This design comes from an exercise in tuning for small area and a short achievable clock period on the open sky130 flow, not from production work. At most, simulation tests tie the RTL to the original design; equivalence was not proved. The series may have gaps, and a smaller design here may also do less where the tests do not look. The RTL of runs 3 to 10 was laid out without a check of its function. Power and IR drop assume default switching activity.

$ cat run.sh
#!/bin/bash
# synth_recipe.tcl (not shown) runs the flow's synth.tcl, then flattens the netlist and writes it again
# the make line also repeats each setting of config.mk as NAME=value (left out here)
make -C /OpenROAD-flow-scripts/flow DESIGN_CONFIG=/design/flow/config.mk WORK_HOME=/design/flow/orfs CLKGATE_MAP_FILE= SYNTH_SCRIPT=/design/flow/synth_recipe.tcl finish
$ cat config.mk
export PLATFORM = sky130hd
export DESIGN_NAME = pipecpu
export DESIGN_NICKNAME = pipecpu
export VERILOG_FILES = /design/flow/design.v
export SDC_FILE = /design/flow/constraint.sdc
export NUM_CORES = 8
export LEC_CHECK = 0
export CAP_MARGIN = 20
export CORE_MARGIN = 2
export CORE_UTILIZATION = 40
export SLEW_MARGIN = 20
$ cat constraint.sdc
create_clock -name core_clock -period 12.5 [get_ports {clk}]
set_input_delay 2.5000 -clock core_clock [delete_from_list [all_inputs] [get_ports {clk}]]
set_output_delay 2.5000 -clock core_clock [all_outputs]
set_load 0.01 [all_outputs]
$ cat design.v
module alu(A, B, ALUOp, C, Zero);
   input  signed [31:0] A, B;
   input         [3:0]  ALUOp;
   output signed [31:0] C;
   output Zero;
   reg signed [31:0] C;
   integer    i;
   always @( * ) begin
      case ( ALUOp )
          4'b0000:  C = A;                           
          4'b0001:  C = A + B;                       
          4'b0010:  C = A - B;                       
          4'b0011:  C = A & B;                       
          4'b0100:   C = A | B;                       
          4'b0101:  C = (A < B) ? 32'd1 : 32'd0;     
          4'b0110: C = ({1'b0, A} < {1'b0, B}) ? 32'd1 : 32'd0;
	      4'b0111:  C = ~(A | B);
	      4'b1000:  C = B << A[4:0];                      
	      4'b1001:  C = B >> A[4:0];                      
	      4'b1010:  C = B >>> A[4:0];                     
	      4'b1011: C = B << A[4:0];                      
	      4'b1100: C = B >> A[4:0];                      
	      4'b1101: C = B << 16;                    
          4'b1110:  C = A ^ B;                       
          default:   C = A;                           
      endcase
   end  
   assign Zero = (C == 32'b0);
endmodule
module dffe32(d, clk, clrn, e, q);
	input [31:0] d;
	input        clk, clrn, e;
	output [31:0] q;
	reg [31:0] q;
	always @(posedge clk or posedge clrn) begin
		if (clrn) begin
				q <= 0;
		end
		else begin
		if(e) 
			q <= d;
		end
	end
endmodule
module mux2x32(a0, a1, s, y);
	input [31:0] a0, a1;
	input        s;
	output [31:0] y;
	assign y = s ? a1:a0;
endmodule
module mux2x5(a0, a1, s, y);
	input [4:0] a0, a1;
	input       s;
	output [4:0] y;
	assign y = s ? a1:a0;
endmodule
module mux4x32(a0, a1, a2, a3, s, y);
	input [31:0] a0, a1, a2, a3;
	input [1:0]  s;
	output [31:0] y;
	function [31:0] select;
		input [31:0] a0,a1,a2,a3;
		input [1:0]  s;
		case(s)
			2'b00:select=a0;
			2'b01:select=a1;
			2'b10:select=a2;
			2'b11:select=a3;
		endcase
	endfunction
	assign y = select(a0, a1, a2, a3, s);
endmodule
module regfile(rna, rnb, d, wn, we, clk, clrn, qa, qb);
	input [4:0] rna, rnb, wn;
	input [31:0] d;
	input        we, clk, clrn;
	output [31:0] qa, qb;
	reg [31:0] register [1:31];
	assign qa = (rna == 0) ? 0:register[rna];
	assign qb = (rnb == 0) ? 0:register[rnb];
	integer i;
	always @(negedge clk or posedge clrn) begin
		if(clrn) begin
			for(i = 1; i <32; i = i + 1)
				register[i] <= 0;
		end else if((wn != 0) && we)
			register[wn] <= d;
	end
endmodule
module pipepc(npc, wpc, clk, clrn, pc);
	input [31:0] npc;
	input        wpc, clrn, clk;
	output [31:0] pc;
	dffe32 program_counter(npc, clk, clrn, wpc, pc);
endmodule
module pipeif(pcsource, ins, pc, bpc, rpc, jpc, npc, pc4, inst);
	input [31:0] pc, bpc, rpc, jpc;   
	input [1:0] pcsource;             
	input [31:0] ins;                 
	output [31:0] npc, pc4, inst;     
	assign pc4 = pc + 4;
	assign inst = ins;               
	mux4x32 next_pc(pc4, bpc, rpc, jpc, pcsource, npc);
endmodule
module pipeir(pc4, inst, wir, clk, clrn, dpc4, dinst);
	input [31:0] pc4,  inst;    
	input        wir, clk, clrn;
	output [31:0] dpc4, dinst;   
	dffe32 pc_plus4(pc4, clk, clrn, wir, dpc4);
	dffe32 instruction (inst, clk, clrn, wir, dinst);
endmodule
module pipeidcu (mwreg, mrn, ern, ewreg, em2reg, mm2reg, rsrtequ, func, op, rs, rt, wreg, m2reg, 
	wmem, aluc, regrt, aluimm, fwda, fwdb, nostall, sext, pcsource, shift, jal);
	input mwreg, ewreg, em2reg, mm2reg, rsrtequ;
	input [4:0] mrn, ern, rs, rt;
	input [5:0] func, op;
	output     wreg, m2reg, wmem, regrt, aluimm, sext, shift, jal;
	output [3:0] aluc;
	output [1:0] pcsource;
	output [1:0] fwda, fwdb;
	output nostall;
	reg [1:0] fwda, fwdb;
   wire r_type  = ~|op;
   wire i_add  = r_type& func[5]&~func[4]&~func[3]&~func[2]&~func[1]&~func[0];  
   wire i_sub  = r_type& func[5]&~func[4]&~func[3]&~func[2]& func[1]&~func[0];  
   wire i_and  = r_type& func[5]&~func[4]&~func[3]& func[2]&~func[1]&~func[0];  
   wire i_or   = r_type& func[5]&~func[4]&~func[3]& func[2]&~func[1]& func[0];  
   wire i_xor  = r_type& func[5]&~func[4]&~func[3]& func[2]& func[1]&~func[0];
   wire i_slt  = r_type& func[5]&~func[4]& func[3]&~func[2]& func[1]&~func[0];  
   wire i_jr   = r_type&~func[5]&~func[4]& func[3]&~func[2]&~func[1]&~func[0];  
   wire i_nor  = r_type& func[5]&~func[4]&~func[3]& func[2]& func[1]& func[0];  
   wire i_sll  = r_type&~func[5]&~func[4]&~func[3]&~func[2]&~func[1]&~func[0];  
   wire i_srl  = r_type&~func[5]&~func[4]&~func[3]&~func[2]& func[1]&~func[0];  
   wire i_sra  = r_type&~func[5]&~func[4]&~func[3]&~func[2]& func[1]& func[0];  
   wire i_sllv = r_type&~func[5]&~func[4]&~func[3]& func[2]&~func[1]&~func[0];  
   wire i_srlv = r_type&~func[5]&~func[4]&~func[3]& func[2]& func[1]&~func[0];  
   wire i_addi = ~op[5]&~op[4]& op[3]&~op[2]&~op[1]&~op[0];  
   wire i_ori  = ~op[5]&~op[4]& op[3]& op[2]&~op[1]& op[0];  
   wire i_xori = ~op[5]&~op[4]& op[3]& op[2]& op[1]&~op[0]; 
   wire i_lw   =  op[5]&~op[4]&~op[3]&~op[2]& op[1]& op[0];  
   wire i_sw   =  op[5]&~op[4]& op[3]&~op[2]& op[1]& op[0];  
   wire i_beq  = ~op[5]&~op[4]&~op[3]& op[2]&~op[1]&~op[0];  
   wire i_bne  = ~op[5]&~op[4]&~op[3]& op[2]&~op[1]& op[0];  
   wire i_lui  = ~op[5]&~op[4]& op[3]& op[2]& op[1]& op[0];  
   wire i_andi = ~op[5]&~op[4]& op[3]& op[2]&~op[1]&~op[0];  
   wire i_j    = ~op[5]&~op[4]&~op[3]&~op[2]& op[1]&~op[0];   
   wire i_jal  = ~op[5]&~op[4]&~op[3]&~op[2]& op[1]& op[0];   
	wire i_rs = i_add | i_sub | i_and | i_or | i_xor | i_jr | i_addi | i_andi | i_ori | i_xori | i_lw | i_sw | i_beq | i_bne | i_nor | i_slt | i_sllv | i_srlv;
	wire i_rt = i_add | i_sub | i_and | i_or | i_xor | i_sll | i_sllv | i_srl | i_srlv | i_sra | i_sw | i_beq | i_bne | i_nor | i_slt;
	assign nostall = ~(ewreg & em2reg & (ern != 0) & (i_rs & (ern == rs) | i_rt & (ern == rt)));
	always @(ewreg or mwreg or ern or mrn or em2reg or mm2reg or mm2reg or rs or rt)
	begin
		fwda = 2'b00;
		if(ewreg & (ern != 0) & (ern == rs) & ~em2reg)
		begin
			fwda = 2'b01;
		end else begin
			if(mwreg & (mrn != 0) & (mrn == rs) & ~mm2reg)
			begin
				fwda = 2'b10;
			end else begin
				if(mwreg & (mrn != 0) & (mrn == rs) & mm2reg) begin
					fwda = 2'b11;
				end
			end
		end
	fwdb = 2'b00;
	if(ewreg & (ern != 0) & (ern == rt) & ~em2reg)begin
		fwdb = 2'b01;
	end else begin
		if(mwreg & (mrn != 0) & (mrn == rt) & ~mm2reg)begin
			fwdb = 2'b10;
		end else begin
			if(mwreg & (mrn != 0) & (mrn == rt) & mm2reg)begin
				fwdb = 2'b11;
			end
		end
	end
end
	assign wreg = (i_add | i_sub | i_and | i_or | i_xor | i_sll | i_sllv | i_srlv | i_nor | i_slt| i_srl | i_sra | i_addi | i_andi | i_ori | i_xori | i_lw | i_lw | i_lui | i_jal) & nostall;
	assign regrt = i_addi | i_andi | i_ori | i_xori | i_lw | i_lui;
	assign jal = i_jal;	
	assign m2reg = i_lw;
	assign shift = i_sll | i_srl | i_sra ;
	assign aluimm = i_addi | i_lw | i_sw | i_beq | i_bne | i_lui | i_ori | i_andi | i_xori;
	assign sext = i_addi | i_lw | i_sw | i_beq | i_bne;
    assign aluc[0] = i_add | i_lw | i_sw | i_addi | i_and   | i_srl  |i_lui | i_andi | i_sllv | i_nor | i_slt;
    assign aluc[1] = i_sub | i_beq | i_and | i_bne | i_sra  | i_andi | i_sllv | i_nor | i_xor | i_xori;
    assign aluc[2] = i_or | i_ori   | i_lui | i_srlv | i_nor | i_slt | i_xor | i_xori;
    assign aluc[3] = i_sll | i_sra | i_srl | i_lui | i_sllv | i_srlv | i_xor | i_xori;
	assign wmem = i_sw & nostall;
	assign pcsource[1] = i_jr | i_j | i_jal;
	assign pcsource[0] = i_beq & rsrtequ | i_bne & ~rsrtequ | i_j | i_jal;
endmodule
module pipeid(mwreg, mrn, ern, ewreg, em2reg, mm2reg, dpc4, dinst, wrn, wdi, ealu, malu, mmo, wwreg, clk, 
clrn, bpc, jpc, pcsource, nostall, wreg, m2reg, wmem, aluc, aluimm, a,b,imm, rn, shift, jal);
	input [31:0] dpc4, dinst, wdi, ealu, malu, mmo;   
	input [4:0]  ern, mrn, wrn;
	input        mwreg, ewreg, em2reg, mm2reg, wwreg;
	input        clk, clrn;
	output [31:0] bpc, jpc, a, b, imm;
	output [4:0]  rn;
	output [3:0]  aluc;
	output [1:0]  pcsource;
	output nostall, wreg, m2reg, wmem, aluimm, shift, jal;
	wire [5:0] op, func;
	wire [4:0] rs, rt, rd;
	wire [31:0] qa, qb, br_offset;
	wire [15:0] ext16;
	wire [1:0]  fwda, fwdb;
	wire        regrt, sext, rsrtequ,e;
	assign func = dinst[5:0];
	assign op = dinst[31:26];
	assign rs = dinst[25:21];
	assign rt = dinst[20:16];
	assign rd = dinst[15:11];
	assign jpc = {dpc4[31:28], dinst[25:0], 2'b00};
	pipeidcu cu(mwreg, mrn, ern, ewreg, em2reg, mm2reg, rsrtequ, func, op, rs, rt, wreg, m2reg, wmem, aluc,
		regrt, aluimm, fwda, fwdb, nostall, sext, pcsource, shift, jal);
	regfile rf(rs,rt, wdi, wrn, wwreg, clk, clrn, qa, qb);
	mux2x5 des_reg_no(rd, rt, regrt, rn);
	mux4x32 alu_a(qa, ealu, malu, mmo, fwda, a);
	mux4x32 alu_b(qb, ealu, malu, mmo, fwdb, b);
	assign rsrtequ = ~|(a^b);                     
	assign e = sext & dinst[15];
	assign ext16 = {16{e}};
	assign imm = {ext16, dinst[15:0]};
	assign br_offset = {imm[29:0], 2'b00};
	assign bpc = dpc4 + br_offset;
endmodule
module pipedereg(dwreg, dm2reg, dwmem, daluc, daluimm, da, db, dimm, drn, dshift, djal, dpc4, clk, clrn, 
                 ewreg,em2reg ,ewmem, ealuc, ealuimm, ea, eb, eimm, ern, eshift, ejal, epc4);
	input [31:0] da, db, dimm, dpc4;
	input [4:0] drn;
	input [3:0]  daluc;
	input        dwreg, dm2reg, dwmem, daluimm, dshift, djal;
	input        clk, clrn;
	output [31:0] ea, eb, eimm, epc4;
	output [4:0]  ern;
	output [3:0]  ealuc;
	output        ewreg, em2reg, ewmem, ealuimm, eshift, ejal;
	reg [31:0]    ea, eb, eimm, epc4;
	reg [4:0]     ern;
	reg [3:0]     ealuc;
	reg	          ewreg, em2reg, ewmem, ealuimm, eshift, ejal;
	always @ (posedge clrn or posedge clk)begin
	if(clrn)
	begin
		ewreg <= 0;
		em2reg <= 0;
		ewmem <= 0;
		ealuc <= 0;
		ealuimm <= 0;
		ea <= 0;
		eb <= 0;
		eimm <= 0;
		ern <= 0;
		eshift <= 0;
		ejal <= 0;
		epc4 <= 0;
	end else begin
		ewreg <= dwreg;
		em2reg <= dm2reg;
		ewmem <= dwmem;
		ealuc <= daluc;
		ealuimm <= daluimm;
		ea <= da;
		eb <= db;
		eimm <= dimm;
		ern <= drn;
		eshift <= dshift;
		ejal <= djal;
		epc4 <= dpc4;
	end
	end
endmodule
module pipeexe(ealuc, ealuimm, ea, eb, eimm, eshift, ern0, epc4, ejal, ern, ealu);
	input [31:0] ea, eb, eimm, epc4;
	input [4:0]  ern0;
	input [3:0]  ealuc;
	input        ealuimm, eshift, ejal;
	output [31:0] ealu;
	output [4:0]  ern;
	wire [31:0] alua, alub, sa, ealu0, epc8;
	wire z;
	assign sa = {eimm[5:0], eimm[10:6]};            
	assign epc8 = epc4 + 4;
	mux2x32 alu_ina(ea, sa, eshift, alua);          
	mux2x32 alu_inb(eb, eimm, ealuimm, alub);       
	mux2x32 save_pc8(ealu0, epc8, ejal, ealu);
	assign ern = ern0 | {5{ejal}};
	alu al_unit(alua, alub, ealuc, ealu0, z);
endmodule
module pipeemreg(ewreg, em2reg, ewmem, ealu, eb, ern, clk, clrn, mwreg, 
	             mm2reg, mwmem, malu, mb, mrn);
	input [31:0] ealu, eb;
	input [4:0]  ern;
	input        ewreg, em2reg, ewmem;
	input        clk, clrn;
	output [31:0] malu, mb;
	output [4:0]  mrn;
	output        mwreg, mm2reg, mwmem;
	reg [31:0]    malu, mb;
	reg [4:0]     mrn;
	reg           mwreg, mm2reg, mwmem;
	always @(posedge clrn or posedge clk) begin
		if (clrn)begin
			mwreg <= 0;
			mm2reg <= 0;
			mwmem <= 0;
			malu <= 0;
			mb <= 0;
			mrn <= 0;
		end
		else  begin
			mwreg <= ewreg;
			mm2reg <= em2reg;
			mwmem <= ewmem;
			malu <= ealu;
			mb <= eb;
			mrn <= ern;
		end
	end
endmodule
module pipemwreg(mwreg, mm2reg, mmo, malu, mrn, clk, clrn,
				  wwreg, wm2reg, wmo, walu, wrn);
	input [31:0] mmo, malu;
	input [4:0] mrn;
	input       mwreg, mm2reg;
	input       clk, clrn;
	output [31:0] wmo, walu;
	output [4:0]  wrn;
	output        wwreg, wm2reg;
	reg [31:0] wmo, walu;
	reg [4:0]  wrn;
	reg        wwreg, wm2reg;
	always @(posedge clrn or posedge clk) begin
		if (clrn) begin
			wwreg <= 0;
			wm2reg <= 0;
			wmo <= 0;
			walu <= 0;
			wrn <= 0;
		end
		else   begin
			wwreg <= mwreg;
			wm2reg <= mm2reg;
			wmo <= mmo;
			walu <= malu;
			wrn <= mrn;
		end
	end
endmodule
module pipecpu(clk, rst, instr, readdata, PC, MemWrite, aluout, writedata);
   input      clk;           
   input      rst;           
   input [31:0]  instr;      
   input [31:0]  readdata;   
   output [31:0] PC;         
   output        MemWrite;   
   output [31:0] aluout;     
   output [31:0] writedata;  
   wire [31:0] dpc4, dinstr, da, db, dimm, ea, eb, eimm;
   wire [31:0] epc4,  wmo, wdi;
   wire       wpcir;         
   wire [1:0] pcsource;      
   wire [31:0] bpc;
   wire [31:0] jpc;
   wire [31:0] npc;
   wire [31:0] pc4;
   wire [31:0] dinst;
   wire [31:0]  walu;
   wire [31:0] ealu;
   wire dwreg, dm2reg, dwmem, daluimm, dshift, djal;
   wire ewreg, em2reg, ewmem, ealuimm, eshift, ejal;
   wire mwreg, mm2reg, mwmem;
   wire wwreg, wm2reg;
   wire [3:0] daluc, ealuc;
   wire [4:0] drn, ern0, ern, mrn, wrn;
   pipepc prog_cnt(  
   				.npc(npc),                
   				.wpc(wpcir),              
   				.clk(clk),              
   				.clrn(rst), 
   				.pc(PC)                  
   				);
   pipeif if_stage(
   		.pcsource(pcsource),          
   		.ins(instr),                  
   		.pc(PC),                      
   		.bpc(bpc),                    
   		.rpc(da),                    
   		.jpc(jpc),                    
   		.npc(npc),                    
   		.pc4(pc4),                    
   		.inst(dinst)                  
   		);
   pipeir inst_reg(
   		.pc4(pc4),                   
   		.inst(dinst),                
   		.wir(wpcir),                 
   		.clk(clk),
   		.clrn(rst),
   		.dpc4(dpc4),                 
   		.dinst(dinstr)                
   	);
   pipeid id_stage(
         .mwreg(mwreg),                 
         .mrn(mrn),                     
         .ern(ern),                    
         .ewreg(ewreg),                 
         .em2reg(em2reg),               
         .mm2reg(mm2reg),               
         .dpc4(dpc4),                   
         .dinst(dinstr),                
         .wrn(wrn),                     
         .wdi(wdi),                     
         .ealu(ealu),                  
         .malu(aluout),                 
         .mmo(readdata),                
         .wwreg(wwreg),
         .clk(clk),
         .clrn(rst),
         .bpc(bpc),
         .jpc(jpc),
         .pcsource(pcsource),
         .nostall(wpcir),
         .wreg(dwreg),
         .m2reg(dm2reg),
         .wmem(dwmem),
         .aluc(daluc),
         .aluimm(daluimm),
         .a(da),
         .b(db),
         .imm(dimm),
         .rn(drn),
         .shift(dshift),
         .jal(djal)
      );
      pipedereg de_reg(
            .dwreg(dwreg),
            .dm2reg(dm2reg),
            .dwmem(dwmem),
            .daluc(daluc),
            .daluimm(daluimm),
            .da(da),
            .db(db),
            .dimm(dimm),
            .drn(drn),
            .dshift(dshift),
            .djal(djal),
            .dpc4(dpc4),
            .clk(clk),
            .clrn(rst),
            .ewreg(ewreg),
            .em2reg(em2reg),
            .ewmem(ewmem),
            .ealuc(ealuc),
            .ealuimm(ealuimm),
            .ea(ea),
            .eb(eb),
            .eimm(eimm),
            .ern(ern0),
            .eshift(eshift),
            .ejal(ejal),
            .epc4(epc4)
         );
      pipeexe exe_stage(
            .ealuc(ealuc),
            .ealuimm(ealuimm),
            .ea(ea),
            .eb(eb),
            .eimm(eimm),
            .eshift(eshift),
            .ern0(ern0),
            .epc4(epc4),
            .ejal(ejal),
            .ern(ern),
            .ealu(ealu)
         );
      pipeemreg em_reg(
            .ewreg(ewreg),
            .em2reg(em2reg),
            .ewmem(ewmem),
            .ealu(ealu),
            .eb(eb),                    
            .ern(ern),
            .clk(clk),
            .clrn(rst),
            .mwreg(mwreg),
            .mm2reg(mm2reg),
            .mwmem(MemWrite),
            .malu(aluout),                 
            .mb(writedata),                
            .mrn(mrn)
         );
      pipemwreg mw_reg(
            .mwreg(mwreg),              
            .mm2reg(mm2reg),            
            .mmo(readdata),             
            .malu(aluout),       
            .mrn(mrn),                
            .clk(clk),
            .clrn(rst),
            .wwreg(wwreg),        
            .wm2reg(wm2reg),     
            .wmo(wmo),            
            .walu(walu),          
            .wrn(wrn)             
         );
      mux2x32 wb_stage(
            .a0(walu),
            .a1(wmo),
            .s(wm2reg),           
            .y(wdi)
         ); 
endmodule
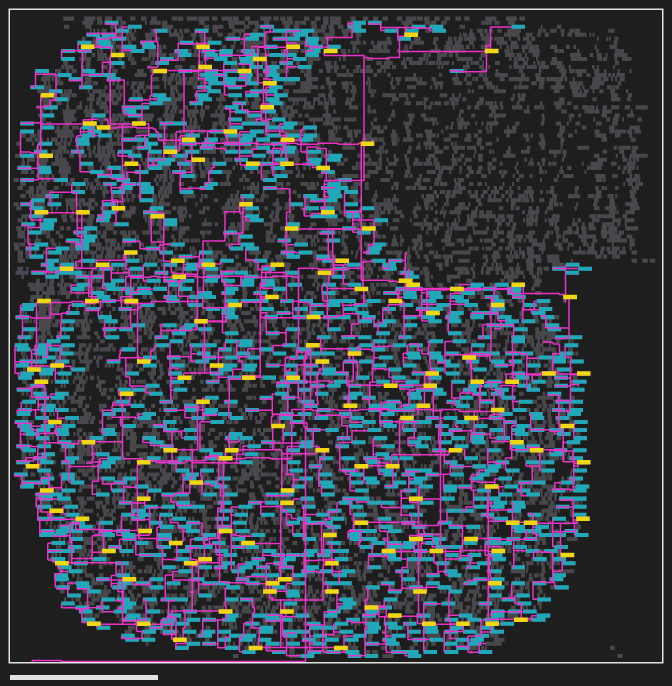
**Above:** run 1 (clock network drawn from the DEF).
The bar under the picture is 100 um long.
- yellow: clock drivers (count 152)
- magenta: clock wires (length 18700 um)
- cyan: flip-flops (count 1359)
- routed clock nets: 153
- flops lie: widely spread

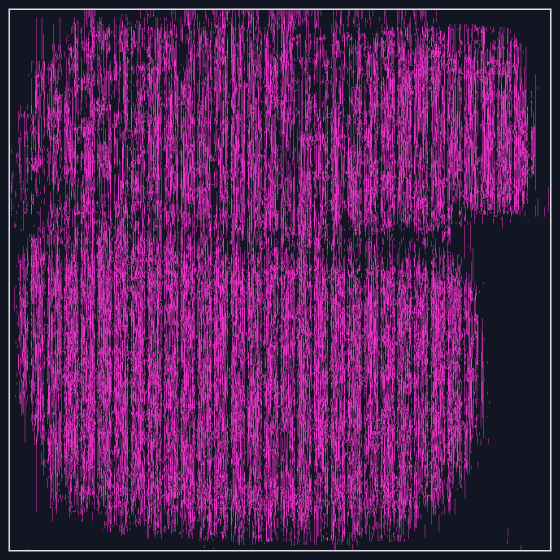
**Above:** run 1 (M2 wires).
- wire length on this layer: 167 mm
- longest straight run: 136 um
met2 Use GR: 57.62%
routed vias: 79520
DRT Wirelength: 435700 um

==> impl_metrics.ini, run 1 <==
[detailed_routing]
drcViolationCount = 0
ant_nets = 0
vias_per_cell = 7.112
drt-initial-drc-count = 14470

[clocking]
clkLatencyLatePin_ns = 0.86
cts.clk_slew.worst_paths_ns = 0.06
root_buffer = clkbuf_16
cts_htree_levels = 4
cts_tree = done
postCtsHoldBufs = 0

[synth]
synth-seq-cells = 1359
synth_cells = 8660
synth.avg_cell_area_um2 = 8.767
ys_async_sr_fraction_pct = 100.0
ys.flop_type = dfrtn_1
synth_area_um2 = 75920
ys_seq_area_share_pct = 44.79
yosysUniqueCellTypes = 98

[power]
p_leak_uw = 0.03674
power.density_nw_per_um2 = 165.2
irDropWorstVdd_v = 0.0001600

[grt]
antenna_found_initial = 48
grt_pass1_vias = 73540
grt_max_degree = 159

[status]
status = complete, no violations

[finish]
final_cell_mix = 992 x dfrtn_1, 957 x nand2_1, 919 x nor2_1
drive_gt1_share_pct = 9.861

[timing]
fin_skew_ns = 0.1312
worst_slew_pin_slew_ns = 1.261

[worst_setup_path]
slowest_delay_ns = 0.59
cp-end-kind = register
cp_data_required_time_ns = 13.23
setup.worst_path.start_class = register
cpMostUsedCell = buf_4
cp_slowest_cell = nor4_1
path_buf_inv = 4

[die]
die_y_um = 439.7
num_rows = 159
fp.dieArea_um2 = 193300

[placement]
hpwlAfterDp_um = 287200
dp_cells = 10870
dpl_cell_area_um2 = 81060
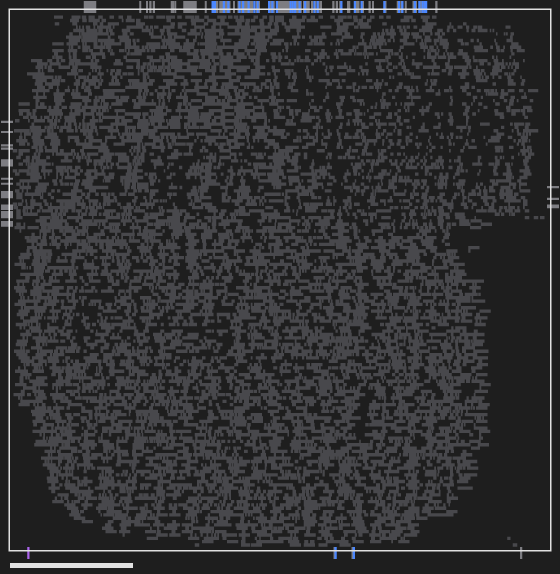
**Above:** run 1 (pin map).
The bar under the picture is 100 um long. Pins as bars across the die edge, other pins in gray.
- purple: clk (pins 1; direction input; edge bottom)
- blue: readdata (pins 32; direction input; edge 30 top, 2 bottom)

## run 1: flip-flops by register name, indices dropped and copies added (netlist names), 4 cells and up
| name | flops |
|---|---|
| de_reg.ea | 32 |
| de_reg.ealuc | 4 |
| de_reg.eb | 32 |
| de_reg.eimm | 17 |
| de_reg.epc4 | 32 |
| de_reg.ern | 5 |
| em_reg.malu | 32 |
| em_reg.mb | 32 |
| em_reg.mrn | 5 |
| id_stage.rf.register | 992 |
| inst_reg.instruction.q | 32 |
| inst_reg.pc_plus4.q | 32 |
| mw_reg.walu | 32 |
| mw_reg.wmo | 32 |
| mw_reg.wrn | 5 |
| prog_cnt.program_counter.q | 32 |
## run 1: area by class of cell
cell class,instances,area [um^2]
Timing Repair Buffer,466,4129
Fill cell,18220,101600
Antenna cell,27,67.56
Clock inverter,61,795.8
Sequential cell,1359,34020
Multi-Input combinational cell,6414,39360
Inverter,137,520.5
Tap cell,2495,3122
Clock buffer,223,4556
## run 1: where the power goes
| part | internal, uW | switching, uW | total [uW] |
|---|---|---|---|
| clock | 2770 | 2060 | 4830 |
| sequential | 5050 | 690 | 5740 |
| combinational | 1230 | 2500 | 3730 |
## run 1: worst register-to-register path: cells and delay by family, from the launching register on
kind | cells | cell delay (ns)
flip-flops | 1 | 0.36
buffers and inverters | 4 | 1.28
AND/OR/NAND/NOR | 11 | 3.23
AO/OA/AOI/OAI | 4 | 1.03
## run 1: layer usage
layer | vias to the layer above | track usage, % | share of wire (%)
met4 | 46 | 28.88 | 8.4
met5 | - | 0.1737 | 0.11
met3 | 1892 | 18.75 | 16
li1 | 31530 | - | -
met1 | 38990 | 57.97 | 38
met2 | 7068 | 57.62 | 38
## run 1: stage by stage
step	setup slack (ns)	power, uW	utilization [%]
finish	0.3291	14300	46.00
global route	0.2422	14700	45.96
CTS	0.4932	14110	45.91
detailed placement	0.4474	9326	43.07
global placement	0.5084	9291	43.04
floorplan	-14.56	7654	-
## run 1: final timing paths
kind / start / end / slack [ns] / cells past startpoint
max: id_stage.rf.register[25][9] / prog_cnt.program_counter.q[30] / 0.33 / 19
min: de_reg.ewmem / em_reg.mwmem / 0.39 / 0
max reg2reg: id_stage.rf.register[25][9] / prog_cnt.program_counter.q[30] / 0.33 / 19
min reg2reg: de_reg.ewmem / em_reg.mwmem / 0.39 / 0
max in group asynchronous: rst / id_stage.rf.register[1][9] / 2.79 / 3
min in group asynchronous: rst / mw_reg.walu[18] / 2.56 / 3
## run 1: cell usage after synthesis, types with 19 or more instances
| cell | n | area [um^2] |
|---|---|---|
| a211oi_1 | 72 | 540.5 |
| a21o_1 | 30 | 225.2 |
| a21oi_1 | 833 | 4169 |
| a221oi_1 | 109 | 954.7 |
| a222oi_1 | 53 | 530.5 |
| a22o_1 | 90 | 788.3 |
| a22oi_1 | 717 | 5383 |
| a31oi_1 | 53 | 331.6 |
| a32oi_1 | 19 | 166.4 |
| and3_1 | 60 | 375.4 |
| buf_1 | 78 | 292.8 |
| buf_2 | 43 | 215.2 |
| clkbuf_1 | 610 | 2290 |
| dfrtn_1 | 992 | 24820 |
| dfrtp_1 | 367 | 9184 |
| ha_1 | 134 | 1677 |
| inv_1 | 116 | 435.4 |
| mux2_2 | 34 | 382.9 |
| mux2i_1 | 204 | 2042 |
| nand2_1 | 968 | 3633 |
| nand2b_1 | 76 | 475.5 |
| nand3_1 | 142 | 710.7 |
| nand4_1 | 135 | 844.6 |
| nor2_1 | 993 | 3727 |
| nor2b_1 | 47 | 294.0 |
| nor3_1 | 123 | 615.6 |
| nor4_1 | 65 | 406.6 |
| o211ai_1 | 57 | 427.9 |
| o21a_1 | 27 | 202.7 |
| o21ai_0 | 704 | 3523 |
| o21bai_1 | 24 | 180.2 |
| o221ai_1 | 29 | 254.0 |
| o22a_1 | 20 | 175.2 |
| o22ai_1 | 47 | 294.0 |
| o31ai_1 | 21 | 157.7 |
| or2_2 | 21 | 131.4 |
| or3_1 | 42 | 262.8 |
| xnor2_1 | 62 | 543.0 |
| xor2_1 | 48 | 420.4 |
## run 1: cells by family (layout without fill, tap and decap cells)
logic type                 count (synthesis)  after routing  share of synthesized area, %
adders and majority gates                137            137                         2.287
and+or+nand+nor                         2777           2777                         16.22
other                                      0             27                             0
AOI/OAI and AO/OA                       3111           3111                         26.57
xor gates and xnor gates                 110            110                         1.269
buffers and inverters                    887            887                         4.603
DFF                                     1359           1359                         44.79
muxes                                    279            279                         4.249
**Run 1: zoomed window**

The bar under the picture is 5 um long. Region (100, 320) to (120, 340) um. Cells in gray, sequential cells in the stronger gray; small squares are vias.
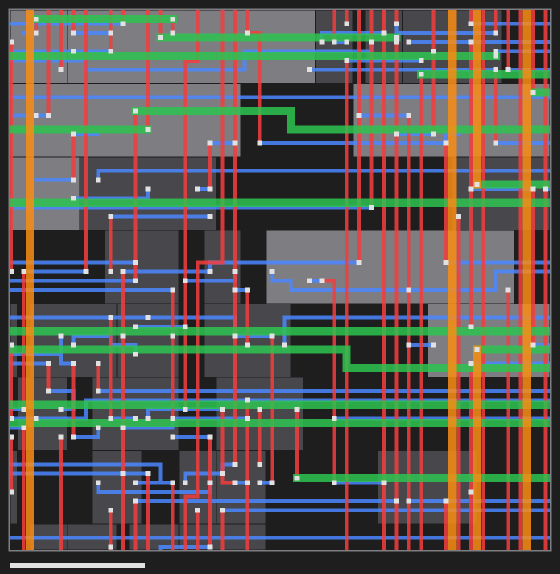

--- run 2 (changed files replaced; the others as in run 1) ---
removed: run.sh
==> design.v <==
module pipecpu(clk, rst, instr, readdata, PC, MemWrite, aluout, writedata);
   input         clk;
   input         rst;
   input  [31:0] instr;
   input  [31:0] readdata;
   output [31:0] PC;
   output        MemWrite;
   output [31:0] aluout;
   output [31:0] writedata;
   localparam OP_ADD = 0, OP_AND = 1, OP_OR = 2, OP_XOR = 3, OP_NOR = 4,
              OP_SLT = 5, OP_SLL = 6, OP_SRL = 7, OP_SRA = 8;
   reg  [31:0] dpc4, dinst;
   reg  [31:1] sela, selb;       
   reg         fea, feb;
   reg         fla, flb;
   reg         fxa, fxb;
   reg  [31:0] pcn, bpcr;        
   reg         taken;
   reg  [31:0] ea, eb, es;       
   reg         ecin;             
   reg  [4:0]  esa;              
   reg  [8:0]  eop;
   reg  [4:0]  ern;
   reg         ewreg, em2reg, ewmem;
   reg  [31:0] malu, mb;
   reg  [4:0]  mrn;
   reg         mwreg, mm2reg, mwmem;
   assign PC = taken ? bpcr : pcn;
   assign MemWrite = mwmem;
   assign aluout = malu;
   assign writedata = mb;
   wire [5:0] op = dinst[31:26];
   wire [5:0] func = dinst[5:0];
   wire [4:0] rs = dinst[25:21];
   wire [4:0] rt = dinst[20:16];
   wire [4:0] rd = dinst[15:11];
   wire r_type = ~|op;
   wire i_add  = r_type & (func == 6'b100000);
   wire i_sub  = r_type & (func == 6'b100010);
   wire i_and  = r_type & (func == 6'b100100);
   wire i_or   = r_type & (func == 6'b100101);
   wire i_xor  = r_type & (func == 6'b100110);
   wire i_nor  = r_type & (func == 6'b100111);
   wire i_slt  = r_type & (func == 6'b101010);
   wire i_sll  = r_type & (func == 6'b000000);
   wire i_srl  = r_type & (func == 6'b000010);
   wire i_sra  = r_type & (func == 6'b000011);
   wire i_sllv = r_type & (func == 6'b000100);
   wire i_srlv = r_type & (func == 6'b000110);
   wire i_jr   = r_type & (func == 6'b001000);
   wire i_addi = (op == 6'b001000);
   wire i_andi = (op == 6'b001100);
   wire i_ori  = (op == 6'b001101);
   wire i_xori = (op == 6'b001110);
   wire i_lui  = (op == 6'b001111);
   wire i_lw   = (op == 6'b100011);
   wire i_sw   = (op == 6'b101011);
   wire i_beq  = (op == 6'b000100);
   wire i_bne  = (op == 6'b000101);
   wire i_j    = (op == 6'b000010);
   wire i_jal  = (op == 6'b000011);
   wire i_rs = i_add | i_sub | i_and | i_or | i_xor | i_jr | i_addi | i_andi | i_ori | i_xori |
               i_lw | i_sw | i_beq | i_bne | i_nor | i_slt | i_sllv | i_srlv;
   wire i_rt = i_add | i_sub | i_and | i_or | i_xor | i_sll | i_sllv | i_srl | i_srlv | i_sra |
               i_sw | i_beq | i_bne | i_nor | i_slt;
   wire wreg = i_add | i_sub | i_and | i_or | i_xor | i_sll | i_sllv | i_srlv | i_nor | i_slt |
               i_srl | i_sra | i_addi | i_andi | i_ori | i_xori | i_lw | i_lui | i_jal;
   wire regrt  = i_addi | i_andi | i_ori | i_xori | i_lw | i_lui;
   wire shift  = i_sll | i_srl | i_sra;
   wire aluimm = i_addi | i_lw | i_sw | i_beq | i_bne | i_lui | i_ori | i_andi | i_xori;
   wire sext   = i_addi | i_lw | i_sw | i_beq | i_bne;
   wire [4:0] rn = i_jal ? 5'd31 : regrt ? rt : rd;
   wire dwreg = wreg & (rn != 5'd0);    
   wire stall = ewreg & em2reg & (i_rs & (ern == rs) | i_rt & (ern == rt));
   reg  [31:0] rf [1:31];
   reg  [31:1] rfv;
   wire [31:0] wdi = mm2reg ? readdata : malu;
   wire [31:1] wsel;
   genvar gi;
   generate
      for (gi = 1; gi < 32; gi = gi + 1) begin : g_rf
         assign wsel[gi] = mwreg & (mrn == gi);
         always @(posedge clk)
            if (wsel[gi]) rf[gi] <= wdi;
      end
   endgenerate
   always @(posedge clk or posedge rst) begin
      if (rst) rfv <= 31'd0;
      else rfv <= rfv | wsel;
   end
   reg [31:0] qa, qb;
   integer k;
   always @(*) begin
      qa = 32'd0;
      qb = 32'd0;
      for (k = 1; k < 32; k = k + 1) begin
         qa = qa | (rf[k] & {32{sela[k]}});
         qb = qb | (rf[k] & {32{selb[k]}});
      end
   end
   wire [31:0] ealu;
   wire [31:0] ao = ({32{fla}} & readdata) | ({32{fxa}} & malu) | qa;    
   wire [31:0] bo = ({32{flb}} & readdata) | ({32{fxb}} & malu) | qb;    
   wire [31:0] a = ({32{fea}} & ealu) | ao;
   wire [31:0] b = ({32{feb}} & ealu) | bo;
   wire [31:0] ninst = stall ? dinst : instr;
   wire [4:0]  nrs = ninst[25:21];
   wire [4:0]  nrt = ninst[20:16];
   wire [31:1] nvalid = rfv | wsel;
   wire efwd = ~stall & dwreg & ~i_lw;
   wire nfea = efwd & (rn == nrs);
   wire nfeb = efwd & (rn == nrt);
   wire nfma = ewreg & (ern == nrs) & ~nfea;
   wire nfmb = ewreg & (ern == nrt) & ~nfeb;
   wire [31:1] nsela, nselb;
   generate
      for (gi = 1; gi < 32; gi = gi + 1) begin : g_sel
         assign nsela[gi] = (nrs == gi) & nvalid[gi] & ~nfea & ~nfma;
         assign nselb[gi] = (nrt == gi) & nvalid[gi] & ~nfeb & ~nfmb;
      end
   endgenerate
   always @(posedge clk or posedge rst) begin
      if (rst) begin
         sela <= 31'd0;
         selb <= 31'd0;
         fea <= 1'b0;
         feb <= 1'b0;
         fla <= 1'b0;
         flb <= 1'b0;
         fxa <= 1'b0;
         fxb <= 1'b0;
      end else begin
         sela <= nsela;
         selb <= nselb;
         fea <= nfea;
         feb <= nfeb;
         fla <= nfma & em2reg;
         flb <= nfmb & em2reg;
         fxa <= nfma & ~em2reg;
         fxb <= nfmb & ~em2reg;
      end
   end
   wire [32:0] sum1 = {ea, 1'b1} + {eb, ecin};
   wire [31:0] sum = sum1[32:1];
   wire        slt = (ea[31] ^ ~eb[31]) ? ea[31] : sum[31];
   wire [31:0] x = ao | bo;
   wire [31:0] cr = ea ^ eb ^ x;
   wire [31:0] cg = ea & eb;
   wire [31:0] cp = ea ^ eb;
   wire [31:0] cok = cr ^ ~{cg[30:0] | (cp[30:0] & cr[30:0]), ecin};
   wire eq_add = &cok;
   wire eq_slt = ~|x[31:1] & (x[0] == slt);
   wire [31:0] ealu_ls;
   wire eq_ls = (ealu_ls == x);
   wire eq_e = eop[OP_ADD] ? eq_add : eop[OP_SLT] ? eq_slt : eq_ls;
   wire eq = (fea & feb) | ((fea | feb) ? eq_e : (ao == bo));
   wire ntaken = ~stall & (i_beq & eq | i_bne & ~eq);
   wire [31:0] imm = {{16{sext & dinst[15]}}, dinst[15:0]};
   wire [31:0] bpc = dpc4 + {imm[29:0], 2'b00};
   wire [31:0] jpc = {dpc4[31:28], dinst[25:0], 2'b00};
   wire [31:0] pcn4 = pcn + 32'd4;
   wire [31:0] bpcr4 = bpcr + 32'd4;
   wire [31:0] pc4 = taken ? bpcr4 : pcn4;
   wire [31:0] npc = stall ? PC : i_jr ? a : (i_j | i_jal) ? jpc : pc4;
   always @(posedge clk or posedge rst) begin
      if (rst) begin
         pcn <= 32'd0;
         taken <= 1'b0;
      end else begin
         pcn <= npc;
         taken <= ntaken;
      end
   end
   always @(posedge clk) bpcr <= bpc;
   always @(posedge clk or posedge rst) begin
      if (rst) dinst <= 32'd0;
      else if (!stall) dinst <= instr;
   end
   always @(posedge clk)
      if (!stall) dpc4 <= pc4;
   wire dsub = i_sub | i_beq | i_bne | i_slt;
   wire [8:0] dop;
   assign dop[OP_ADD] = i_add | i_addi | i_lw | i_sw | i_jal | i_sub | i_beq | i_bne;
   assign dop[OP_AND] = i_and | i_andi;
   assign dop[OP_OR]  = ~(dop[OP_ADD] | i_and | i_andi | i_xor | i_xori | i_nor | i_slt |
                          i_sll | i_sllv | i_srl | i_srlv | i_sra);
   assign dop[OP_XOR] = i_xor | i_xori;
   assign dop[OP_NOR] = i_nor;
   assign dop[OP_SLT] = i_slt;
   assign dop[OP_SLL] = i_sll | i_sllv;
   assign dop[OP_SRL] = i_srl | i_srlv;
   assign dop[OP_SRA] = i_sra;
   wire [31:0] da = i_jal ? dpc4 : i_lui ? 32'd0 :
                    shift ? {a[31:5], dinst[10:6]} : a;
   wire [31:0] db0 = i_jal ? 32'd4 : i_lui ? {dinst[15:0], 16'd0} :
                     aluimm ? imm : (dop[OP_OR] & ~i_or) ? 32'd0 : b;
   wire [31:0] db = dsub ? ~db0 : db0;
   always @(posedge clk) begin
      ea <= da;
      eb <= db;
      es <= b;
      ecin <= dsub;
      esa <= shift ? dinst[10:6] : (i_sllv | i_srlv) ? a[4:0] : 5'd0;
      ern <= rn;
   end
   always @(posedge clk or posedge rst) begin
      if (rst) begin
         eop <= 9'd0;
         ewreg <= 1'b0;
         em2reg <= 1'b0;
         ewmem <= 1'b0;
      end else begin
         eop <= dop;
         ewreg <= dwreg & ~stall;
         em2reg <= i_lw;
         ewmem <= i_sw & ~stall;
      end
   end
   wire [31:0] shl = es << esa;
   wire signed [32:0] sre = {eop[OP_SRA] & es[31], es};
   wire [32:0] shr = sre >>> esa;
   assign ealu_ls = ({32{eop[OP_AND]}} & (ea & eb)) |
                 ({32{eop[OP_OR]}}  & (ea | eb)) |
                 ({32{eop[OP_XOR]}} & (ea ^ eb)) |
                 ({32{eop[OP_NOR]}} & ~(ea | eb)) |
                 ({32{eop[OP_SLL]}} & shl) |
                 ({32{eop[OP_SRL] | eop[OP_SRA]}} & shr[31:0]);
   assign ealu = ({32{eop[OP_ADD]}} & sum) | ({32{eop[OP_SLT]}} & {31'd0, slt}) | ealu_ls;
   always @(posedge clk or posedge rst) begin
      if (rst) begin
         malu <= 32'd0;
         mwreg <= 1'b0;
         mm2reg <= 1'b0;
         mwmem <= 1'b0;
      end else begin
         malu <= ealu;
         mwreg <= ewreg;
         mm2reg <= em2reg;
         mwmem <= ewmem;
      end
   end
   always @(posedge clk) begin
      mb <= es;
      mrn <= ern;
   end
endmodule
==> flow/run.sh <==
#!/bin/bash
# The standard layout, with timing repair aiming well below the clock
# period (the SDC is unchanged).
set -euo pipefail
bash standard.sh SETUP_SLACK_MARGIN=8.5 finish > standard_flow.log 2>&1
==> standard.sh <==
#!/bin/bash
# synth_recipe.tcl (not shown) runs the flow's synth.tcl, then flattens the netlist and writes it again
# the make line also repeats each setting of config.mk as NAME=value (left out here)
make -C /OpenROAD-flow-scripts/flow DESIGN_CONFIG=/design/flow/config.mk WORK_HOME=/design/flow/orfs CLKGATE_MAP_FILE= SYNTH_SCRIPT=/design/flow/synth_recipe.tcl "${@:-finish}"
==> config.mk <==
export PLATFORM = sky130hd
export DESIGN_NAME = pipecpu
export DESIGN_NICKNAME = pipecpu
export VERILOG_FILES = /design/flow/design.v
export SDC_FILE = /design/flow/constraint.sdc
export NUM_CORES = 8
export LEC_CHECK = 0
export CAP_MARGIN = 20
export CORE_MARGIN = 2
export CORE_UTILIZATION = 50
export SLEW_MARGIN = 20
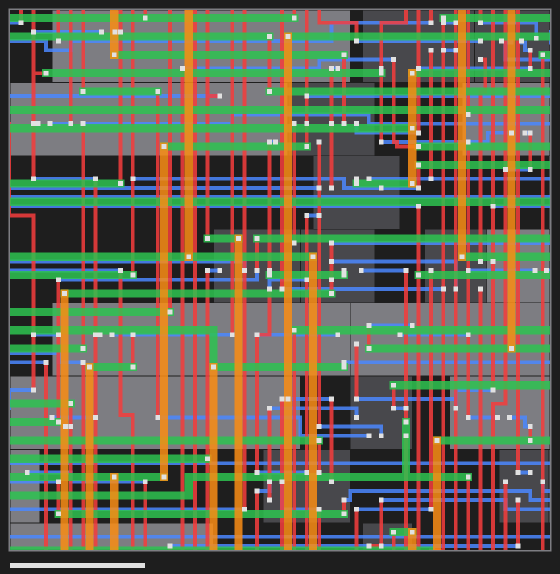
**Above:** run 2 (zoomed window).
The bar under the picture is 5 um long. Region (84, 271) to (104, 291) um. Cells in gray, sequential cells in the stronger gray; small squares are vias.
- red: metal 2
- orange: metal 4
- blue: metal 1
- green: metal 3
- cells with their middle in the window: 15
- netlist names of flops here include: rf (5)
- sequential cells in the window: 5
- most frequent: edfxtp_1 (5), a221oi_1 (3), nand4_1 (2)

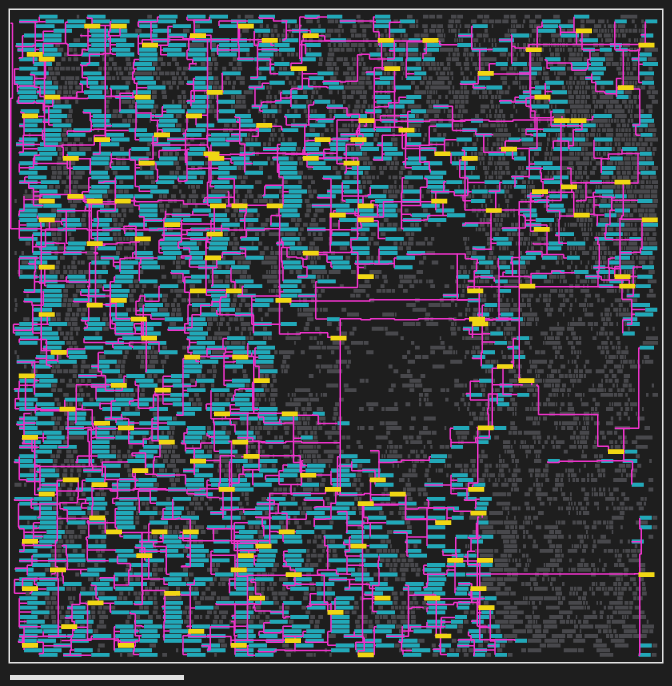
**Above:** run 2 (clock network drawn from the DEF).
The bar under the picture is 100 um long.
- cyan: flip-flops (count 1411)
- yellow: clock drivers (count 151)
- magenta: clock wires (length 17600 um)
- routed clock nets: 152

==> run 2 against run 1 <==
Clock skew down 0.061 ns. Final area down 4.1%. Sequential share of layout area up 8.6 points. First-iteration DRC count down 4.3%. Synthesized cell count down 36%. Critical path depth down 3. Global-route usage up 7.9 points. Via count down 20%. Largest cell class is now sequential cells.
==> impl_metrics.ini, run 2 <==
[worst_setup_path]
cp-end-kind = register
cp_slowest_cell = fa_1
setup.worst_path.start_class = input port
path_buf_inv = 1
cp_cell_sequence = clkdlybuf4s15_2, a222oi_1, nand4_1, nor3_4, ha_4, fa_1, xor2_1, nand4_1, nor4_2, nand4_1, o31ai_2, maj3_2, nor2_4, nand3_2, a31oi_1, or3_1
cpMostUsedCell = nand4_1

[synth]
ys.flop_type = edfxtp_1
ys_async_sr_fraction_pct = 14.95
synth_top_area_share_pct = 44.66
synth_cells = 5552
synth.avg_cell_area_um2 = 12.40
yosysUniqueCellTypes = 89
synth_area_um2 = 68860
ys_seq_area_share_pct = 57.44
synth_commonest_cells = 1024 x edfxtp_1, 427 x a22oi_1, 326 x nand2_1, 317 x clkbuf_1, 307 x a221oi_1
yosys-top-cells-area = edfxtp_1 45%, dfrtp_1 7.7%, dfxtp_1 5.1%

[grt]
grt.busiest_layer = met2
use_met2_pct = 70.55
antenna_found_initial = 19
grt_max_degree = 78
use_met1_pct = 63.94
grt_use_met3_pct = 23.52

[finish]
drive_gt1_share_pct = 24.64
nets = 6145
final_cell_mix = 1024 x edfxtp_1, 422 x a22oi_1, 356 x buf_4
top_register = rf
syn_to_final_growth_pct = 20.60

[timing]
worst_slew_pin_slew_ns = 1.262
fin_skew_ns = 0.06984

[die]
num_rows = 136
fp.dieArea_um2 = 140700
die_y_um = 375.1

[power]
p_int_uw = 9311
p_total_uw = 13400
p_leak_uw = 0.03019
power.share.sequential_pct = 43.3
pwr-share-comb_pct = 21.6
swShare_pct = 30.52
power_frac_clock_pct = 35.1
irDropWorstVdd_v = 0.0001950
power.density_nw_per_um2 = 161.4

[detailed_routing]
finalWirelength_um = 374400
drcViolationCount = 0
vias_per_cell = 8.060
ant_nets = 0
drt-initial-drc-count = 13850

[clocking]
cts.clk_slew.worst_paths_ns = 0.06
clkLatencyLatePin_ns = 0.85
root_buffer = clkbuf_16

[status]
status = complete, no violations

[worst_hold_path]
hp-class = reg -> reg
run 2: cell types whose count changed after synthesis, sizes merged, moves of 198 or more:
cell and delta:
clkbuf -293, o21ai -595, a221oi +198, edfxtp +1024, dfrtn -992, a22o +201
a22oi -290, a21oi -705, nor2 -840, nand2 -642
run 2: power groups by stage:
stage | Combinational [uW] | Sequential (uW) | Clock [uW]
floorplan | 1300 | 5670 | 0
global placement | 2200 | 5860 | 0
detailed placement | 2200 | 5850 | 0
CTS | 2620 | 5770 | 4680
global route | 2990 | 5800 | 4870
finish | 2900 | 5800 | 4710
run 2: cell type report:
class,count,area (um^2)
Inverter,183,725.7
Clock buffer,192,4096
Multi-Input combinational cell,3559,29400
Tap cell,1794,2245
Antenna cell,13,32.53
Clock inverter,90,1052
Fill cell,10740,54110
Timing Repair inverter,3,25.02
Sequential cell,1411,39800
Timing Repair Buffer,610,5672
run 2: routing by layer:
layer / up-vias / share of wire [%]
met5: - / 0.041
met4: 14 / 10
met3: 2257 / 17
met1: 30750 / 33
li1: 23140 / -
met2: 7154 / 39
run 2: path summary, 6_finish.rpt:
check | start | end | slack [ns] | cells past startpoint
min | dpc4[0] | bpcr[0] | 0.38 | 0
max | readdata[7] | taken | 7.18 | 16
min in group asynchronous | rst | malu[20] | 2.16 | 2
max reg2reg | selb[17] | taken | 7.23 | 19
max in group asynchronous | rst | rfv[8] | 8.64 | 4
min reg2reg | dpc4[0] | bpcr[0] | 0.38 | 0
run 2: worst register-to-register path, stage by stage, from the launching register on:
cell	delay, ns
dfrtp_2	0.97
buf_4	0.64
a22o_1	0.26
a221oi_1	0.06
nand4_1	0.19
nor3_1	0.09
nand2_1	0.22
inv_2	0.09
ha_4	0.19
fa_1	0.56
xor2_1	0.19
nand4_1	0.16
nor4_2	0.34
nand4_1	0.14
o31ai_2	0.24
maj3_2	0.24
nor2_4	0.05
nand3_2	0.07
a31oi_1	0.04
or3_1	0.40
run 2: logic make-up after synthesis:
family,count (synthesis),synth area share [%]
buffers and inverters,582,3.252
DFF,1411,57.44
and+or+nand+nor,1251,9.158
muxes,249,5.188
adders and majority gates,161,3.292
AOI/OAI and AO/OA,1714,19.33
xor gates and xnor gates,184,2.340
run 2: timing repair:
| action | CTS | global route |
|---|---|---|
| resized for setup | 814 | 167 |
| endpoints found under the setup margin | 521 | 172 |
| gates cloned | 12 | 1 |
| hold buffers | 0 | 0 |
| pin swaps | 107 | 108 |
| buffers inserted | 195 | 63 |
run 2: through the flow:
step                utilization (%)  worst slack, ns  hold slack [ns]  instance area [um^2]
floorplan                         -            7.115           0.3290                 69070
global placement              53.28            5.256           0.3524                 73070
detailed placement            53.32            5.176           0.3729                 73120
CTS                           59.78            7.199           0.3825                 81990
global route                  60.53            7.019           0.4034                 83020
finish                        60.55            7.182           0.3814                 83040
**Run 2: M2 wires**

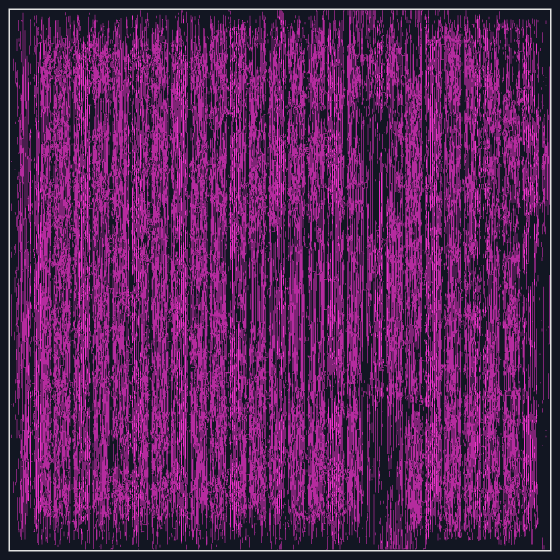

==> inputs of run 3 (changes only) <==
--- a/design.v
+++ b/design.v
@@ -88,16 +88,15 @@
       if (rst) rfv <= 31'd0;
       else rfv <= rfv | wsel;
    end
-   reg [31:0] qa, qb;
-   integer k;
-   always @(*) begin
-      qa = 32'd0;
-      qb = 32'd0;
-      for (k = 1; k < 32; k = k + 1) begin
-         qa = qa | (rf[k] & {32{sela[k]}});
-         qb = qb | (rf[k] & {32{selb[k]}});
-      end
-   end
+   wire [31*32-1:0] rfq;
+   generate
+      for (gi = 1; gi < 32; gi = gi + 1) begin : g_rfq
+         assign rfq[(gi-1)*32 +: 32] = rf[gi];
+      end
+   endgenerate
+   wire [31:0] qa, qb;
+   rf_read rda (.d(rfq), .sel(sela), .q(qa));
+   rf_read rdb (.d(rfq), .sel(selb), .q(qb));
    wire [31:0] ealu;
    wire [31:0] ao = ({32{fla}} & readdata) | ({32{fxa}} & malu) | qa;    
    wire [31:0] bo = ({32{flb}} & readdata) | ({32{fxb}} & malu) | qb;    
@@ -140,27 +139,20 @@
          fxb <= nfmb & ~em2reg;
       end
    end
-   wire [32:0] sum1 = {ea, 1'b1} + {eb, ecin};
-   wire [31:0] sum = sum1[32:1];
-   wire        slt = (ea[31] ^ ~eb[31]) ? ea[31] : sum[31];
-   wire [31:0] x = ao | bo;
-   wire [31:0] cr = ea ^ eb ^ x;
-   wire [31:0] cg = ea & eb;
-   wire [31:0] cp = ea ^ eb;
-   wire [31:0] cok = cr ^ ~{cg[30:0] | (cp[30:0] & cr[30:0]), ecin};
-   wire eq_add = &cok;
-   wire eq_slt = ~|x[31:1] & (x[0] == slt);
+   wire [31:0] sum;
+   wire        slt;
+   alu_add add (.a(ea), .b(eb), .cin(ecin), .sum(sum), .slt(slt));
    wire [31:0] ealu_ls;
-   wire eq_ls = (ealu_ls == x);
-   wire eq_e = eop[OP_ADD] ? eq_add : eop[OP_SLT] ? eq_slt : eq_ls;
-   wire eq = (fea & feb) | ((fea | feb) ? eq_e : (ao == bo));
-   wire ntaken = ~stall & (i_beq & eq | i_bne & ~eq);
+   wire ntaken;
+   wire fe1 = fea ^ feb;
+   br_eq beq_unit (.ao(ao), .bo(bo), .ea(ea), .eb(eb), .ecin(ecin), .slt(slt), .els(ealu_ls),
+                   .m_same(fea & feb), .m_n(~fea & ~feb), .m_add(fe1 & eop[OP_ADD]),
+                   .m_slt(fe1 & eop[OP_SLT]), .m_ls(fe1 & ~eop[OP_ADD] & ~eop[OP_SLT]),
+                   .beq(i_beq & ~stall), .bne(i_bne & ~stall), .taken(ntaken));
    wire [31:0] imm = {{16{sext & dinst[15]}}, dinst[15:0]};
    wire [31:0] bpc = dpc4 + {imm[29:0], 2'b00};
    wire [31:0] jpc = {dpc4[31:28], dinst[25:0], 2'b00};
-   wire [31:0] pcn4 = pcn + 32'd4;
-   wire [31:0] bpcr4 = bpcr + 32'd4;
-   wire [31:0] pc4 = taken ? bpcr4 : pcn4;
+   wire [31:0] pc4 = PC + 32'd4;
    wire [31:0] npc = stall ? PC : i_jr ? a : (i_j | i_jal) ? jpc : pc4;
    always @(posedge clk or posedge rst) begin
       if (rst) begin
@@ -200,7 +192,8 @@
       eb <= db;
       es <= b;
       ecin <= dsub;
-      esa <= shift ? dinst[10:6] : (i_sllv | i_srlv) ? a[4:0] : 5'd0;
+      esa <= (i_sll ? -dinst[10:6] : 5'd0) | ((i_srl | i_sra) ? dinst[10:6] : 5'd0) |
+             (i_sllv ? -a[4:0] : 5'd0) | (i_srlv ? a[4:0] : 5'd0);
       ern <= rn;
    end
    always @(posedge clk or posedge rst) begin
@@ -216,15 +209,7 @@
          ewmem <= i_sw & ~stall;
       end
    end
-   wire [31:0] shl = es << esa;
-   wire signed [32:0] sre = {eop[OP_SRA] & es[31], es};
-   wire [32:0] shr = sre >>> esa;
-   assign ealu_ls = ({32{eop[OP_AND]}} & (ea & eb)) |
-                 ({32{eop[OP_OR]}}  & (ea | eb)) |
-                 ({32{eop[OP_XOR]}} & (ea ^ eb)) |
-                 ({32{eop[OP_NOR]}} & ~(ea | eb)) |
-                 ({32{eop[OP_SLL]}} & shl) |
-                 ({32{eop[OP_SRL] | eop[OP_SRA]}} & shr[31:0]);
+   alu_ls ls (.a(ea), .b(eb), .s(es), .sa(esa), .op(eop[8:1]), .y(ealu_ls));
    assign ealu = ({32{eop[OP_ADD]}} & sum) | ({32{eop[OP_SLT]}} & {31'd0, slt}) | ealu_ls;
    always @(posedge clk or posedge rst) begin
       if (rst) begin
@@ -244,3 +229,74 @@
       mrn <= ern;
    end
 endmodule
+module rf_read(d, sel, q);
+   input  [31*32-1:0] d;
+   input  [31:1]      sel;
+   output reg [31:0]  q;
+   integer k;
+   always @(*) begin
+      q = 32'd0;
+      for (k = 1; k < 32; k = k + 1)
+         q = q | (d[(k-1)*32 +: 32] & {32{sel[k]}});
+   end
+endmodule
+module alu_add(a, b, cin, sum, slt);
+   input  [31:0] a, b;
+   input         cin;
+   output [31:0] sum;
+   output        slt;
+   wire [32:0] sum1 = {a, 1'b1} + {b, cin};
+   assign sum = sum1[32:1];
+   assign slt = (a[31] ^ ~b[31]) ? a[31] : sum[31];
+endmodule
+module alu_ls(a, b, s, sa, op, y);
+   input  [31:0] a, b, s;
+   input  [4:0]  sa;
+   input  [7:0]  op;
+   output [31:0] y;
+   wire [31:0] r1 = sa[0] ? {s[0],     s[31:1]}  : s;
+   wire [31:0] r2 = sa[1] ? {r1[1:0],  r1[31:2]} : r1;
+   wire [31:0] r3 = sa[2] ? {r2[3:0],  r2[31:4]} : r2;
+   wire [31:0] r4 = sa[3] ? {r3[7:0],  r3[31:8]} : r3;
+   wire [31:0] r5 = sa[4] ? {r4[15:0], r4[31:16]} : r4;
+   wire [31:0] t;
+   genvar i;
+   generate
+      for (i = 0; i < 32; i = i + 1) begin : g_t
+         if (i == 0) assign t[i] = 1'b0;
+         else assign t[i] = (sa >= 32 - i);
+      end
+   endgenerate
+   wire fill = op[7] & s[31];
+   wire [31:0] m = op[5] ? (~t & {32{|sa}}) : t;
+   wire [31:0] sh = (r5 & ~m) | ({32{fill}} & m);
+   assign y = ({32{op[0]}} & (a & b)) |
+              ({32{op[1]}} & (a | b)) |
+              ({32{op[2]}} & (a ^ b)) |
+              ({32{op[3]}} & ~(a | b)) |
+              ({32{op[5] | op[6] | op[7]}} & sh);
+endmodule
+module br_eq(ao, bo, ea, eb, ecin, slt, els, m_same, m_n, m_add, m_slt, m_ls, beq, bne, taken);
+   input  [31:0] ao, bo, ea, eb, els;
+   input         ecin, slt, m_same, m_n, m_add, m_slt, m_ls, beq, bne;
+   output        taken;
+   wire [31:0] x = ao | bo;
+   wire [31:0] p = ea ^ eb;
+   wire [31:0] g = ea & eb;
+   wire [31:0] c0 = {g[30:0] | p[30:0], ecin};
+   wire [31:0] c1 = {g[30:0], ecin};
+   wire [31:0] xm1 = {x[30:0], 1'b0};
+   wire [31:0] cin_i;
+   genvar i;
+   generate
+      for (i = 0; i < 32; i = i + 1) begin : g_c
+         assign cin_i[i] = xm1[i] ? c1[i] : c0[i];
+      end
+   endgenerate
+   wire eq_add = &(~(x ^ p ^ cin_i));
+   wire eq_slt = ~|x[31:1] & ~(x[0] ^ slt);
+   wire eq_ls = &(~(els ^ x));
+   wire eq_n = &(~(ao ^ bo));
+   wire eq = m_same | (m_n & eq_n) | (m_add & eq_add) | (m_slt & eq_slt) | (m_ls & eq_ls);
+   assign taken = beq & eq | bne & ~eq;
+endmodule
--- a/config.mk
+++ b/config.mk
@@ -9,3 +9,4 @@
 export CORE_MARGIN = 2
 export CORE_UTILIZATION = 50
 export SLEW_MARGIN = 20
+export SYNTH_HIERARCHICAL = 1
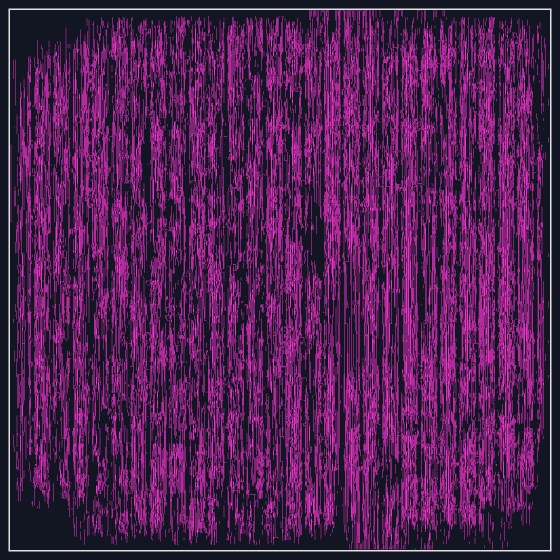
**Above:** run 3 (M2 wires).
- nets with wire on the layer: 5481
- main direction: vertical
routed vias: 56470
met2 Use GR: 58.20%

==> run 3 against run 2 <==
Sequential power decreased by 2%. Global-route usage decreased by 12 points. Clock-buffer cell count rose by 4. Area after synthesis rose by 2.1%. Worst hold slack worse by 0.016 ns. Highest routed layer unchanged. Fmax up 15%. Largest power group unchanged. Final area decreased by 0.47%. Critical path type is now reg -> out. Non-clock buffer count decreased by 133. Combinational power is 7% lower. Via count shrank 11%. Flip-flop and latch count stayed put.
==> impl_metrics.ini, run 3 <==
[status]
status = complete, no violations

[worst_hold_path]
hp-class = reg -> reg

[clocking]
clkLatencyLatePin_ns = 0.82
root_buffer = clkbuf_16
cts.clk_slew.worst_paths_ns = 0.07
cts_tree = done
postCtsHoldBufs = 0

[finish]
nets = 6342
syn_to_final_growth_pct = 17.56
final_cell_mix = 1024 x edfxtp_1, 805 x a22oi_1, 281 x nand2_1
utilization_pct = 59.24
top_register = rf
largest_register_ffs = 992
n_fill_cell = 11340

[grt]
grt_pass1_wl_um = 401200
grt_pass1_vias = 52500
grt_max_degree = 123
antenna_found_initial = 19

[worst_setup_path]
setup.worst_path.start_class = register
cp-end-kind = primary output
cp_cell_sequence = buf_12, buf_8, buf_16, mux2_4, buf_6
cp_data_required_time_ns = 10.00
slowest_delay_ns = 0.41

[synth]
synth_area_um2 = 70310
synth-seq-cells = 1411
synth_top_area_share_pct = 43.74
ys.flop_type = edfxtp_1
synth_area_leader_cell = edfxtp_1
ys_seq_area_share_pct = 56.26
synth_cells = 5799
synth_commonest_cells = 1024 x edfxtp_1, 805 x a22oi_1, 291 x clkbuf_1, 284 x nand2_1, 276 x inv_1
synth.avg_cell_area_um2 = 12.12
ys_async_sr_fraction_pct = 14.95
yosysUniqueCellTypes = 112

[placement]
hpwlAfterDp_um = 189200
gp_congestion = 1.013

[die]
num_rows = 137
die_y_um = 379.0
start_util_pct = 50.39
fp.dieArea_um2 = 143600

[timing]
fin_skew_ns = 0.05706
period_share_pct = 37.06
worst_slew_pin_slew_ns = 1.378

[detailed_routing]
drt-initial-drc-count = 8339
vias_per_cell = 7.011
drcViolationCount = 0
finalWirelength_um = 288700
ant_nets = 0

[power]
power.density_nw_per_um2 = 157.6
p_leak_uw = 0.03053
irDropWorstVdd_v = 0.0001409
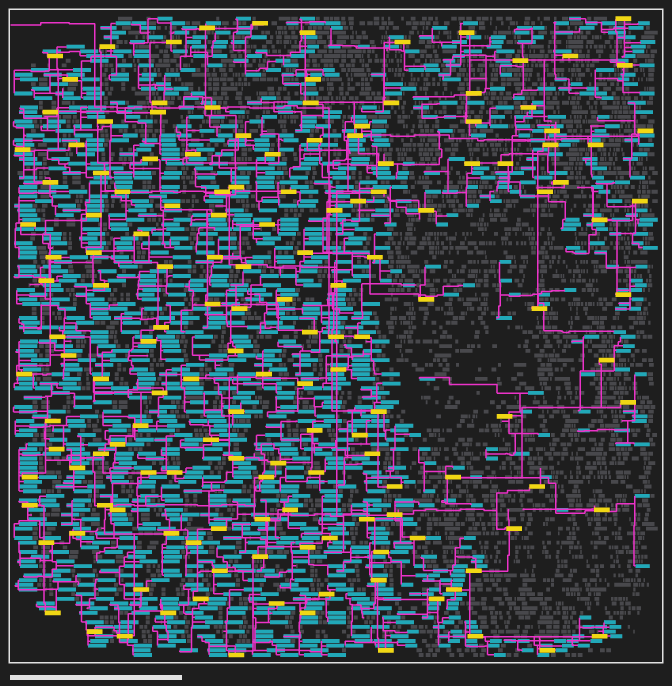
**Above:** run 3 (clock network drawn from the DEF).
The bar under the picture is 100 um long.
- yellow: clock drivers (count 154)
- magenta: clock wires (length 17500 um)
- cyan: flip-flops (count 1411)
- flops lie: widely spread

==> run 3: changes by cell type after synthesis, moves of 67 or more <==
| cell | previous run | this run |
|---|---|---|
| ha_1 | 126 | 223 |
| nor3_1 | 175 | 51 |
| a22o_1 | 291 | 68 |
| or4_1 | 5 | 72 |
| a22oi_1 | 427 | 805 |
| inv_1 | 174 | 276 |
| a221oi_1 | 307 | 34 |
==> run 3: power breakdown <==
part | internal, uW | total (uW) | leakage (uW) | switching [uW]
Clock | 2600 | 4600 | 0.00249 | 2000
Sequential | 5450 | 5710 | 0.0136 | 265
Combinational | 1080 | 2710 | 0.0144 | 1630
==> run 3: repair_timing <==
action / in CTS / in global routing
pin swaps: 79 / 45
endpoints found under the setup margin: 240 / 153
cloned: 11 / 2
buffers inserted: 113 / 36
resized for setup: 647 / 135
==> run 3: area by class of cell <==
type | count | area, um^2 | area share (%)
diodes | 4 | 10.01 | 0.01211
clock buffers | 196 | 4185 | 5.064
clock inverters | 84 | 914.6 | 1.107
inverters | 282 | 1079 | 1.305
multi-input cells | 3724 | 30100 | 36.42
flip-flops and latches | 1411 | 39610 | 47.92
well taps | 1876 | 2347 | 2.840
repair buffers | 477 | 4407 | 5.332
==> run 3: Yosys stat by module (local to each module, per instance) <==
module | cells | flops+latches | cell area, um^2 | times used
alu_add | 270 | 0 | 1837 | 1
pipecpu | 2963 | 1411 | 49600 | 1
rf_read | 733 | 0 | 5328 | 2
alu_ls | 671 | 0 | 4999 | 1
br_eq | 429 | 0 | 3218 | 1
==> run 3: cells by family after synthesis <==
group | synth area share, %
mux | 3.214
fa+ha+maj | 4.054
compound gates | 19.89
simple gates | 9.532
buf+inv | 4.022
flops | 56.26
xor+xnor | 3.033
==> run 3: critical path, delay by kind of cell, from the launching register on <==
kind | cells | cell delay, ns
buf+inv | 4 | 0.58
mux | 1 | 0.35
flops | 1 | 0.41
==> run 3: layer usage <==
metal  up-vias  wire (um)  track usage [%]
li1      23480          -                -
met1     28440     111600            53.91
met2      3898     125500            58.20
met3       631      34340            9.460
met4        18      17130            20.57
met5         -        128                0
==> run 3: worst paths after layout <==
path,from,end,slack (ns),cells past startpoint
max in group asynchronous,rst,dinst[29],8.94,3
hold reg to reg,ewmem,mwmem,0.37,0
min in group asynchronous,rst,sela[19],2.11,2
setup / recovery,taken,PC[0],7.87,5
setup reg to reg,selb[2],taken,8.13,15
hold / removal,ewmem,mwmem,0.37,0
==> run 3: metrics by stage <==
stage	std cells	instance area (um^2)	hold slack, ns	power, uW	setup slack (ns)
6_report	8054	82650	0.3651	13020	7.868
5_1_grt	8050	82640	0.3771	13400	7.848
4_1_cts	8011	81660	0.3661	12880	7.839
3_5_place_dp	7607	74030	0.3523	8029	6.772
3_3_place_gp	7607	74020	0.3363	8017	6.815
2_1_floorplan	5799	70400	0.3290	7016	7.258
**Run 3: critical path on the layout**

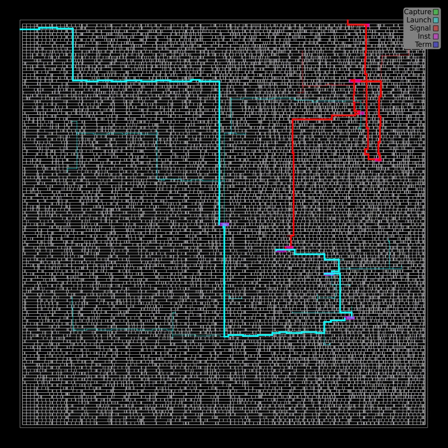

==> inputs of run 4 (changes only) <==
--- a/design.v
+++ b/design.v
@@ -9,7 +9,7 @@
    output [31:0] writedata;
    localparam OP_ADD = 0, OP_AND = 1, OP_OR = 2, OP_XOR = 3, OP_NOR = 4,
               OP_SLT = 5, OP_SLL = 6, OP_SRL = 7, OP_SRA = 8;
-   reg  [31:0] dpc4, dinst;
+   reg  [31:0] dinst;
    reg  [31:1] sela, selb;       
    reg         fea, feb;
    reg         fla, flb;
@@ -150,8 +150,8 @@
                    .m_slt(fe1 & eop[OP_SLT]), .m_ls(fe1 & ~eop[OP_ADD] & ~eop[OP_SLT]),
                    .beq(i_beq & ~stall), .bne(i_bne & ~stall), .taken(ntaken));
    wire [31:0] imm = {{16{sext & dinst[15]}}, dinst[15:0]};
-   wire [31:0] bpc = dpc4 + {imm[29:0], 2'b00};
-   wire [31:0] jpc = {dpc4[31:28], dinst[25:0], 2'b00};
+   wire [31:0] bpc = PC + {imm[29:0], 2'b00};
+   wire [31:0] jpc = {PC[31:28], dinst[25:0], 2'b00};
    wire [31:0] pc4 = PC + 32'd4;
    wire [31:0] npc = stall ? PC : i_jr ? a : (i_j | i_jal) ? jpc : pc4;
    always @(posedge clk or posedge rst) begin
@@ -168,8 +168,6 @@
       if (rst) dinst <= 32'd0;
       else if (!stall) dinst <= instr;
    end
-   always @(posedge clk)
-      if (!stall) dpc4 <= pc4;
    wire dsub = i_sub | i_beq | i_bne | i_slt;
    wire [8:0] dop;
    assign dop[OP_ADD] = i_add | i_addi | i_lw | i_sw | i_jal | i_sub | i_beq | i_bne;
@@ -182,7 +180,7 @@
    assign dop[OP_SLL] = i_sll | i_sllv;
    assign dop[OP_SRL] = i_srl | i_srlv;
    assign dop[OP_SRA] = i_sra;
-   wire [31:0] da = i_jal ? dpc4 : i_lui ? 32'd0 :
+   wire [31:0] da = i_jal ? PC : i_lui ? 32'd0 :
                     shift ? {a[31:5], dinst[10:6]} : a;
    wire [31:0] db0 = i_jal ? 32'd4 : i_lui ? {dinst[15:0], 16'd0} :
                      aluimm ? imm : (dop[OP_OR] & ~i_or) ? 32'd0 : b;
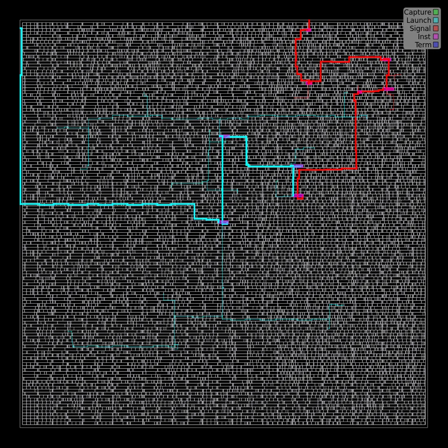
**Above:** run 4 (critical path on the layout).
Finished Layout Cells: 7926
Setup TNS Final: 0 ns
utilization after layout: 59.31%
minimum clock period: 4.714 ns
worst setup margin: 7.786 ns

==> run 4 against run 3 <==
Final area shrank 1.6%. Die area shrank 2.1%. Largest cell class unchanged. Clock skew grew 0.0071 ns. Setup slack lost 0.082 ns. Critical path type unchanged. Cell count shrank 1.6%.
==> impl_metrics.ini, run 4 <==
[worst_setup_path]
cp_slowest_cell = dfrtp_2
cp-end-kind = primary output
cp_cell_sequence = buf_6, buf_16, buf_12, mux2_4, buf_6
setup.worst_path.start_class = register

[power]
pwr-share-comb_pct = 21.5
power.share.sequential_pct = 43.8
power.switching_uw = 3706
irDropWorstVdd_v = 0.0001268
power_frac_clock_pct = 34.7
p_int_uw = 8789

[finish]
multi_input_area_um2 = 29860
seqCellArea_um2 = 38720
n_fill_cell = 11100

[timing]
fin_skew_ns = 0.06419
worst_slew_pin_slew_ns = 1.174
hold_ws_ns = 0.3550

[die]
fp.dieArea_um2 = 140700

[synth]
yosys-top-cells-area = edfxtp_1 43%, a22oi_1 8.6%, dfrtp_1 7.7%
ys_async_sr_fraction_pct = 15.30
yosysUniqueCellTypes = 108
ys.flop_type = edfxtp_1
synth_area_leader_cell = edfxtp_1

[worst_hold_path]
hp-class = reg -> reg

[placement]
hpwlAfterDp_um = 189500

[status]
status = complete, no violations

[detailed_routing]
via_count = 55700
finalWirelength_um = 283800

[clocking]
clkLatencyLatePin_ns = 0.80
cts_htree_levels = 4
root_buffer = clkbuf_16
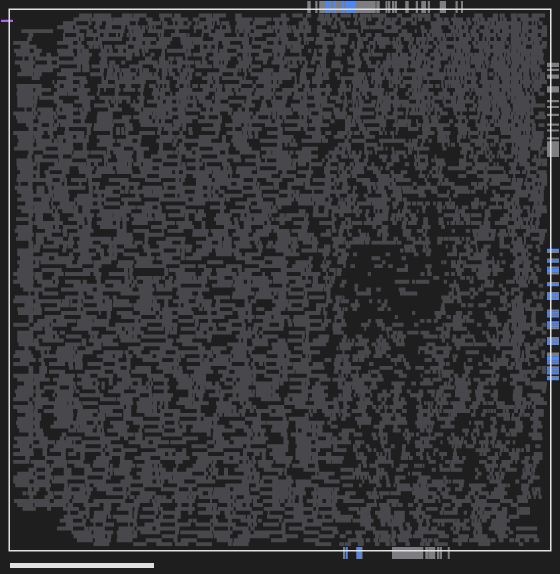
**Above:** run 4 (pin map).
The bar under the picture is 100 um long. Pins as bars across the die edge, other pins in gray.
- blue: readdata (pins 32; direction input; edge 19 right, 10 top, 3 bottom)
- purple: clk (pins 1; direction input; edge left)
- all pins by edge: 64 top, 60 right, 38 bottom, 1 left
PortBufs: 162
Chip Height: 375.1 um
chip width: 375.1 um

==> run 4: kinds of logic (layout without fill, tap and decap cells) <==
| kind of cell | count (synthesis) | count (layout) | share of synthesized area, % |
|---|---|---|---|
| compound gates | 1808 | 1808 | 20.07 |
| flops | 1379 | 1379 | 56.05 |
| fa+ha+maj | 226 | 226 | 4.140 |
| buf+inv | 658 | 1064 | 4.071 |
| mux | 178 | 178 | 3.082 |
| simple gates | 1231 | 1231 | 9.657 |
| other cells | 0 | 17 | 0 |
| xor+xnor | 229 | 229 | 2.924 |
==> run 4: what timing repair did <==
| item | CTS | global route |
|---|---|---|
| pin swaps | 96 | 68 |
| gates cloned | 6 | 0 |
| buffers inserted | 153 | 52 |
| gates resized for setup | 709 | 154 |
| endpoints found under the setup margin | 256 | 152 |
==> run 4: metal layers <==
| metal | wire [um] | share of wire, % | vias to the layer above | global-route usage (%) |
|---|---|---|---|---|
| met5 | 128 | 0.045 | - | 0 |
| met4 | 15900 | 5.6 | 18 | 18.30 |
| met3 | 30450 | 11 | 627 | 8.223 |
| met2 | 125900 | 44 | 3731 | 59.64 |
| met1 | 111400 | 39 | 28080 | 54.15 |
| li1 | - | - | 23240 | - |
==> run 4: final timing paths <==
kind,startpoint,end,slack (ns),cells after the start
worst min-delay path,ewmem,mwmem,0.36,0
worst min register to register,ewmem,mwmem,0.36,0
min in group asynchronous,rst,dinst[15],2.25,3
max in group asynchronous,rst,malu[13],8.95,4
worst max-delay path,taken,PC[25],7.79,5
worst max register to register,selb[18],taken,8.18,13
==> run 4: area by class of cell <==
| cell class | instances | area share, % |
|---|---|---|
| clock buffers | 200 | 5.023 |
| well taps | 1794 | 2.759 |
| flip-flops and latches | 1379 | 47.60 |
| diodes | 17 | 0.05229 |
| inverters | 286 | 1.357 |
| multi-input cells | 3672 | 36.71 |
| clock inverters | 66 | 0.7721 |
| repair buffers | 512 | 5.732 |
==> run 4: modules after synthesis, one instance, submodules excluded <==
module	flops+latches	times used	cells	area, um^2
br_eq	0	1	429	3218
alu_add	0	1	270	1837
alu_ls	0	1	671	4999
pipecpu	1379	1	2873	48140
rf_read	0	2	733	5328
==> run 4: power groups by stage <==
stage | Sequential [uW] | Combinational (uW) | Clock [uW]
after floorplan | 5420 | 1250 | 0
after global placement | 5510 | 2090 | 0
after detailed placement | 5510 | 2090 | 0
after CTS | 5460 | 2450 | 4370
after global routing | 5480 | 2810 | 4550
final | 5470 | 2680 | 4340
==> run 4: critical path: cells and delay by family, from the launching register on <==
| family | cells | cell delay [ns] |
|---|---|---|
| multiplexers | 1 | 0.34 |
| buffers and inverters | 4 | 0.58 |
| flip-flops | 1 | 0.50 |
==> run 4: through the flow <==
step / utilization [%] / std cells / area, um^2 / worst slack, ns / total power (uW)
4_1_cts: 58.51 / 7857 / 80250 / 7.761 / 12280
6_report: 59.31 / 7926 / 81350 / 7.786 / 12500
5_1_grt: 59.30 / 7916 / 81320 / 7.752 / 12850
3_5_place_dp: 52.80 / 7432 / 72420 / 6.781 / 7608
2_1_floorplan: - / 5709 / 68900 / 7.258 / 6676
3_3_place_gp: 52.80 / 7431 / 72410 / 6.775 / 7601
**Run 4: clock network drawn from the DEF**

The bar under the picture is 100 um long.
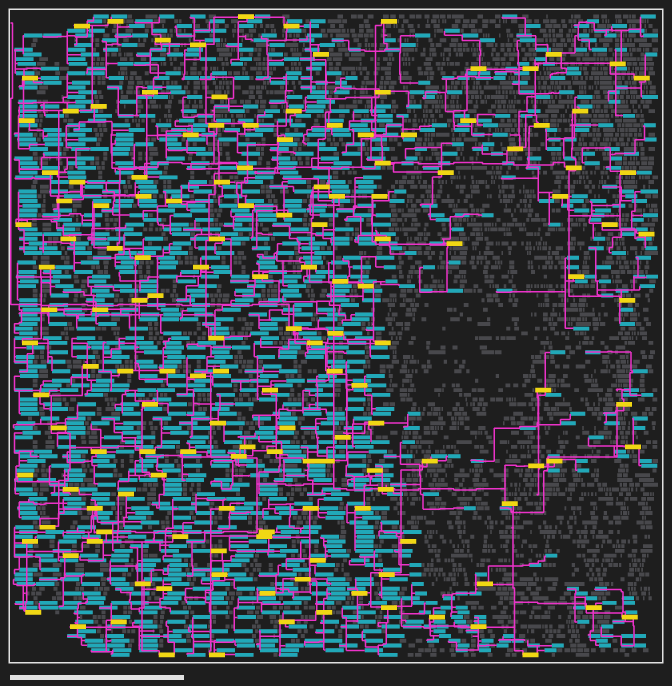

==> inputs of run 5 (changes only) <==
--- a/design.v
+++ b/design.v
@@ -15,7 +15,6 @@
    reg         fla, flb;
    reg         fxa, fxb;
    reg  [31:0] pcn, bpcr;        
-   reg         taken;
    reg  [31:0] ea, eb, es;       
    reg         ecin;             
    reg  [4:0]  esa;              
@@ -25,7 +24,6 @@
    reg  [31:0] malu, mb;
    reg  [4:0]  mrn;
    reg         mwreg, mm2reg, mwmem;
-   assign PC = taken ? bpcr : pcn;
    assign MemWrite = mwmem;
    assign aluout = malu;
    assign writedata = mb;
@@ -150,19 +148,20 @@
                    .m_slt(fe1 & eop[OP_SLT]), .m_ls(fe1 & ~eop[OP_ADD] & ~eop[OP_SLT]),
                    .beq(i_beq & ~stall), .bne(i_bne & ~stall), .taken(ntaken));
    wire [31:0] imm = {{16{sext & dinst[15]}}, dinst[15:0]};
-   wire [31:0] bpc = PC + {imm[29:0], 2'b00};
-   wire [31:0] jpc = {PC[31:28], dinst[25:0], 2'b00};
+   wire [31:0] bpc = pcn + {{14{dinst[15]}}, dinst[15:0], 2'b00};
+   wire [31:0] jpc = {pcn[31:28], dinst[25:0], 2'b00};
    wire [31:0] pc4 = PC + 32'd4;
    wire [31:0] npc = stall ? PC : i_jr ? a : (i_j | i_jal) ? jpc : pc4;
    always @(posedge clk or posedge rst) begin
-      if (rst) begin
-         pcn <= 32'd0;
-         taken <= 1'b0;
-      end else begin
-         pcn <= npc;
-         taken <= ntaken;
-      end
+      if (rst) pcn <= 32'd0;
+      else pcn <= npc;
    end
+   generate
+      for (gi = 0; gi < 4; gi = gi + 1) begin : g_pc
+         pc_sel psel (.clk(clk), .rst(rst), .ntaken(ntaken), .bpc(bpcr[gi*8 +: 8]),
+                      .pcn(pcn[gi*8 +: 8]), .pc(PC[gi*8 +: 8]));
+      end
+   endgenerate
    always @(posedge clk) bpcr <= bpc;
    always @(posedge clk or posedge rst) begin
       if (rst) dinst <= 32'd0;
@@ -180,7 +179,7 @@
    assign dop[OP_SLL] = i_sll | i_sllv;
    assign dop[OP_SRL] = i_srl | i_srlv;
    assign dop[OP_SRA] = i_sra;
-   wire [31:0] da = i_jal ? PC : i_lui ? 32'd0 :
+   wire [31:0] da = i_jal ? pcn : i_lui ? 32'd0 :
                     shift ? {a[31:5], dinst[10:6]} : a;
    wire [31:0] db0 = i_jal ? 32'd4 : i_lui ? {dinst[15:0], 16'd0} :
                      aluimm ? imm : (dop[OP_OR] & ~i_or) ? 32'd0 : b;
@@ -298,3 +297,14 @@
    wire eq = m_same | (m_n & eq_n) | (m_add & eq_add) | (m_slt & eq_slt) | (m_ls & eq_ls);
    assign taken = beq & eq | bne & ~eq;
 endmodule
+module pc_sel(clk, rst, ntaken, bpc, pcn, pc);
+   input        clk, rst, ntaken;
+   input  [7:0] bpc, pcn;
+   output [7:0] pc;
+   reg taken;
+   always @(posedge clk or posedge rst) begin
+      if (rst) taken <= 1'b0;
+      else taken <= ntaken;
+   end
+   assign pc = taken ? bpc : pcn;
+endmodule
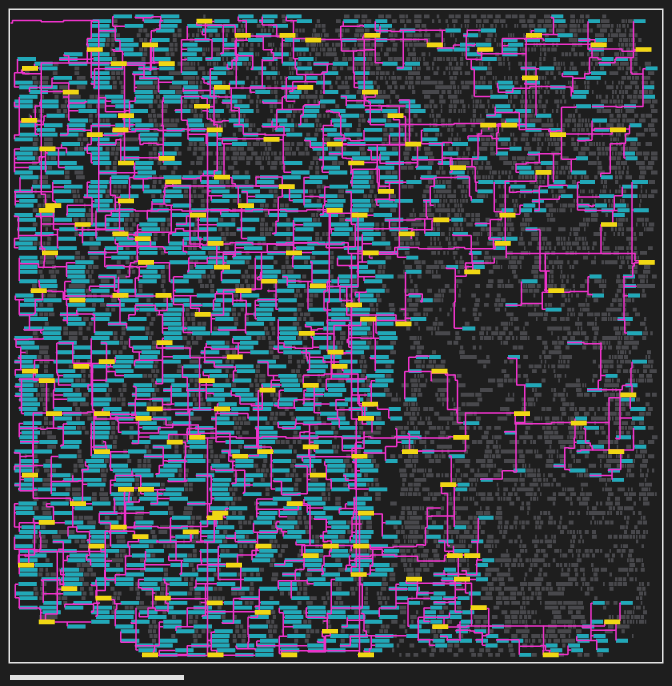
**Above:** run 5 (clock network drawn from the DEF).
The bar under the picture is 100 um long.
- cyan: flip-flops (count 1382)
- magenta: clock wires (length 17300 um)
- yellow: clock drivers (count 153)
- flops lie: widely spread
clock group share of total power: 36.5%
P_clk: 4610 uW
skew final: 0.04274 ns
clock latency on the worst-skew pair: 0.83 ns

==> run 5 against run 4 <==
First-iteration DRC count is 6.6% lower. Still clean. Global-route usage is 0.28 points higher. Sequential share of layout area up 0.77 points.
==> impl_metrics.ini, run 5 <==
[status]
status = complete, no violations

[synth]
synth.avg_cell_area_um2 = 12.06
yosysUniqueCellTypes = 106
ys.flop_type = edfxtp_1
synth_area_um2 = 68800
ys_seq_area_share_pct = 56.20
synth_commonest_cells = 992 x edfxtp_1, 804 x a22oi_1, 283 x clkbuf_1, 270 x nand2_1, 256 x inv_1

[placement]
hpwlAfterDp_um = 188200
numPortBuffers = 162
dpl_cell_area_um2 = 72360

[grt]
grt_pass1_vias = 52230
grt_pass1_wl_um = 396200
antenna_found_initial = 19

[worst_setup_path]
rr_worst_depth = 15
setup.worst_path.start_class = register
cpMostUsedCell = xnor2_1

[finish]
syn_to_final_growth_pct = 16.41
top_register = rf
largest_register_ffs = 992

[die]
num_rows = 136
start_util_pct = 50.23
die_y_um = 375.0

[power]
p_int_uw = 8899

[clocking]
cts_htree_levels = 4
cts_tree = done

[timing]
finalCriticalPeriod_ns = 4.413
worst_slew_pin_slew_ns = 1.266
hold_ws_ns = 0.3463
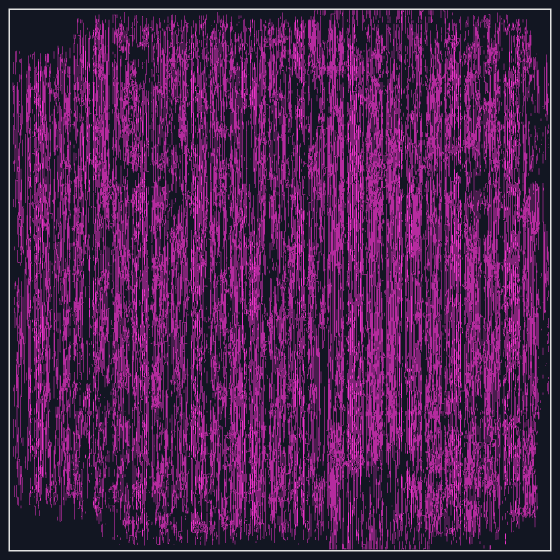
**Above:** run 5 (M2 wires).
- longest straight run: 162 um
- nets with wire on the layer: 5356
- wire length on this layer: 124 mm
DRT Wirelength: 285200 um
met2 Use GR: 58.63%
routed vias: 55700

-- run 5: routing by layer --
layer	up-vias	track usage, %	wire length (um)
li1	23090	-	-
met1	27970	52.92	109200
met2	3867	58.63	124100
met3	766	10.48	33680
met4	8	21.86	18200
met5	-	0	49
-- run 5: layout make-up --
class | instances | area [um^2] | area share [%]
antenna | 2 | 5.005 | 0.006249
clock buffer | 211 | 4249 | 5.305
clock inverter | 70 | 897.1 | 1.120
inverter | 261 | 997.2 | 1.245
multi-input combinational | 3688 | 29280 | 36.56
sequential | 1382 | 38740 | 48.37
tap | 1794 | 2245 | 2.803
timing repair buffer | 423 | 3667 | 4.579
timing repair inverter | 1 | 7.507 | 0.009373
-- run 5: what timing repair did --
action / CTS / global route
buffers inserted: 108 / 12
gates cloned: 4 / 1
pin swaps: 104 / 41
resized for setup: 641 / 114
endpoints found under the setup margin: 271 / 235
-- run 5: critical path: cells and delay by family (launching register included) --
kind                       cells  cell delay [ns]
adders and majority gates      1             0.19
muxes                          1             0.38
AOI/OAI and AO/OA              4             0.97
buffers and inverters          3             0.41
and+or+nand+nor                4             1.41
xor gates and xnor gates       2             0.44
DFF                            1             0.45
-- run 5: Yosys stat by module, one instance, submodules excluded --
module   flops+latches  cells inside  cell area [um^2]  copies in the design
pipecpu           1378          2824             47450                     1
rf_read              0           733              5328                     2
br_eq                0           429              3218                     1
alu_ls               0           671              4999                     1
alu_add              0           270              1837                     1
pc_sel               1            11             160.2                     4
-- run 5: cells by family after synthesis --
family | after synthesis | synth area share (%)
compound gates | 1845 | 20.47
xor+xnor | 221 | 2.813
fa+ha+maj | 226 | 4.143
buf+inv | 637 | 3.934
flops | 1382 | 56.20
mux | 180 | 3.242
simple gates | 1213 | 9.198
-- run 5: power groups by stage --
| stage | Sequential, uW | Clock [uW] | Combinational [uW] |
|---|---|---|---|
| floorplan | 5460 | 0 | 1330 |
| global placement | 5550 | 0 | 2200 |
| detailed placement | 5550 | 0 | 2210 |
| CTS | 5450 | 4650 | 2450 |
| global route | 5480 | 4830 | 2700 |
| finish | 5460 | 4610 | 2570 |
-- run 5: final timing paths --
kind / startpoint / end
max: sela[2] / g_pc[3].psel.taken
min: ewmem / mwmem
max reg2reg: sela[2] / g_pc[3].psel.taken
min reg2reg: ewmem / mwmem
max in group asynchronous: rst / malu[2]
min in group asynchronous: rst / g_pc[2].psel.taken
-- run 5: stage by stage --
step,power (uW),instances
after floorplan,6790,5704
after global placement,7751,7424
after detailed placement,7765,7424
after CTS,12550,7817
after global routing,13000,7830
final,12640,7832
**Run 5: pin map**

The bar under the picture is 100 um long. Pins as bars across the die edge, other pins in gray.
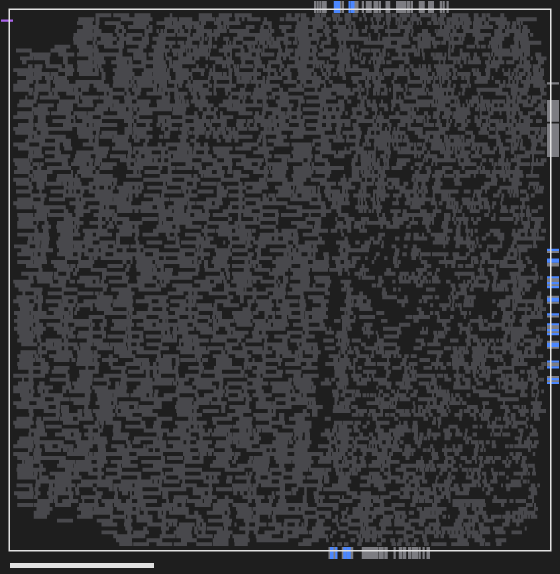

==> inputs of run 6 (changes only) <==
--- a/config.mk
+++ b/config.mk
@@ -8,5 +8,6 @@
 export CAP_MARGIN = 20
 export CORE_MARGIN = 2
 export CORE_UTILIZATION = 50
+export CTS_BUF_LIST = sky130_fd_sc_hd__clkbuf_8
 export SLEW_MARGIN = 20
 export SYNTH_HIERARCHICAL = 1
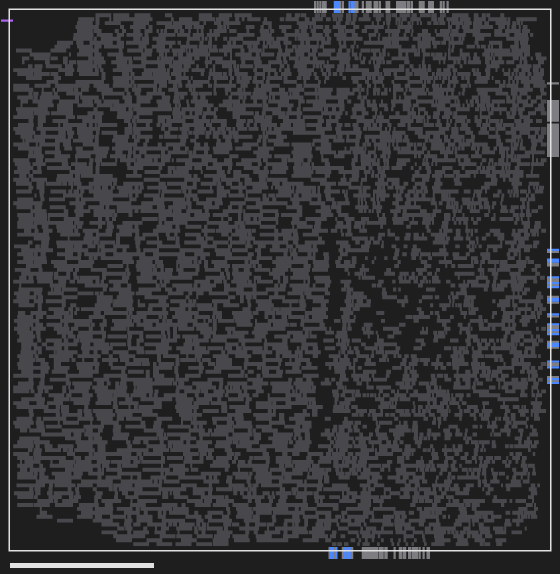
**Above:** run 6 (pin map).
The bar under the picture is 100 um long. Pins as bars across the die edge, other pins in gray.
- purple: clk (pins 1; direction input; edge left)
- blue: readdata (pins 32; direction input; edge 18 right, 7 top, 7 bottom)
- all pins by edge: 65 right, 51 top, 46 bottom, 1 left
Chip Height: 375.0 um
chip width: 375.0 um

==> run 6 against run 5 <==
Still clean. First-iteration DRC count fell by 2.5%. Final area fell by 1.1%. Non-clock buffer count fell by 16. Global-route usage barely moved.
==> impl_metrics.ini, run 6 <==
[grt]
grt_max_degree = 67
grt_pass1_vias = 52830
antenna_found_initial = 21

[worst_setup_path]
cp_cell_sequence = buf_12, mux2_4, buf_6
cp_data_required_time_ns = 10.00
slowest_delay_ns = 0.41
cp_slowest_cell = dfrtp_2
cp-end-kind = primary output
crit_family = flip-flops

[clocking]
root_buffer = clkbuf_8
postCtsHoldBufs = 0
cts.clk_slew.worst_paths_ns = 0.06
cts_htree_levels = 4
clkLatencyLatePin_ns = 1.02

[finish]
drive_gt1_share_pct = 19.95
top_register = rf
final_cell_mix = 992 x edfxtp_1, 804 x a22oi_1, 336 x inv_1
syn_to_final_growth_pct = 15.08
design_area_um2 = 79180

[die]
num_rows = 136
start_util_pct = 50.23
fp.dieArea_um2 = 140600

[detailed_routing]
drcViolationCount = 0
ant_nets = 0
vias_per_cell = 7.038
drt-initial-drc-count = 8132

[synth]
synth_top_area_share_pct = 43.30
ys.flop_type = edfxtp_1
ys_seq_area_share_pct = 56.20
synth.avg_cell_area_um2 = 12.06
synth_area_um2 = 68800
synth_cells = 5704
yosys.cell_count.top_type = edfxtp_1

[timing]
worst_slew_pin_slew_ns = 1.268
fin_skew_ns = 0.06464
tns_ns = 0
finalCriticalPeriod_ns = 4.569

[placement]
hpwlAfterDp_um = 188200
numPortBuffers = 162
dpl_cell_area_um2 = 72360

[power]
power.density_nw_per_um2 = 150.2
p_leak_uw = 0.02952

[status]
status = complete, no violations
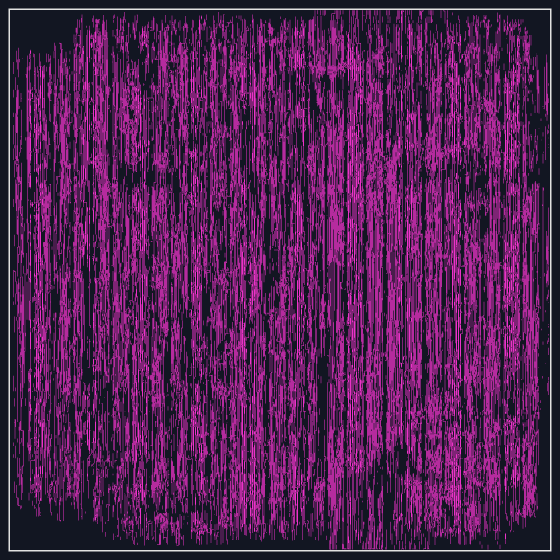
**Above:** run 6 (M2 wires).
- share of all routed wire: 43%
- main direction: vertical
- wire length on this layer: 124 mm
- longest straight run: 171 um
- nets with wire on the layer: 5400
routed vias: 55980
DRT Wirelength: 286000 um

## run 6: cell type report
cell class,count,area (um^2)
Clock inverter,166,952.2
Sequential cell,1382,38750
Antenna cell,5,12.51
Timing Repair Buffer,407,3513
Tap cell,1794,2245
Inverter,261,989.7
Timing Repair inverter,1,7.507
Multi-Input combinational cell,3688,29270
Fill cell,11370,57800
Clock buffer,250,3441
## run 6: modules after synthesis (local to each module, per instance)
module,area [um^2],cells inside,times used,flops+latches
alu_add,1837,270,1,0
alu_ls,4999,671,1,0
br_eq,3218,429,1,0
pc_sel,160.2,11,4,1
pipecpu,47450,2824,1,1378
rf_read,5328,733,2,0
## run 6: cells by family after synthesis
family	after synthesis	synth area share, %
buf+inv	637	3.934
xor+xnor	221	2.813
compound gates	1845	20.47
fa+ha+maj	226	4.143
simple gates	1213	9.198
flops	1382	56.20
mux	180	3.242
## run 6: worst register-to-register path, stage by stage (launching register included)
cell and delay (ns):
dfrtp_1 0.42, buf_12 0.19, a22o_1 0.32, a221oi_1 0.21
nand3_1 0.27, or4_4 0.64, a221o_1 0.33, inv_1 0.10
ha_4 0.20, xnor2_1 0.11, xnor2_1 0.32, nand4_1 0.22
nor3_2 0.27, a41oi_4 0.22, mux2_4 0.37
## run 6: through the flow
| step | total power (uW) | hold slack [ns] | std cells | util, % |
|---|---|---|---|---|
| 2_1_floorplan | 6790 | 0.3258 | 5704 | - |
| 3_3_place_gp | 7751 | 0.3393 | 7424 | 52.82 |
| 3_5_place_dp | 7765 | 0.3347 | 7424 | 52.82 |
| 4_1_cts | 11810 | 0.3481 | 7927 | 57.38 |
| 5_1_grt | 12250 | 0.3668 | 7951 | 57.80 |
| 6_report | 11890 | 0.3468 | 7954 | 57.80 |
## run 6: path summary, 6_finish.rpt
check | from | end | depth (start not counted) | slack (ns)
max in group asynchronous | rst | malu[10] | 3 | 8.78
worst min-delay path | ewmem | mwmem | 0 | 0.35
worst min register to register | ewmem | mwmem | 0 | 0.35
worst max-delay path | g_pc[0].psel.taken | PC[0] | 3 | 7.93
min in group asynchronous | rst | g_pc[2].psel.taken | 2 | 1.86
worst max register to register | sela[2] | g_pc[1].psel.taken | 14 | 8.19
## run 6: per-layer routing
| layer | track usage, % | part of all wire, % | vias to the layer above |
|---|---|---|---|
| met5 | 0 | 0.018 | - |
| met2 | 58.41 | 43 | 4066 |
| li1 | - | - | 23240 |
| met1 | 53.46 | 38 | 27910 |
| met3 | 9.731 | 12 | 756 |
| met4 | 22.37 | 6.3 | 8 |
## run 6: where the power goes
part | total (uW) | internal [uW] | switching [uW] | leakage [uW]
Clock | 3880 | 1940 | 1940 | 0.00257
Sequential | 5470 | 5260 | 211 | 0.0133
Combinational | 2550 | 1010 | 1540 | 0.0137
Total | 11900 | 8200 | 3690 | 0.0295
## run 6: repair_timing
item	in CTS	in global routing
endpoints found under the setup margin	269	167
gates resized for setup	776	85
setup buffers	85	20
pin swaps	86	45
cloned	2	2
**Run 6: critical path on the layout**

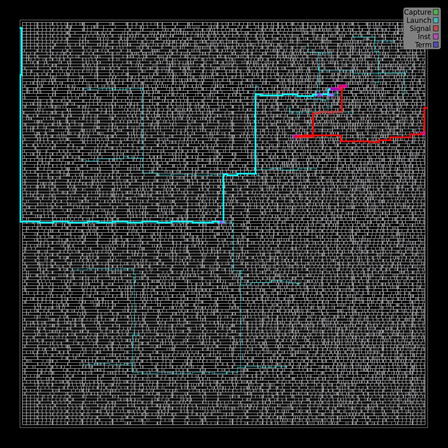

==> inputs of run 7 (changes only) <==
--- a/config.mk
+++ b/config.mk
@@ -8,6 +8,6 @@
 export CAP_MARGIN = 20
 export CORE_MARGIN = 2
 export CORE_UTILIZATION = 50
-export CTS_BUF_LIST = sky130_fd_sc_hd__clkbuf_8
+export PLACE_DENSITY = 0.75
 export SLEW_MARGIN = 20
 export SYNTH_HIERARCHICAL = 1
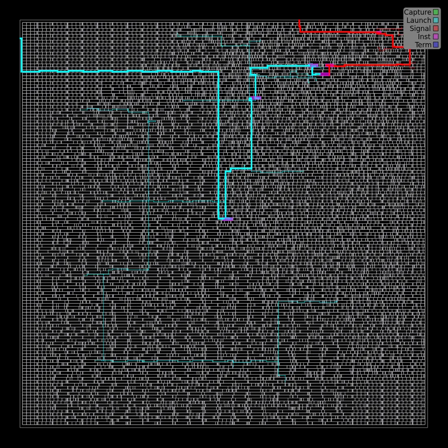
**Above:** run 7 (critical path on the layout).
utilization after layout: 58.65%
minimum clock period: 4.370 ns
Finished Layout Cells: 7873

==> run 7 against run 6 <==
Flip-flop and latch count unchanged. Power grew 5.2%. Fmax rose by 4.6%. Setup slack improved by 0.20 ns. Final area increased by 1.5%. Register-to-register slack about the same.
==> impl_metrics.ini, run 7 <==
[synth]
yosysUniqueCellTypes = 106
synth_commonest_cells = 992 x edfxtp_1, 804 x a22oi_1, 283 x clkbuf_1, 270 x nand2_1, 256 x inv_1
synth.avg_cell_area_um2 = 12.06
synth_cells = 5704
ys_async_sr_fraction_pct = 15.48
synth_area_leader_cell = edfxtp_1
yosys-top-cells-area = edfxtp_1 43%, a22oi_1 8.8%, dfrtp_1 7.8%
synth_area_um2 = 68800
ys_seq_area_share_pct = 56.20
synth-seq-cells = 1382
synth_top_area_share_pct = 43.30
yosys.cell_count.top_type = edfxtp_1
ys.flop_type = edfxtp_1

[clocking]
cts_tree = done
cts.clk_slew.worst_paths_ns = 0.06
root_buffer = clkbuf_16
cts_htree_levels = 4
clkLatencyLatePin_ns = 0.84

[worst_setup_path]
regToRegSetupSlack_ns = 8.20
cp_data_required_time_ns = 10.00
setup.worst_path.start_class = register
cp-end-kind = primary output

[finish]
drive_gt1_share_pct = 20.30
top_register = rf
final_cell_mix = 992 x edfxtp_1, 804 x a22oi_1, 263 x nand2_1
nets = 6227
syn_to_final_growth_pct = 16.76
largest_register_ffs = 992

[die]
start_util_pct = 50.23
die_w_um = 375.0
num_rows = 136

[detailed_routing]
drt-initial-drc-count = 11690
vias_per_cell = 7.335
drcViolationCount = 0
ant_nets = 0

[placement]
gp_congestion = 1.049
numPortBuffers = 162
hpwlAfterDp_um = 195900
dpl_worst_slack_ns = 6.930

[grt]
grt_max_degree = 73
antenna_found_initial = 42
grt_pass1_wl_um = 405800

[timing]
setup_viol = 0
fmax_mhz = 228.8
worst_slew_pin_slew_ns = 1.319
hold_ws_ns = 0.3694
period_share_pct = 34.96
fin_skew_ns = 0.06036

[worst_hold_path]
hp-class = reg -> reg

[status]
status = complete, no violations

[power]
power.density_nw_per_um2 = 155.7
p_leak_uw = 0.02970
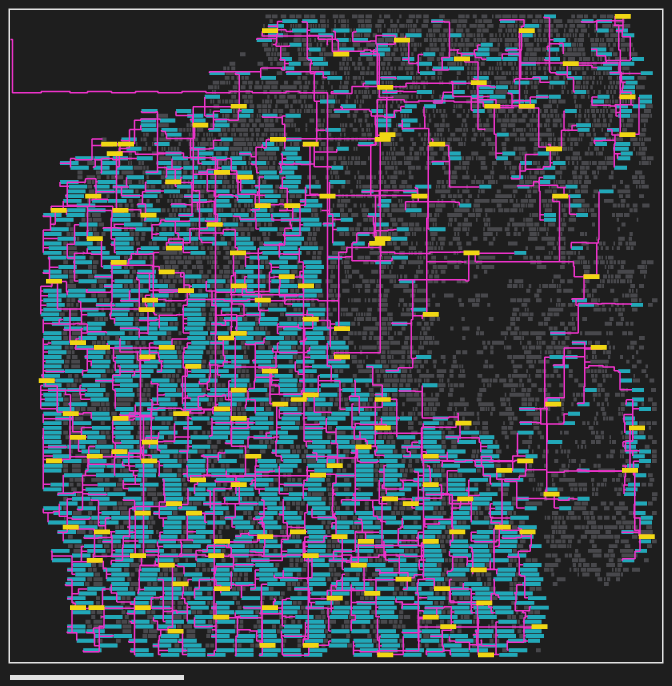
**Above:** run 7 (clock network drawn from the DEF).
The bar under the picture is 100 um long.
- magenta: clock wires (length 16700 um)
- cyan: flip-flops (count 1382)
- yellow: clock drivers (count 145)
- routed clock nets: 146

==> run 7: cell counts after synthesis <==
Identical to the previous run, type by type.
==> run 7: logic make-up after synthesis <==
group / after synthesis / synth area share (%)
compound gates: 1845 / 20.47
flops: 1382 / 56.20
simple gates: 1213 / 9.198
buf+inv: 637 / 3.934
fa+ha+maj: 226 / 4.143
xor+xnor: 221 / 2.813
mux: 180 / 3.242
==> run 7: stage by stage <==
step           instance area [um^2]  power, uW
2_1_floorplan                 68870       6790
3_3_place_gp                  72430       7755
3_5_place_dp                  72440       7782
4_1_cts                       79620      12350
5_1_grt                       80290      12790
6_report                      80330      12510
==> run 7: worst paths after layout <==
path | from | endpoint | depth (start not counted)
setup / recovery | g_pc[0].psel.taken | PC[3] | 3
hold / removal | ewmem | mwmem | 0
setup reg to reg | selb[2] | g_pc[3].psel.taken | 15
hold reg to reg | ewmem | mwmem | 0
max in group asynchronous | rst | sela[20] | 4
min in group asynchronous | rst | g_pc[2].psel.taken | 2
==> run 7: repair_timing <==
item / 4_1_cts / 5_1_grt
setup buffers: 122 / 15
pin swaps: 130 / 38
cloned: 10 / 2
hold buffers: 0 / 0
resized for setup: 696 / 110
endpoints found under the setup margin: 344 / 213
==> run 7: metal layers <==
| metal | GRT usage, % | share of wire [%] | up-vias |
|---|---|---|---|
| li1 | - | - | 23120 |
| met2 | 60.70 | 43 | 5186 |
| met5 | 0 | 0.036 | - |
| met4 | 24.58 | 7.6 | 18 |
| met3 | 14.13 | 15 | 1080 |
| met1 | 50.53 | 34 | 28340 |
==> run 7: cell type report <==
type / instances / area (um^2)
repair buffers: 454 / 4051
inverters: 261 / 994.7
clock inverters: 83 / 902.1
fillers: 10620 / 56650
repair inverters: 1 / 7.507
clock buffers: 184 / 3886
well taps: 1794 / 2245
diodes: 24 / 60.06
flip-flops and latches: 1382 / 38750
multi-input cells: 3690 / 29440
==> run 7: modules after synthesis (local to each module, per instance) <==
module,flops+latches,cells inside
rf_read,0,733
alu_ls,0,671
alu_add,0,270
br_eq,0,429
pc_sel,1,11
pipecpu,1378,2824
==> run 7: critical path: stages, from the launching register on <==
cell	delay, ns
dfrtp_2	0.41
buf_12	0.15
mux2_4	0.34
buf_6	0.14
==> run 7: where the power goes <==
group | internal [uW] | switching [uW]
registers | 5250 | 236
logic | 1030 | 1580
clock network | 2480 | 1930
total | 8760 | 3750
**Run 7: pin map**

The bar under the picture is 100 um long. Pins as bars across the die edge, other pins in gray.
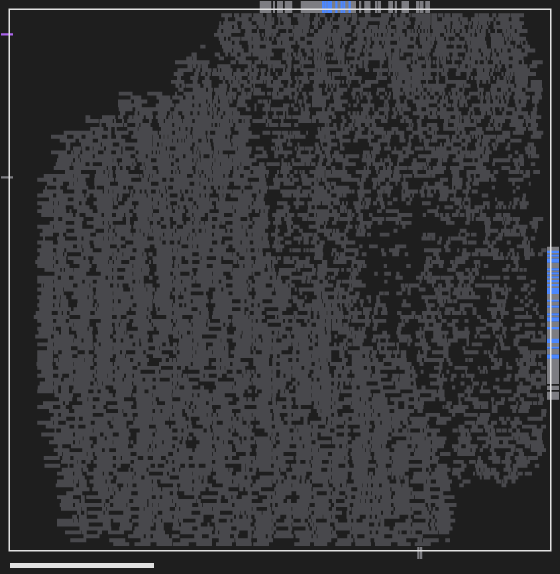

==> inputs of run 8 (changes only) <==
==> flow/run.sh (replaced) <==
#!/bin/bash
# The standard layout, with timing repair aiming well below the clock
# period (the SDC is unchanged).
set -euo pipefail
bash standard.sh SETUP_SLACK_MARGIN=9.0 finish > standard_flow.log 2>&1
--- a/config.mk
+++ b/config.mk
@@ -8,6 +8,5 @@
 export CAP_MARGIN = 20
 export CORE_MARGIN = 2
 export CORE_UTILIZATION = 50
-export PLACE_DENSITY = 0.75
 export SLEW_MARGIN = 20
 export SYNTH_HIERARCHICAL = 1
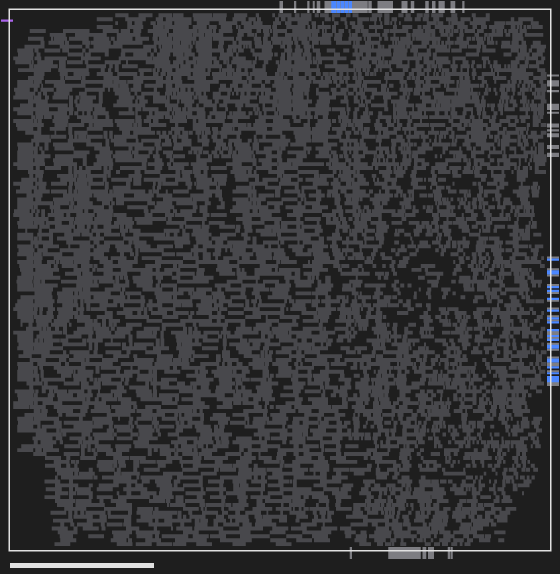
**Above:** run 8 (pin map).
The bar under the picture is 100 um long. Pins as bars across the die edge, other pins in gray.
- blue: readdata (pins 32; direction input; edge 21 right, 11 top)
- purple: clk (pins 1; direction input; edge left)
- all pins by edge: 70 top, 59 right, 33 bottom, 1 left

==> run 8 against run 7 <==
Global-route usage increased by 1.3 points. Worst hold slack got worse by 0.014 ns. Sequential share of layout area decreased by 2.0 points. Synthesized cell count unchanged. Critical endpoint is now g_pc[0].psel.taken. Critical path depth increased by 12. Cell count increased by 2.1%. Power increased by 0.46%. Clock skew decreased by 0.0092 ns. Area after synthesis unchanged. Largest cell class unchanged. Non-clock buffer count increased by 162. Setup slack improved by 0.031 ns. Clock power decreased by 0.9%.
==> impl_metrics.ini, run 8 <==
[status]
status = complete, no violations

[synth]
yosys.cell_count.top_type = edfxtp_1
yosys-top-cells-area = edfxtp_1 43%, a22oi_1 8.8%, dfrtp_1 7.8%
yosysUniqueCellTypes = 106
ys_seq_area_share_pct = 56.20
synth_fa_ha_area_share_pct = 4.143
ys.flop_type = edfxtp_1
synth_top_area_share_pct = 43.30
synth.avg_cell_area_um2 = 12.06
ys_async_sr_fraction_pct = 15.48

[worst_setup_path]
cp_slowest_cell = or4_1
path_buf_inv = 4
slowest_delay_ns = 0.69
cp_data_required_time_ns = 13.16
cp-end-kind = register

[clocking]
clkLatencyLatePin_ns = 0.81
postCtsHoldBufs = 0
cts.clk_slew.worst_paths_ns = 0.06
cts_tree = done

[timing]
tns_ns = 0
fmax_mhz = 230.5
period_share_pct = 34.71
worst_slew_pin_slew_ns = 1.173
setup_viol = 0
finalCriticalPeriod_ns = 4.338

[power]
power.switching_uw = 3757
power_frac_clock_pct = 34.8

[worst_hold_path]
hp-class = reg -> reg

[placement]
dp_cells = 7421
numPortBuffers = 162
hpwlAfterDp_um = 188200
gp_congestion = 0.9892

[grt]
grt_pass1_wl_um = 416300
antenna_found_initial = 21

[die]
fp.dieArea_um2 = 140600
start_util_pct = 50.23
num_rows = 136

[finish]
drive_gt1_share_pct = 26.81
largest_register_ffs = 992
final_cell_mix = 992 x edfxtp_1, 778 x a22oi_1, 339 x buf_4
nets = 6397
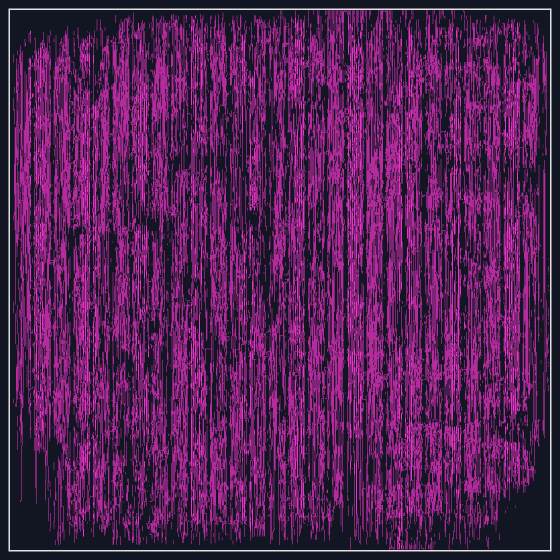
**Above:** run 8 (M2 wires).
- share of all routed wire: 43%
- longest straight run: 151 um
- wire length on this layer: 131 mm

==> run 8: cell counts after synthesis <==
No cell type changed its count.
==> run 8: final cells by class <==
class / instances / area share [%]
Antenna cell: 9 / 0.02677
Clock buffer: 211 / 5.016
Clock inverter: 71 / 0.7316
Inverter: 261 / 1.213
Multi-Input combinational cell: 3690 / 36.60
Sequential cell: 1382 / 46.20
Tap cell: 1794 / 2.668
Timing Repair Buffer: 616 / 7.542
Timing Repair inverter: 1 / 0.01041
==> run 8: per-layer routing <==
layer	vias up	part of all wire [%]	routed length (um)	GRT usage, %
met5	-	0.018	53	0
met4	8	7.6	23160	25.75
met3	909	12	36560	10.19
met2	4475	43	130600	62.05
met1	28680	37	112500	55.48
li1	23510	-	-	-
==> run 8: path summary, 6_finish.rpt <==
check | start | to | cells after the start
worst max-delay path | selb[1] | g_pc[0].psel.taken | 15
worst min-delay path | ewmem | mwmem | 0
worst max register to register | selb[1] | g_pc[0].psel.taken | 15
worst min register to register | ewmem | mwmem | 0
max in group asynchronous | rst | selb[30] | 4
min in group asynchronous | rst | g_pc[2].psel.taken | 2
==> run 8: cell families (layout without fill, tap and decap cells) <==
group / count (synthesis) / after routing
buf+inv: 637 / 1160
compound gates: 1845 / 1845
xor+xnor: 221 / 221
flops: 1382 / 1382
simple gates: 1213 / 1218
other cells: 0 / 9
fa+ha+maj: 226 / 226
mux: 180 / 180
==> run 8: power by group through the flow <==
stage / clock network [uW] / logic (uW) / registers (uW)
final: 4370 / 2710 / 5480
after floorplan: 0 / 1340 / 5460
after global routing: 4570 / 2840 / 5490
after CTS: 4390 / 2540 / 5470
after detailed placement: 0 / 2190 / 5560
after global placement: 0 / 2190 / 5560
==> run 8: worst reg2reg max path, delay by kind of cell (launching register included) <==
kind | cells | cell delay (ns)
muxes | 1 | 0.37
DFF | 1 | 0.45
adders and majority gates | 1 | 0.19
xor gates and xnor gates | 1 | 0.33
buffers and inverters | 4 | 0.60
AOI/OAI and AO/OA | 4 | 0.91
and+or+nand+nor | 4 | 1.38
==> run 8: what timing repair did <==
action	4_1_cts	5_1_grt
gates cloned	30	2
gates resized for setup	1144	226
buffers inserted	225	66
endpoints found under the setup margin	500	260
pin swaps	158	104
==> run 8: per-module statistics from Yosys, one instance, submodules excluded <==
module,cells,area (um^2)
pc_sel,11,160.2
rf_read,733,5328
br_eq,429,3218
pipecpu,2824,47450
alu_add,270,1837
alu_ls,671,4999
==> run 8: through the flow <==
stage | power, uW | utilization, % | setup slack, ns | hold slack [ns] | instance area, um^2
after floorplan | 6799 | - | 7.272 | 0.3258 | 69370
after global placement | 7747 | 53.14 | 6.526 | 0.3390 | 72790
after detailed placement | 7755 | 53.14 | 6.500 | 0.3372 | 72790
after CTS | 12400 | 60.34 | 8.152 | 0.3530 | 82660
after global routing | 12890 | 61.41 | 8.152 | 0.3702 | 84130
final | 12560 | 61.43 | 8.162 | 0.3553 | 84140
**Run 8: clock network drawn from the DEF**

The bar under the picture is 100 um long.
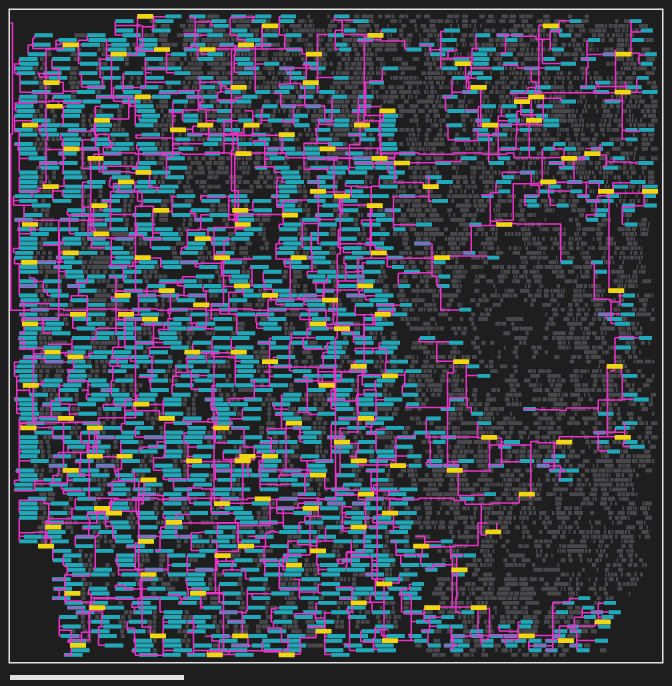

==> inputs of run 9 (changes only) <==
--- a/design.v
+++ b/design.v
@@ -27,6 +27,32 @@
    assign MemWrite = mwmem;
    assign aluout = malu;
    assign writedata = mb;
+   function uses_rs;
+      input [31:0] w;
+      reg r;
+      begin
+         r = (w[31:26] == 6'b000000);
+         uses_rs = r & (w[5:0] == 6'b100000 || w[5:0] == 6'b100010 || w[5:0] == 6'b100100 ||
+                        w[5:0] == 6'b100101 || w[5:0] == 6'b100110 || w[5:0] == 6'b100111 ||
+                        w[5:0] == 6'b101010 || w[5:0] == 6'b000100 || w[5:0] == 6'b000110 ||
+                        w[5:0] == 6'b001000) |
+                   (w[31:26] == 6'b001000) | (w[31:26] == 6'b001100) | (w[31:26] == 6'b001101) |
+                   (w[31:26] == 6'b001110) | (w[31:26] == 6'b100011) | (w[31:26] == 6'b101011) |
+                   (w[31:26] == 6'b000100) | (w[31:26] == 6'b000101);
+      end
+   endfunction
+   function uses_rt;
+      input [31:0] w;
+      reg r;
+      begin
+         r = (w[31:26] == 6'b000000);
+         uses_rt = r & (w[5:0] == 6'b100000 || w[5:0] == 6'b100010 || w[5:0] == 6'b100100 ||
+                        w[5:0] == 6'b100101 || w[5:0] == 6'b100110 || w[5:0] == 6'b100111 ||
+                        w[5:0] == 6'b101010 || w[5:0] == 6'b000000 || w[5:0] == 6'b000010 ||
+                        w[5:0] == 6'b000011 || w[5:0] == 6'b000100 || w[5:0] == 6'b000110) |
+                   (w[31:26] == 6'b101011) | (w[31:26] == 6'b000100) | (w[31:26] == 6'b000101);
+      end
+   endfunction
    wire [5:0] op = dinst[31:26];
    wire [5:0] func = dinst[5:0];
    wire [4:0] rs = dinst[25:21];
@@ -57,10 +83,6 @@
    wire i_bne  = (op == 6'b000101);
    wire i_j    = (op == 6'b000010);
    wire i_jal  = (op == 6'b000011);
-   wire i_rs = i_add | i_sub | i_and | i_or | i_xor | i_jr | i_addi | i_andi | i_ori | i_xori |
-               i_lw | i_sw | i_beq | i_bne | i_nor | i_slt | i_sllv | i_srlv;
-   wire i_rt = i_add | i_sub | i_and | i_or | i_xor | i_sll | i_sllv | i_srl | i_srlv | i_sra |
-               i_sw | i_beq | i_bne | i_nor | i_slt;
    wire wreg = i_add | i_sub | i_and | i_or | i_xor | i_sll | i_sllv | i_srlv | i_nor | i_slt |
                i_srl | i_sra | i_addi | i_andi | i_ori | i_xori | i_lw | i_lui | i_jal;
    wire regrt  = i_addi | i_andi | i_ori | i_xori | i_lw | i_lui;
@@ -69,7 +91,7 @@
    wire sext   = i_addi | i_lw | i_sw | i_beq | i_bne;
    wire [4:0] rn = i_jal ? 5'd31 : regrt ? rt : rd;
    wire dwreg = wreg & (rn != 5'd0);    
-   wire stall = ewreg & em2reg & (i_rs & (ern == rs) | i_rt & (ern == rt));
+   reg stall;
    reg  [31:0] rf [1:31];
    reg  [31:1] rfv;
    wire [31:0] wdi = mm2reg ? readdata : malu;
@@ -105,6 +127,8 @@
    wire [4:0]  nrt = ninst[20:16];
    wire [31:1] nvalid = rfv | wsel;
    wire efwd = ~stall & dwreg & ~i_lw;
+   wire nstall = ~stall & dwreg & i_lw &
+                 (uses_rs(instr) & (rn == instr[25:21]) | uses_rt(instr) & (rn == instr[20:16]));
    wire nfea = efwd & (rn == nrs);
    wire nfeb = efwd & (rn == nrt);
    wire nfma = ewreg & (ern == nrs) & ~nfea;
@@ -118,6 +142,7 @@
    endgenerate
    always @(posedge clk or posedge rst) begin
       if (rst) begin
+         stall <= 1'b0;
          sela <= 31'd0;
          selb <= 31'd0;
          fea <= 1'b0;
@@ -127,6 +152,7 @@
          fxa <= 1'b0;
          fxb <= 1'b0;
       end else begin
+         stall <= nstall;
          sela <= nsela;
          selb <= nselb;
          fea <= nfea;
==> flow/run.sh (replaced) <==
#!/bin/bash
# The standard layout, with timing repair aiming well below the clock
# period (the SDC is unchanged).
set -euo pipefail
bash standard.sh SETUP_SLACK_MARGIN=8.5 finish > standard_flow.log 2>&1
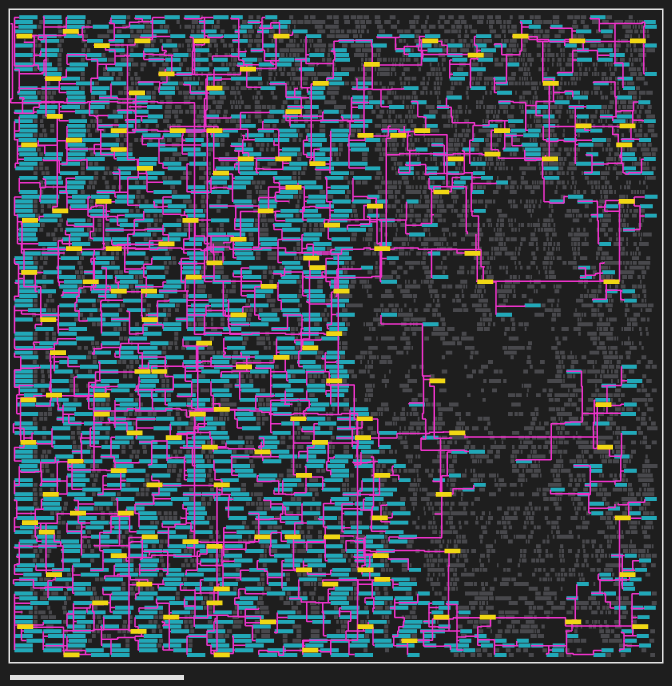
**Above:** run 9 (clock network drawn from the DEF).
The bar under the picture is 100 um long.
- cyan: flip-flops (count 1383)
- yellow: clock drivers (count 147)
- magenta: clock wires (length 17100 um)
- routed clock nets: 148
- flops lie: widely spread

==> run 9 against run 8 <==
First-iteration DRC count shrank 20%. Wire length shrank 5.2%. Sequential share of layout area grew 1.9 points. Power grew 1.0%. Area after synthesis grew 0.27%. Synthesized cell count shrank 0.96%. Via count shrank 4.5%. Critical endpoint unchanged. Worst hold slack gained 0.0051 ns. Highest routed layer unchanged. Clock skew shrank 0.014 ns.
==> impl_metrics.ini, run 9 <==
[synth]
synth_area_leader_cell = edfxtp_1
synth.avg_cell_area_um2 = 12.21
yosys-top-cells-area = edfxtp_1 43%, a22oi_1 8.6%, dfrtp_1 7.8%
yosysUniqueCellTypes = 117
synth_top_area_share_pct = 43.18
synth_area_um2 = 68990
yosys.cell_count.top_type = edfxtp_1
synth_cells = 5649
ys.flop_type = edfxtp_1
ys_seq_area_share_pct = 56.09
synth_commonest_cells = 992 x edfxtp_1, 789 x a22oi_1, 272 x inv_1, 269 x clkbuf_1, 248 x nand2_1

[die]
start_util_pct = 50.30
fp.dieArea_um2 = 141000
die_w_um = 375.5
die_y_um = 375.5

[power]
irDropWorstVdd_v = 0.0001437

[timing]
fin_skew_ns = 0.03723
tns_ns = 0
hold_ws_ns = 0.3603
period_share_pct = 35.02
fmax_mhz = 228.4

[finish]
final_cells = 7841
final_cell_mix = 992 x edfxtp_1, 781 x a22oi_1, 257 x buf_4
utilization_pct = 58.82
largest_register_ffs = 992
nets = 6200
drive_gt1_share_pct = 21.04

[worst_setup_path]
cp_slowest_cell = nor4_2
cp-end-kind = register
cp_cell_sequence = dlygate4sd2_1, a221o_1, inv_2, ha_4, buf_4, xnor2_1, xnor2_2, nor4_2, and3_1, a41oi_4, mux2_4
crit_family = simple AND/OR/NAND/NOR gates
cp_data_required_time_ns = 13.17
slowest_delay_ns = 0.39
setup.worst_path.start_class = input port

[placement]
numPortBuffers = 162
hpwlAfterDp_um = 197400
gp_congestion = 0.9943

[detailed_routing]
ant_nets = 0
drcViolationCount = 0

[status]
status = complete, no violations

[clocking]
cts.clk_slew.worst_paths_ns = 0.06
clkLatencyLatePin_ns = 0.81
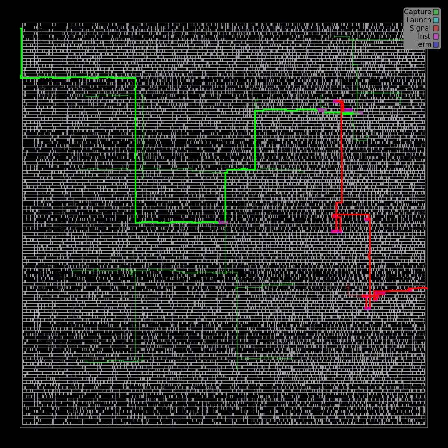
**Above:** run 9 (critical path on the layout).
minimum clock period: 4.378 ns
worst setup margin: 8.122 ns

-- run 9: cells by family (layout without fill, tap and decap cells) --
kind of cell,Yosys count,count (layout),synth area share [%]
AOI/OAI and AO/OA,1795,1795,19.87
DFF,1383,1383,56.09
and+or+nand+nor,1156,1156,9.188
buffers and inverters,638,1016,3.941
xor gates and xnor gates,238,238,3.032
adders and majority gates,226,226,4.132
muxes,213,213,3.756
other,0,20,0
-- run 9: worst reg2reg max path: stages (launching register included) --
cell     delay [ns]
dfrtp_1        0.36
buf_4          0.25
buf_4          0.29
a22oi_1        0.23
nand4_1        0.32
or4_4          0.62
a221o_1        0.32
inv_2          0.08
ha_4           0.23
o21ai_2        0.12
xnor2_2        0.30
nand4_1        0.21
nor4_4         0.33
a41oi_4        0.22
mux2_4         0.36
-- run 9: worst paths after layout --
kind | startpoint | to | slack, ns | depth (start not counted)
max | readdata[4] | g_pc[0].psel.taken | 8.12 | 11
min | ewmem | mwmem | 0.36 | 0
max reg2reg | sela[15] | g_pc[0].psel.taken | 8.15 | 14
min reg2reg | ewmem | mwmem | 0.36 | 0
max in group asynchronous | rst | selb[8] | 8.79 | 4
min in group asynchronous | rst | g_pc[1].psel.taken | 2.08 | 2
-- run 9: area by class of cell --
class                      instances  area, um^2  area share [%]
sequential                      1383       38780           48.08
multi-input combinational       3628       29520           36.60
timing repair buffer             471        4159           5.156
clock buffer                     195        4036           5.004
tap                             1794        2245           2.783
inverter                         276        1049           1.300
clock inverter                    73       820.8           1.018
antenna                           20       50.05         0.06204
timing repair inverter             1       5.005        0.006204
-- run 9: timing repair --
| item | in CTS | in global routing |
|---|---|---|
| gates resized for setup | 644 | 150 |
| buffers inserted | 118 | 39 |
| pin swaps | 128 | 70 |
| cloned | 2 | 3 |
| setup endpoints to repair | 296 | 202 |
-- run 9: report_power, final --
group	internal, uW	switching (uW)	leakage, uW
sequential	5260	230	0.0133
clock	2490	1930	0.00235
combinational	1130	1660	0.0138
-- run 9: modules after synthesis (local to each module, per instance) --
module   flip-flops and latches  cells inside  area [um^2]  copies in the design
alu_add                       0           270         1837                     1
alu_ls                        0           671         4999                     1
br_eq                         0           429         3218                     1
pc_sel                        1            11        160.2                     4
pipecpu                    1379          2769        47640                     1
rf_read                       0           733         5328                     2
-- run 9: per-layer routing --
metal  vias to the layer above  wire length, um  track usage (%)
met5                         -              205                0
met4                        22            18620            22.25
met3                       658            30310            8.610
met2                      3639           125500            58.98
met1                     27730           112500            54.61
li1                      22940                -                -
-- run 9: metrics by stage --
stage	power, uW	instance area [um^2]	setup slack [ns]
after floorplan	6870	69040	7.258
after global placement	7916	72630	6.718
after detailed placement	7921	72640	6.756
after CTS	12580	79670	8.117
after global routing	13060	80640	8.108
final	12690	80670	8.122
**Run 9: zoomed window**

The bar under the picture is 5 um long. Region (84, 272) to (104, 292) um. Cells in gray, sequential cells in the stronger gray; small squares are vias.
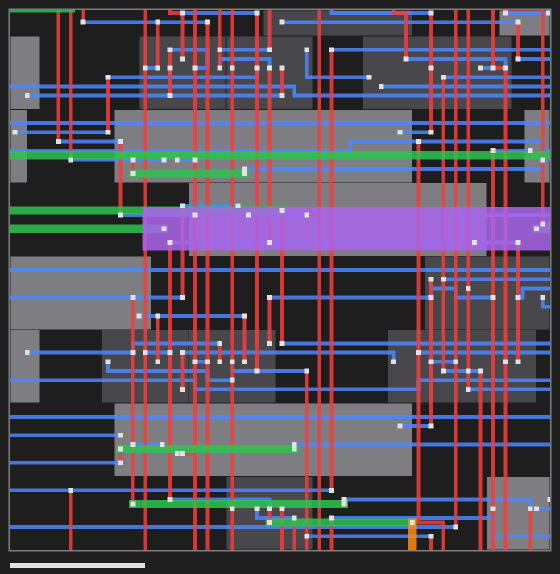

==> inputs of run 10 (changes only) <==
==> flow/run.sh (replaced) <==
#!/bin/bash
# The standard layout, with timing repair aiming well below the clock
# period (the SDC is unchanged).
set -euo pipefail
bash standard.sh SETUP_SLACK_MARGIN=8.0 finish > standard_flow.log 2>&1
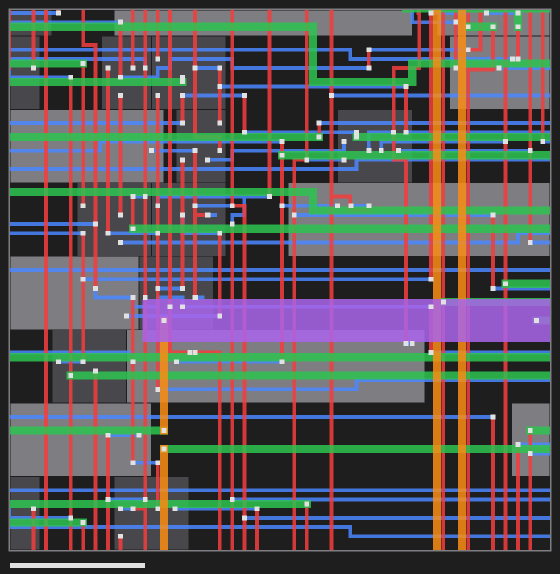
**Above:** run 10 (zoomed window).
The bar under the picture is 5 um long. Region (84, 272) to (104, 292) um. Cells in gray, sequential cells in the stronger gray; small squares are vias.
- purple: metal 5
- orange: metal 4
- red: metal 2
- blue: metal 1
- green: metal 3
- sequential cells in the window: 3
- most frequent: a22oi_1 (4), edfxtp_1 (3)
- cells with their middle in the window: 12
- netlist names of flops here include: rf (3)

==> run 10 against run 9 <==
Clock skew is 0.0091 ns higher. Largest power group unchanged. Still clean on timing, DRC and antenna. Setup slack lost 0.24 ns. Area after synthesis did not move. Largest cell class unchanged. Critical path type is now reg -> reg.
==> impl_metrics.ini, run 10 <==
[placement]
gp_congestion = 1.039
hpwlAfterDp_um = 191500

[power]
irDropWorstVdd_v = 0.0001365

[synth]
ys.flop_type = edfxtp_1
synth_fa_ha_area_share_pct = 4.132
ys_async_sr_fraction_pct = 15.55
synth-xor-area-share_pct = 3.032
synth_area_um2 = 68990

[timing]
finalCriticalPeriod_ns = 4.615
fmax_mhz = 216.7
tns_ns = 0
setup_viol = 0
worst_slack_ns = 7.885
worst_slew_pin_slew_ns = 1.296

[finish]
drive_gt1_share_pct = 15.22
design_area_um2 = 78620
multi_input_area_um2 = 28710
syn_to_final_growth_pct = 13.96

[detailed_routing]
drt-initial-drc-count = 8570
ant_nets = 0
dr_wl_met2_um = 122800

[grt]
grt_pass1_wl_um = 394300

[status]
status = complete, no violations

[die]
start_util_pct = 50.30

[clocking]
cts_htree_levels = 4

[worst_setup_path]
cp_data_required_time_ns = 13.08
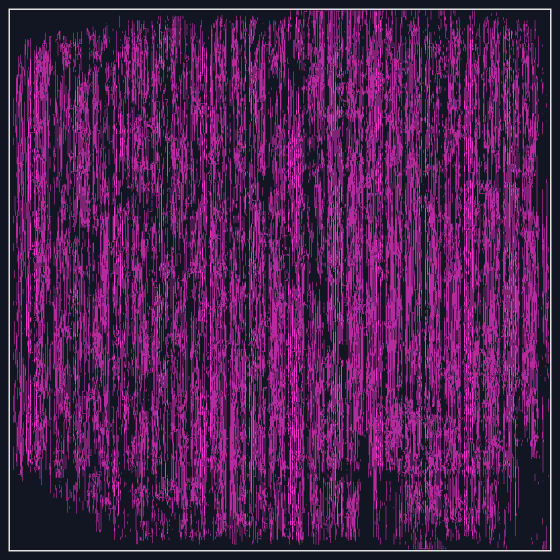
**Above:** run 10 (M2 wires).
- longest straight run: 173 um
- share of all routed wire: 43%
- main direction: vertical
- wire length on this layer: 123 mm
- nets with wire on the layer: 5227

-- run 10: cell count changes in the layout (fill, tap and decap cells not counted), sizes merged --
cell	previous run	this run
buf	362	166
inv	275	283
clkinv	59	56
dlygate4sd2	59	12
dlymetal6s2s	0	7
bufinv	9	7
clkdlybuf4s50	35	111
clkbuf	198	200
clkinvlp	7	5
clkdlybuf4s15	12	22
-- run 10: path summary, 6_finish.rpt --
path / from / slack, ns / cells after the start / endpoint
worst min register to register: es[4] / 0.35 / 0 / mb[4]
worst max register to register: esa[0] / 7.88 / 11 / ea[2]
worst min-delay path: es[4] / 0.35 / 0 / mb[4]
min in group asynchronous: rst / 2.11 / 2 / g_pc[0].psel.taken
worst max-delay path: esa[0] / 7.88 / 11 / ea[2]
max in group asynchronous: rst / 8.34 / 4 / sela[3]
-- run 10: metrics by stage --
stage,hold slack [ns],cells
after floorplan,0.3312,5649
after global placement,0.3497,7379
after detailed placement,0.3355,7380
after CTS,0.3524,7659
after global routing,0.3614,7681
final,0.3503,7694
-- run 10: power by group --
group	internal (uW)	leakage (uW)	switching, uW
clock	2480	0.00236	1930
combinational	957	0.0127	1550
sequential	5260	0.0133	238
total	8690	0.0284	3720
-- run 10: cell type report --
cell class	instances	share of cell area, %
flip-flops and latches	1383	49.26
diodes	20	0.06366
multi-input cells	3628	36.51
repair buffers	323	3.789
well taps	1794	2.855
inverters	276	1.323
clock buffers	195	5.198
clock inverters	74	0.9883
repair inverters	1	0.006366
-- run 10: critical path, cell delays in order (launching register included) --
cell and delay, ns:
dfxtp_1 0.30, buf_4 0.36, nand2b_1 0.47, o22ai_1 0.18, a221oi_1 0.71, o221ai_1 0.28, o31ai_2 0.54, a21o_1 0.19
a21oi_1 0.38, nor2_1 0.22, a21oi_1 0.05, o21ai_0 0.71
-- run 10: Yosys stat by module, one instance, submodules excluded --
| module | cells inside | copies in the design | flip-flops and latches |
|---|---|---|---|
| pc_sel | 11 | 4 | 1 |
| br_eq | 429 | 1 | 0 |
| rf_read | 733 | 2 | 0 |
| alu_add | 270 | 1 | 0 |
| alu_ls | 671 | 1 | 0 |
| pipecpu | 2769 | 1 | 1379 |
-- run 10: routing by layer --
metal / track usage (%) / vias up
met5: 0 / -
met4: 22.01 / 24
met3: 11.62 / 765
met2: 57.78 / 3887
met1: 52.67 / 27700
li1: - / 22670
-- run 10: what timing repair did --
| action | CTS | global route |
|---|---|---|
| hold endpoints to repair | 0 | 0 |
| buffers inserted | 10 | 14 |
| pin swaps | 22 | 39 |
| setup endpoints to repair | 171 | 115 |
| resized for setup | 207 | 87 |
| gates cloned | 0 | 1 |
-- run 10: logic make-up after synthesis --
family                   after synthesis
AND/OR/NAND/NOR                     1156
multiplexers                         213
flip-flops                          1383
adder cells (fa/ha/maj)              226
AO/OA/AOI/OAI                       1795
XOR/XNOR                             238
buffers and inverters                638

## port drivers added, routing unchanged
Ports are ideal in the flow. The routed layouts listed here were re-timed in OpenROAD.
Step 1, drivers: a clkbuf_16 drives clk and a buf_2 each remaining input, both assumed.
Step 2 also shifts input and output timing later by t, the mid clock arrival at the registers, as if the neighbouring blocks saw the same clock.
Slacks: ideal / step 1 / step 2; pairs: ideal / step 1.
run	shift t [ns]	slack for setup (ns)	latest minus earliest clock arrival (ns)	worst register clock-pin slew, ns
run 2	0.897	7.182 / 7.203 / 6.306	0.071 / 0.070	0.07 / 0.07
run 3	0.881	7.868 / 7.780 / 7.363	0.057 / 0.057	0.07 / 0.07
run 4	0.843	7.786 / 7.711 / 7.328	0.065 / 0.065	0.07 / 0.07
run 5	0.900	8.087 / 8.041 / 7.268	0.044 / 0.044	0.07 / 0.07
run 6	1.068	7.931 / 7.855 / 7.183	0.065 / 0.066	0.07 / 0.07
run 7	0.887	8.130 / 8.050 / 7.290	0.060 / 0.061	0.07 / 0.07
run 8	0.863	8.162 / 8.104 / 7.348	0.052 / 0.052	0.06 / 0.06
run 9	0.881	8.122 / 8.054 / 7.269	0.039 / 0.039	0.07 / 0.07
run 10	0.865	7.885 / 7.885 / 7.073	0.047 / 0.047	0.07 / 0.07
After both steps every run listed still meets setup and hold. The setup slack of run 2, which loses most, moves by +0.021 ns with the drivers and by -0.876 ns with both steps.
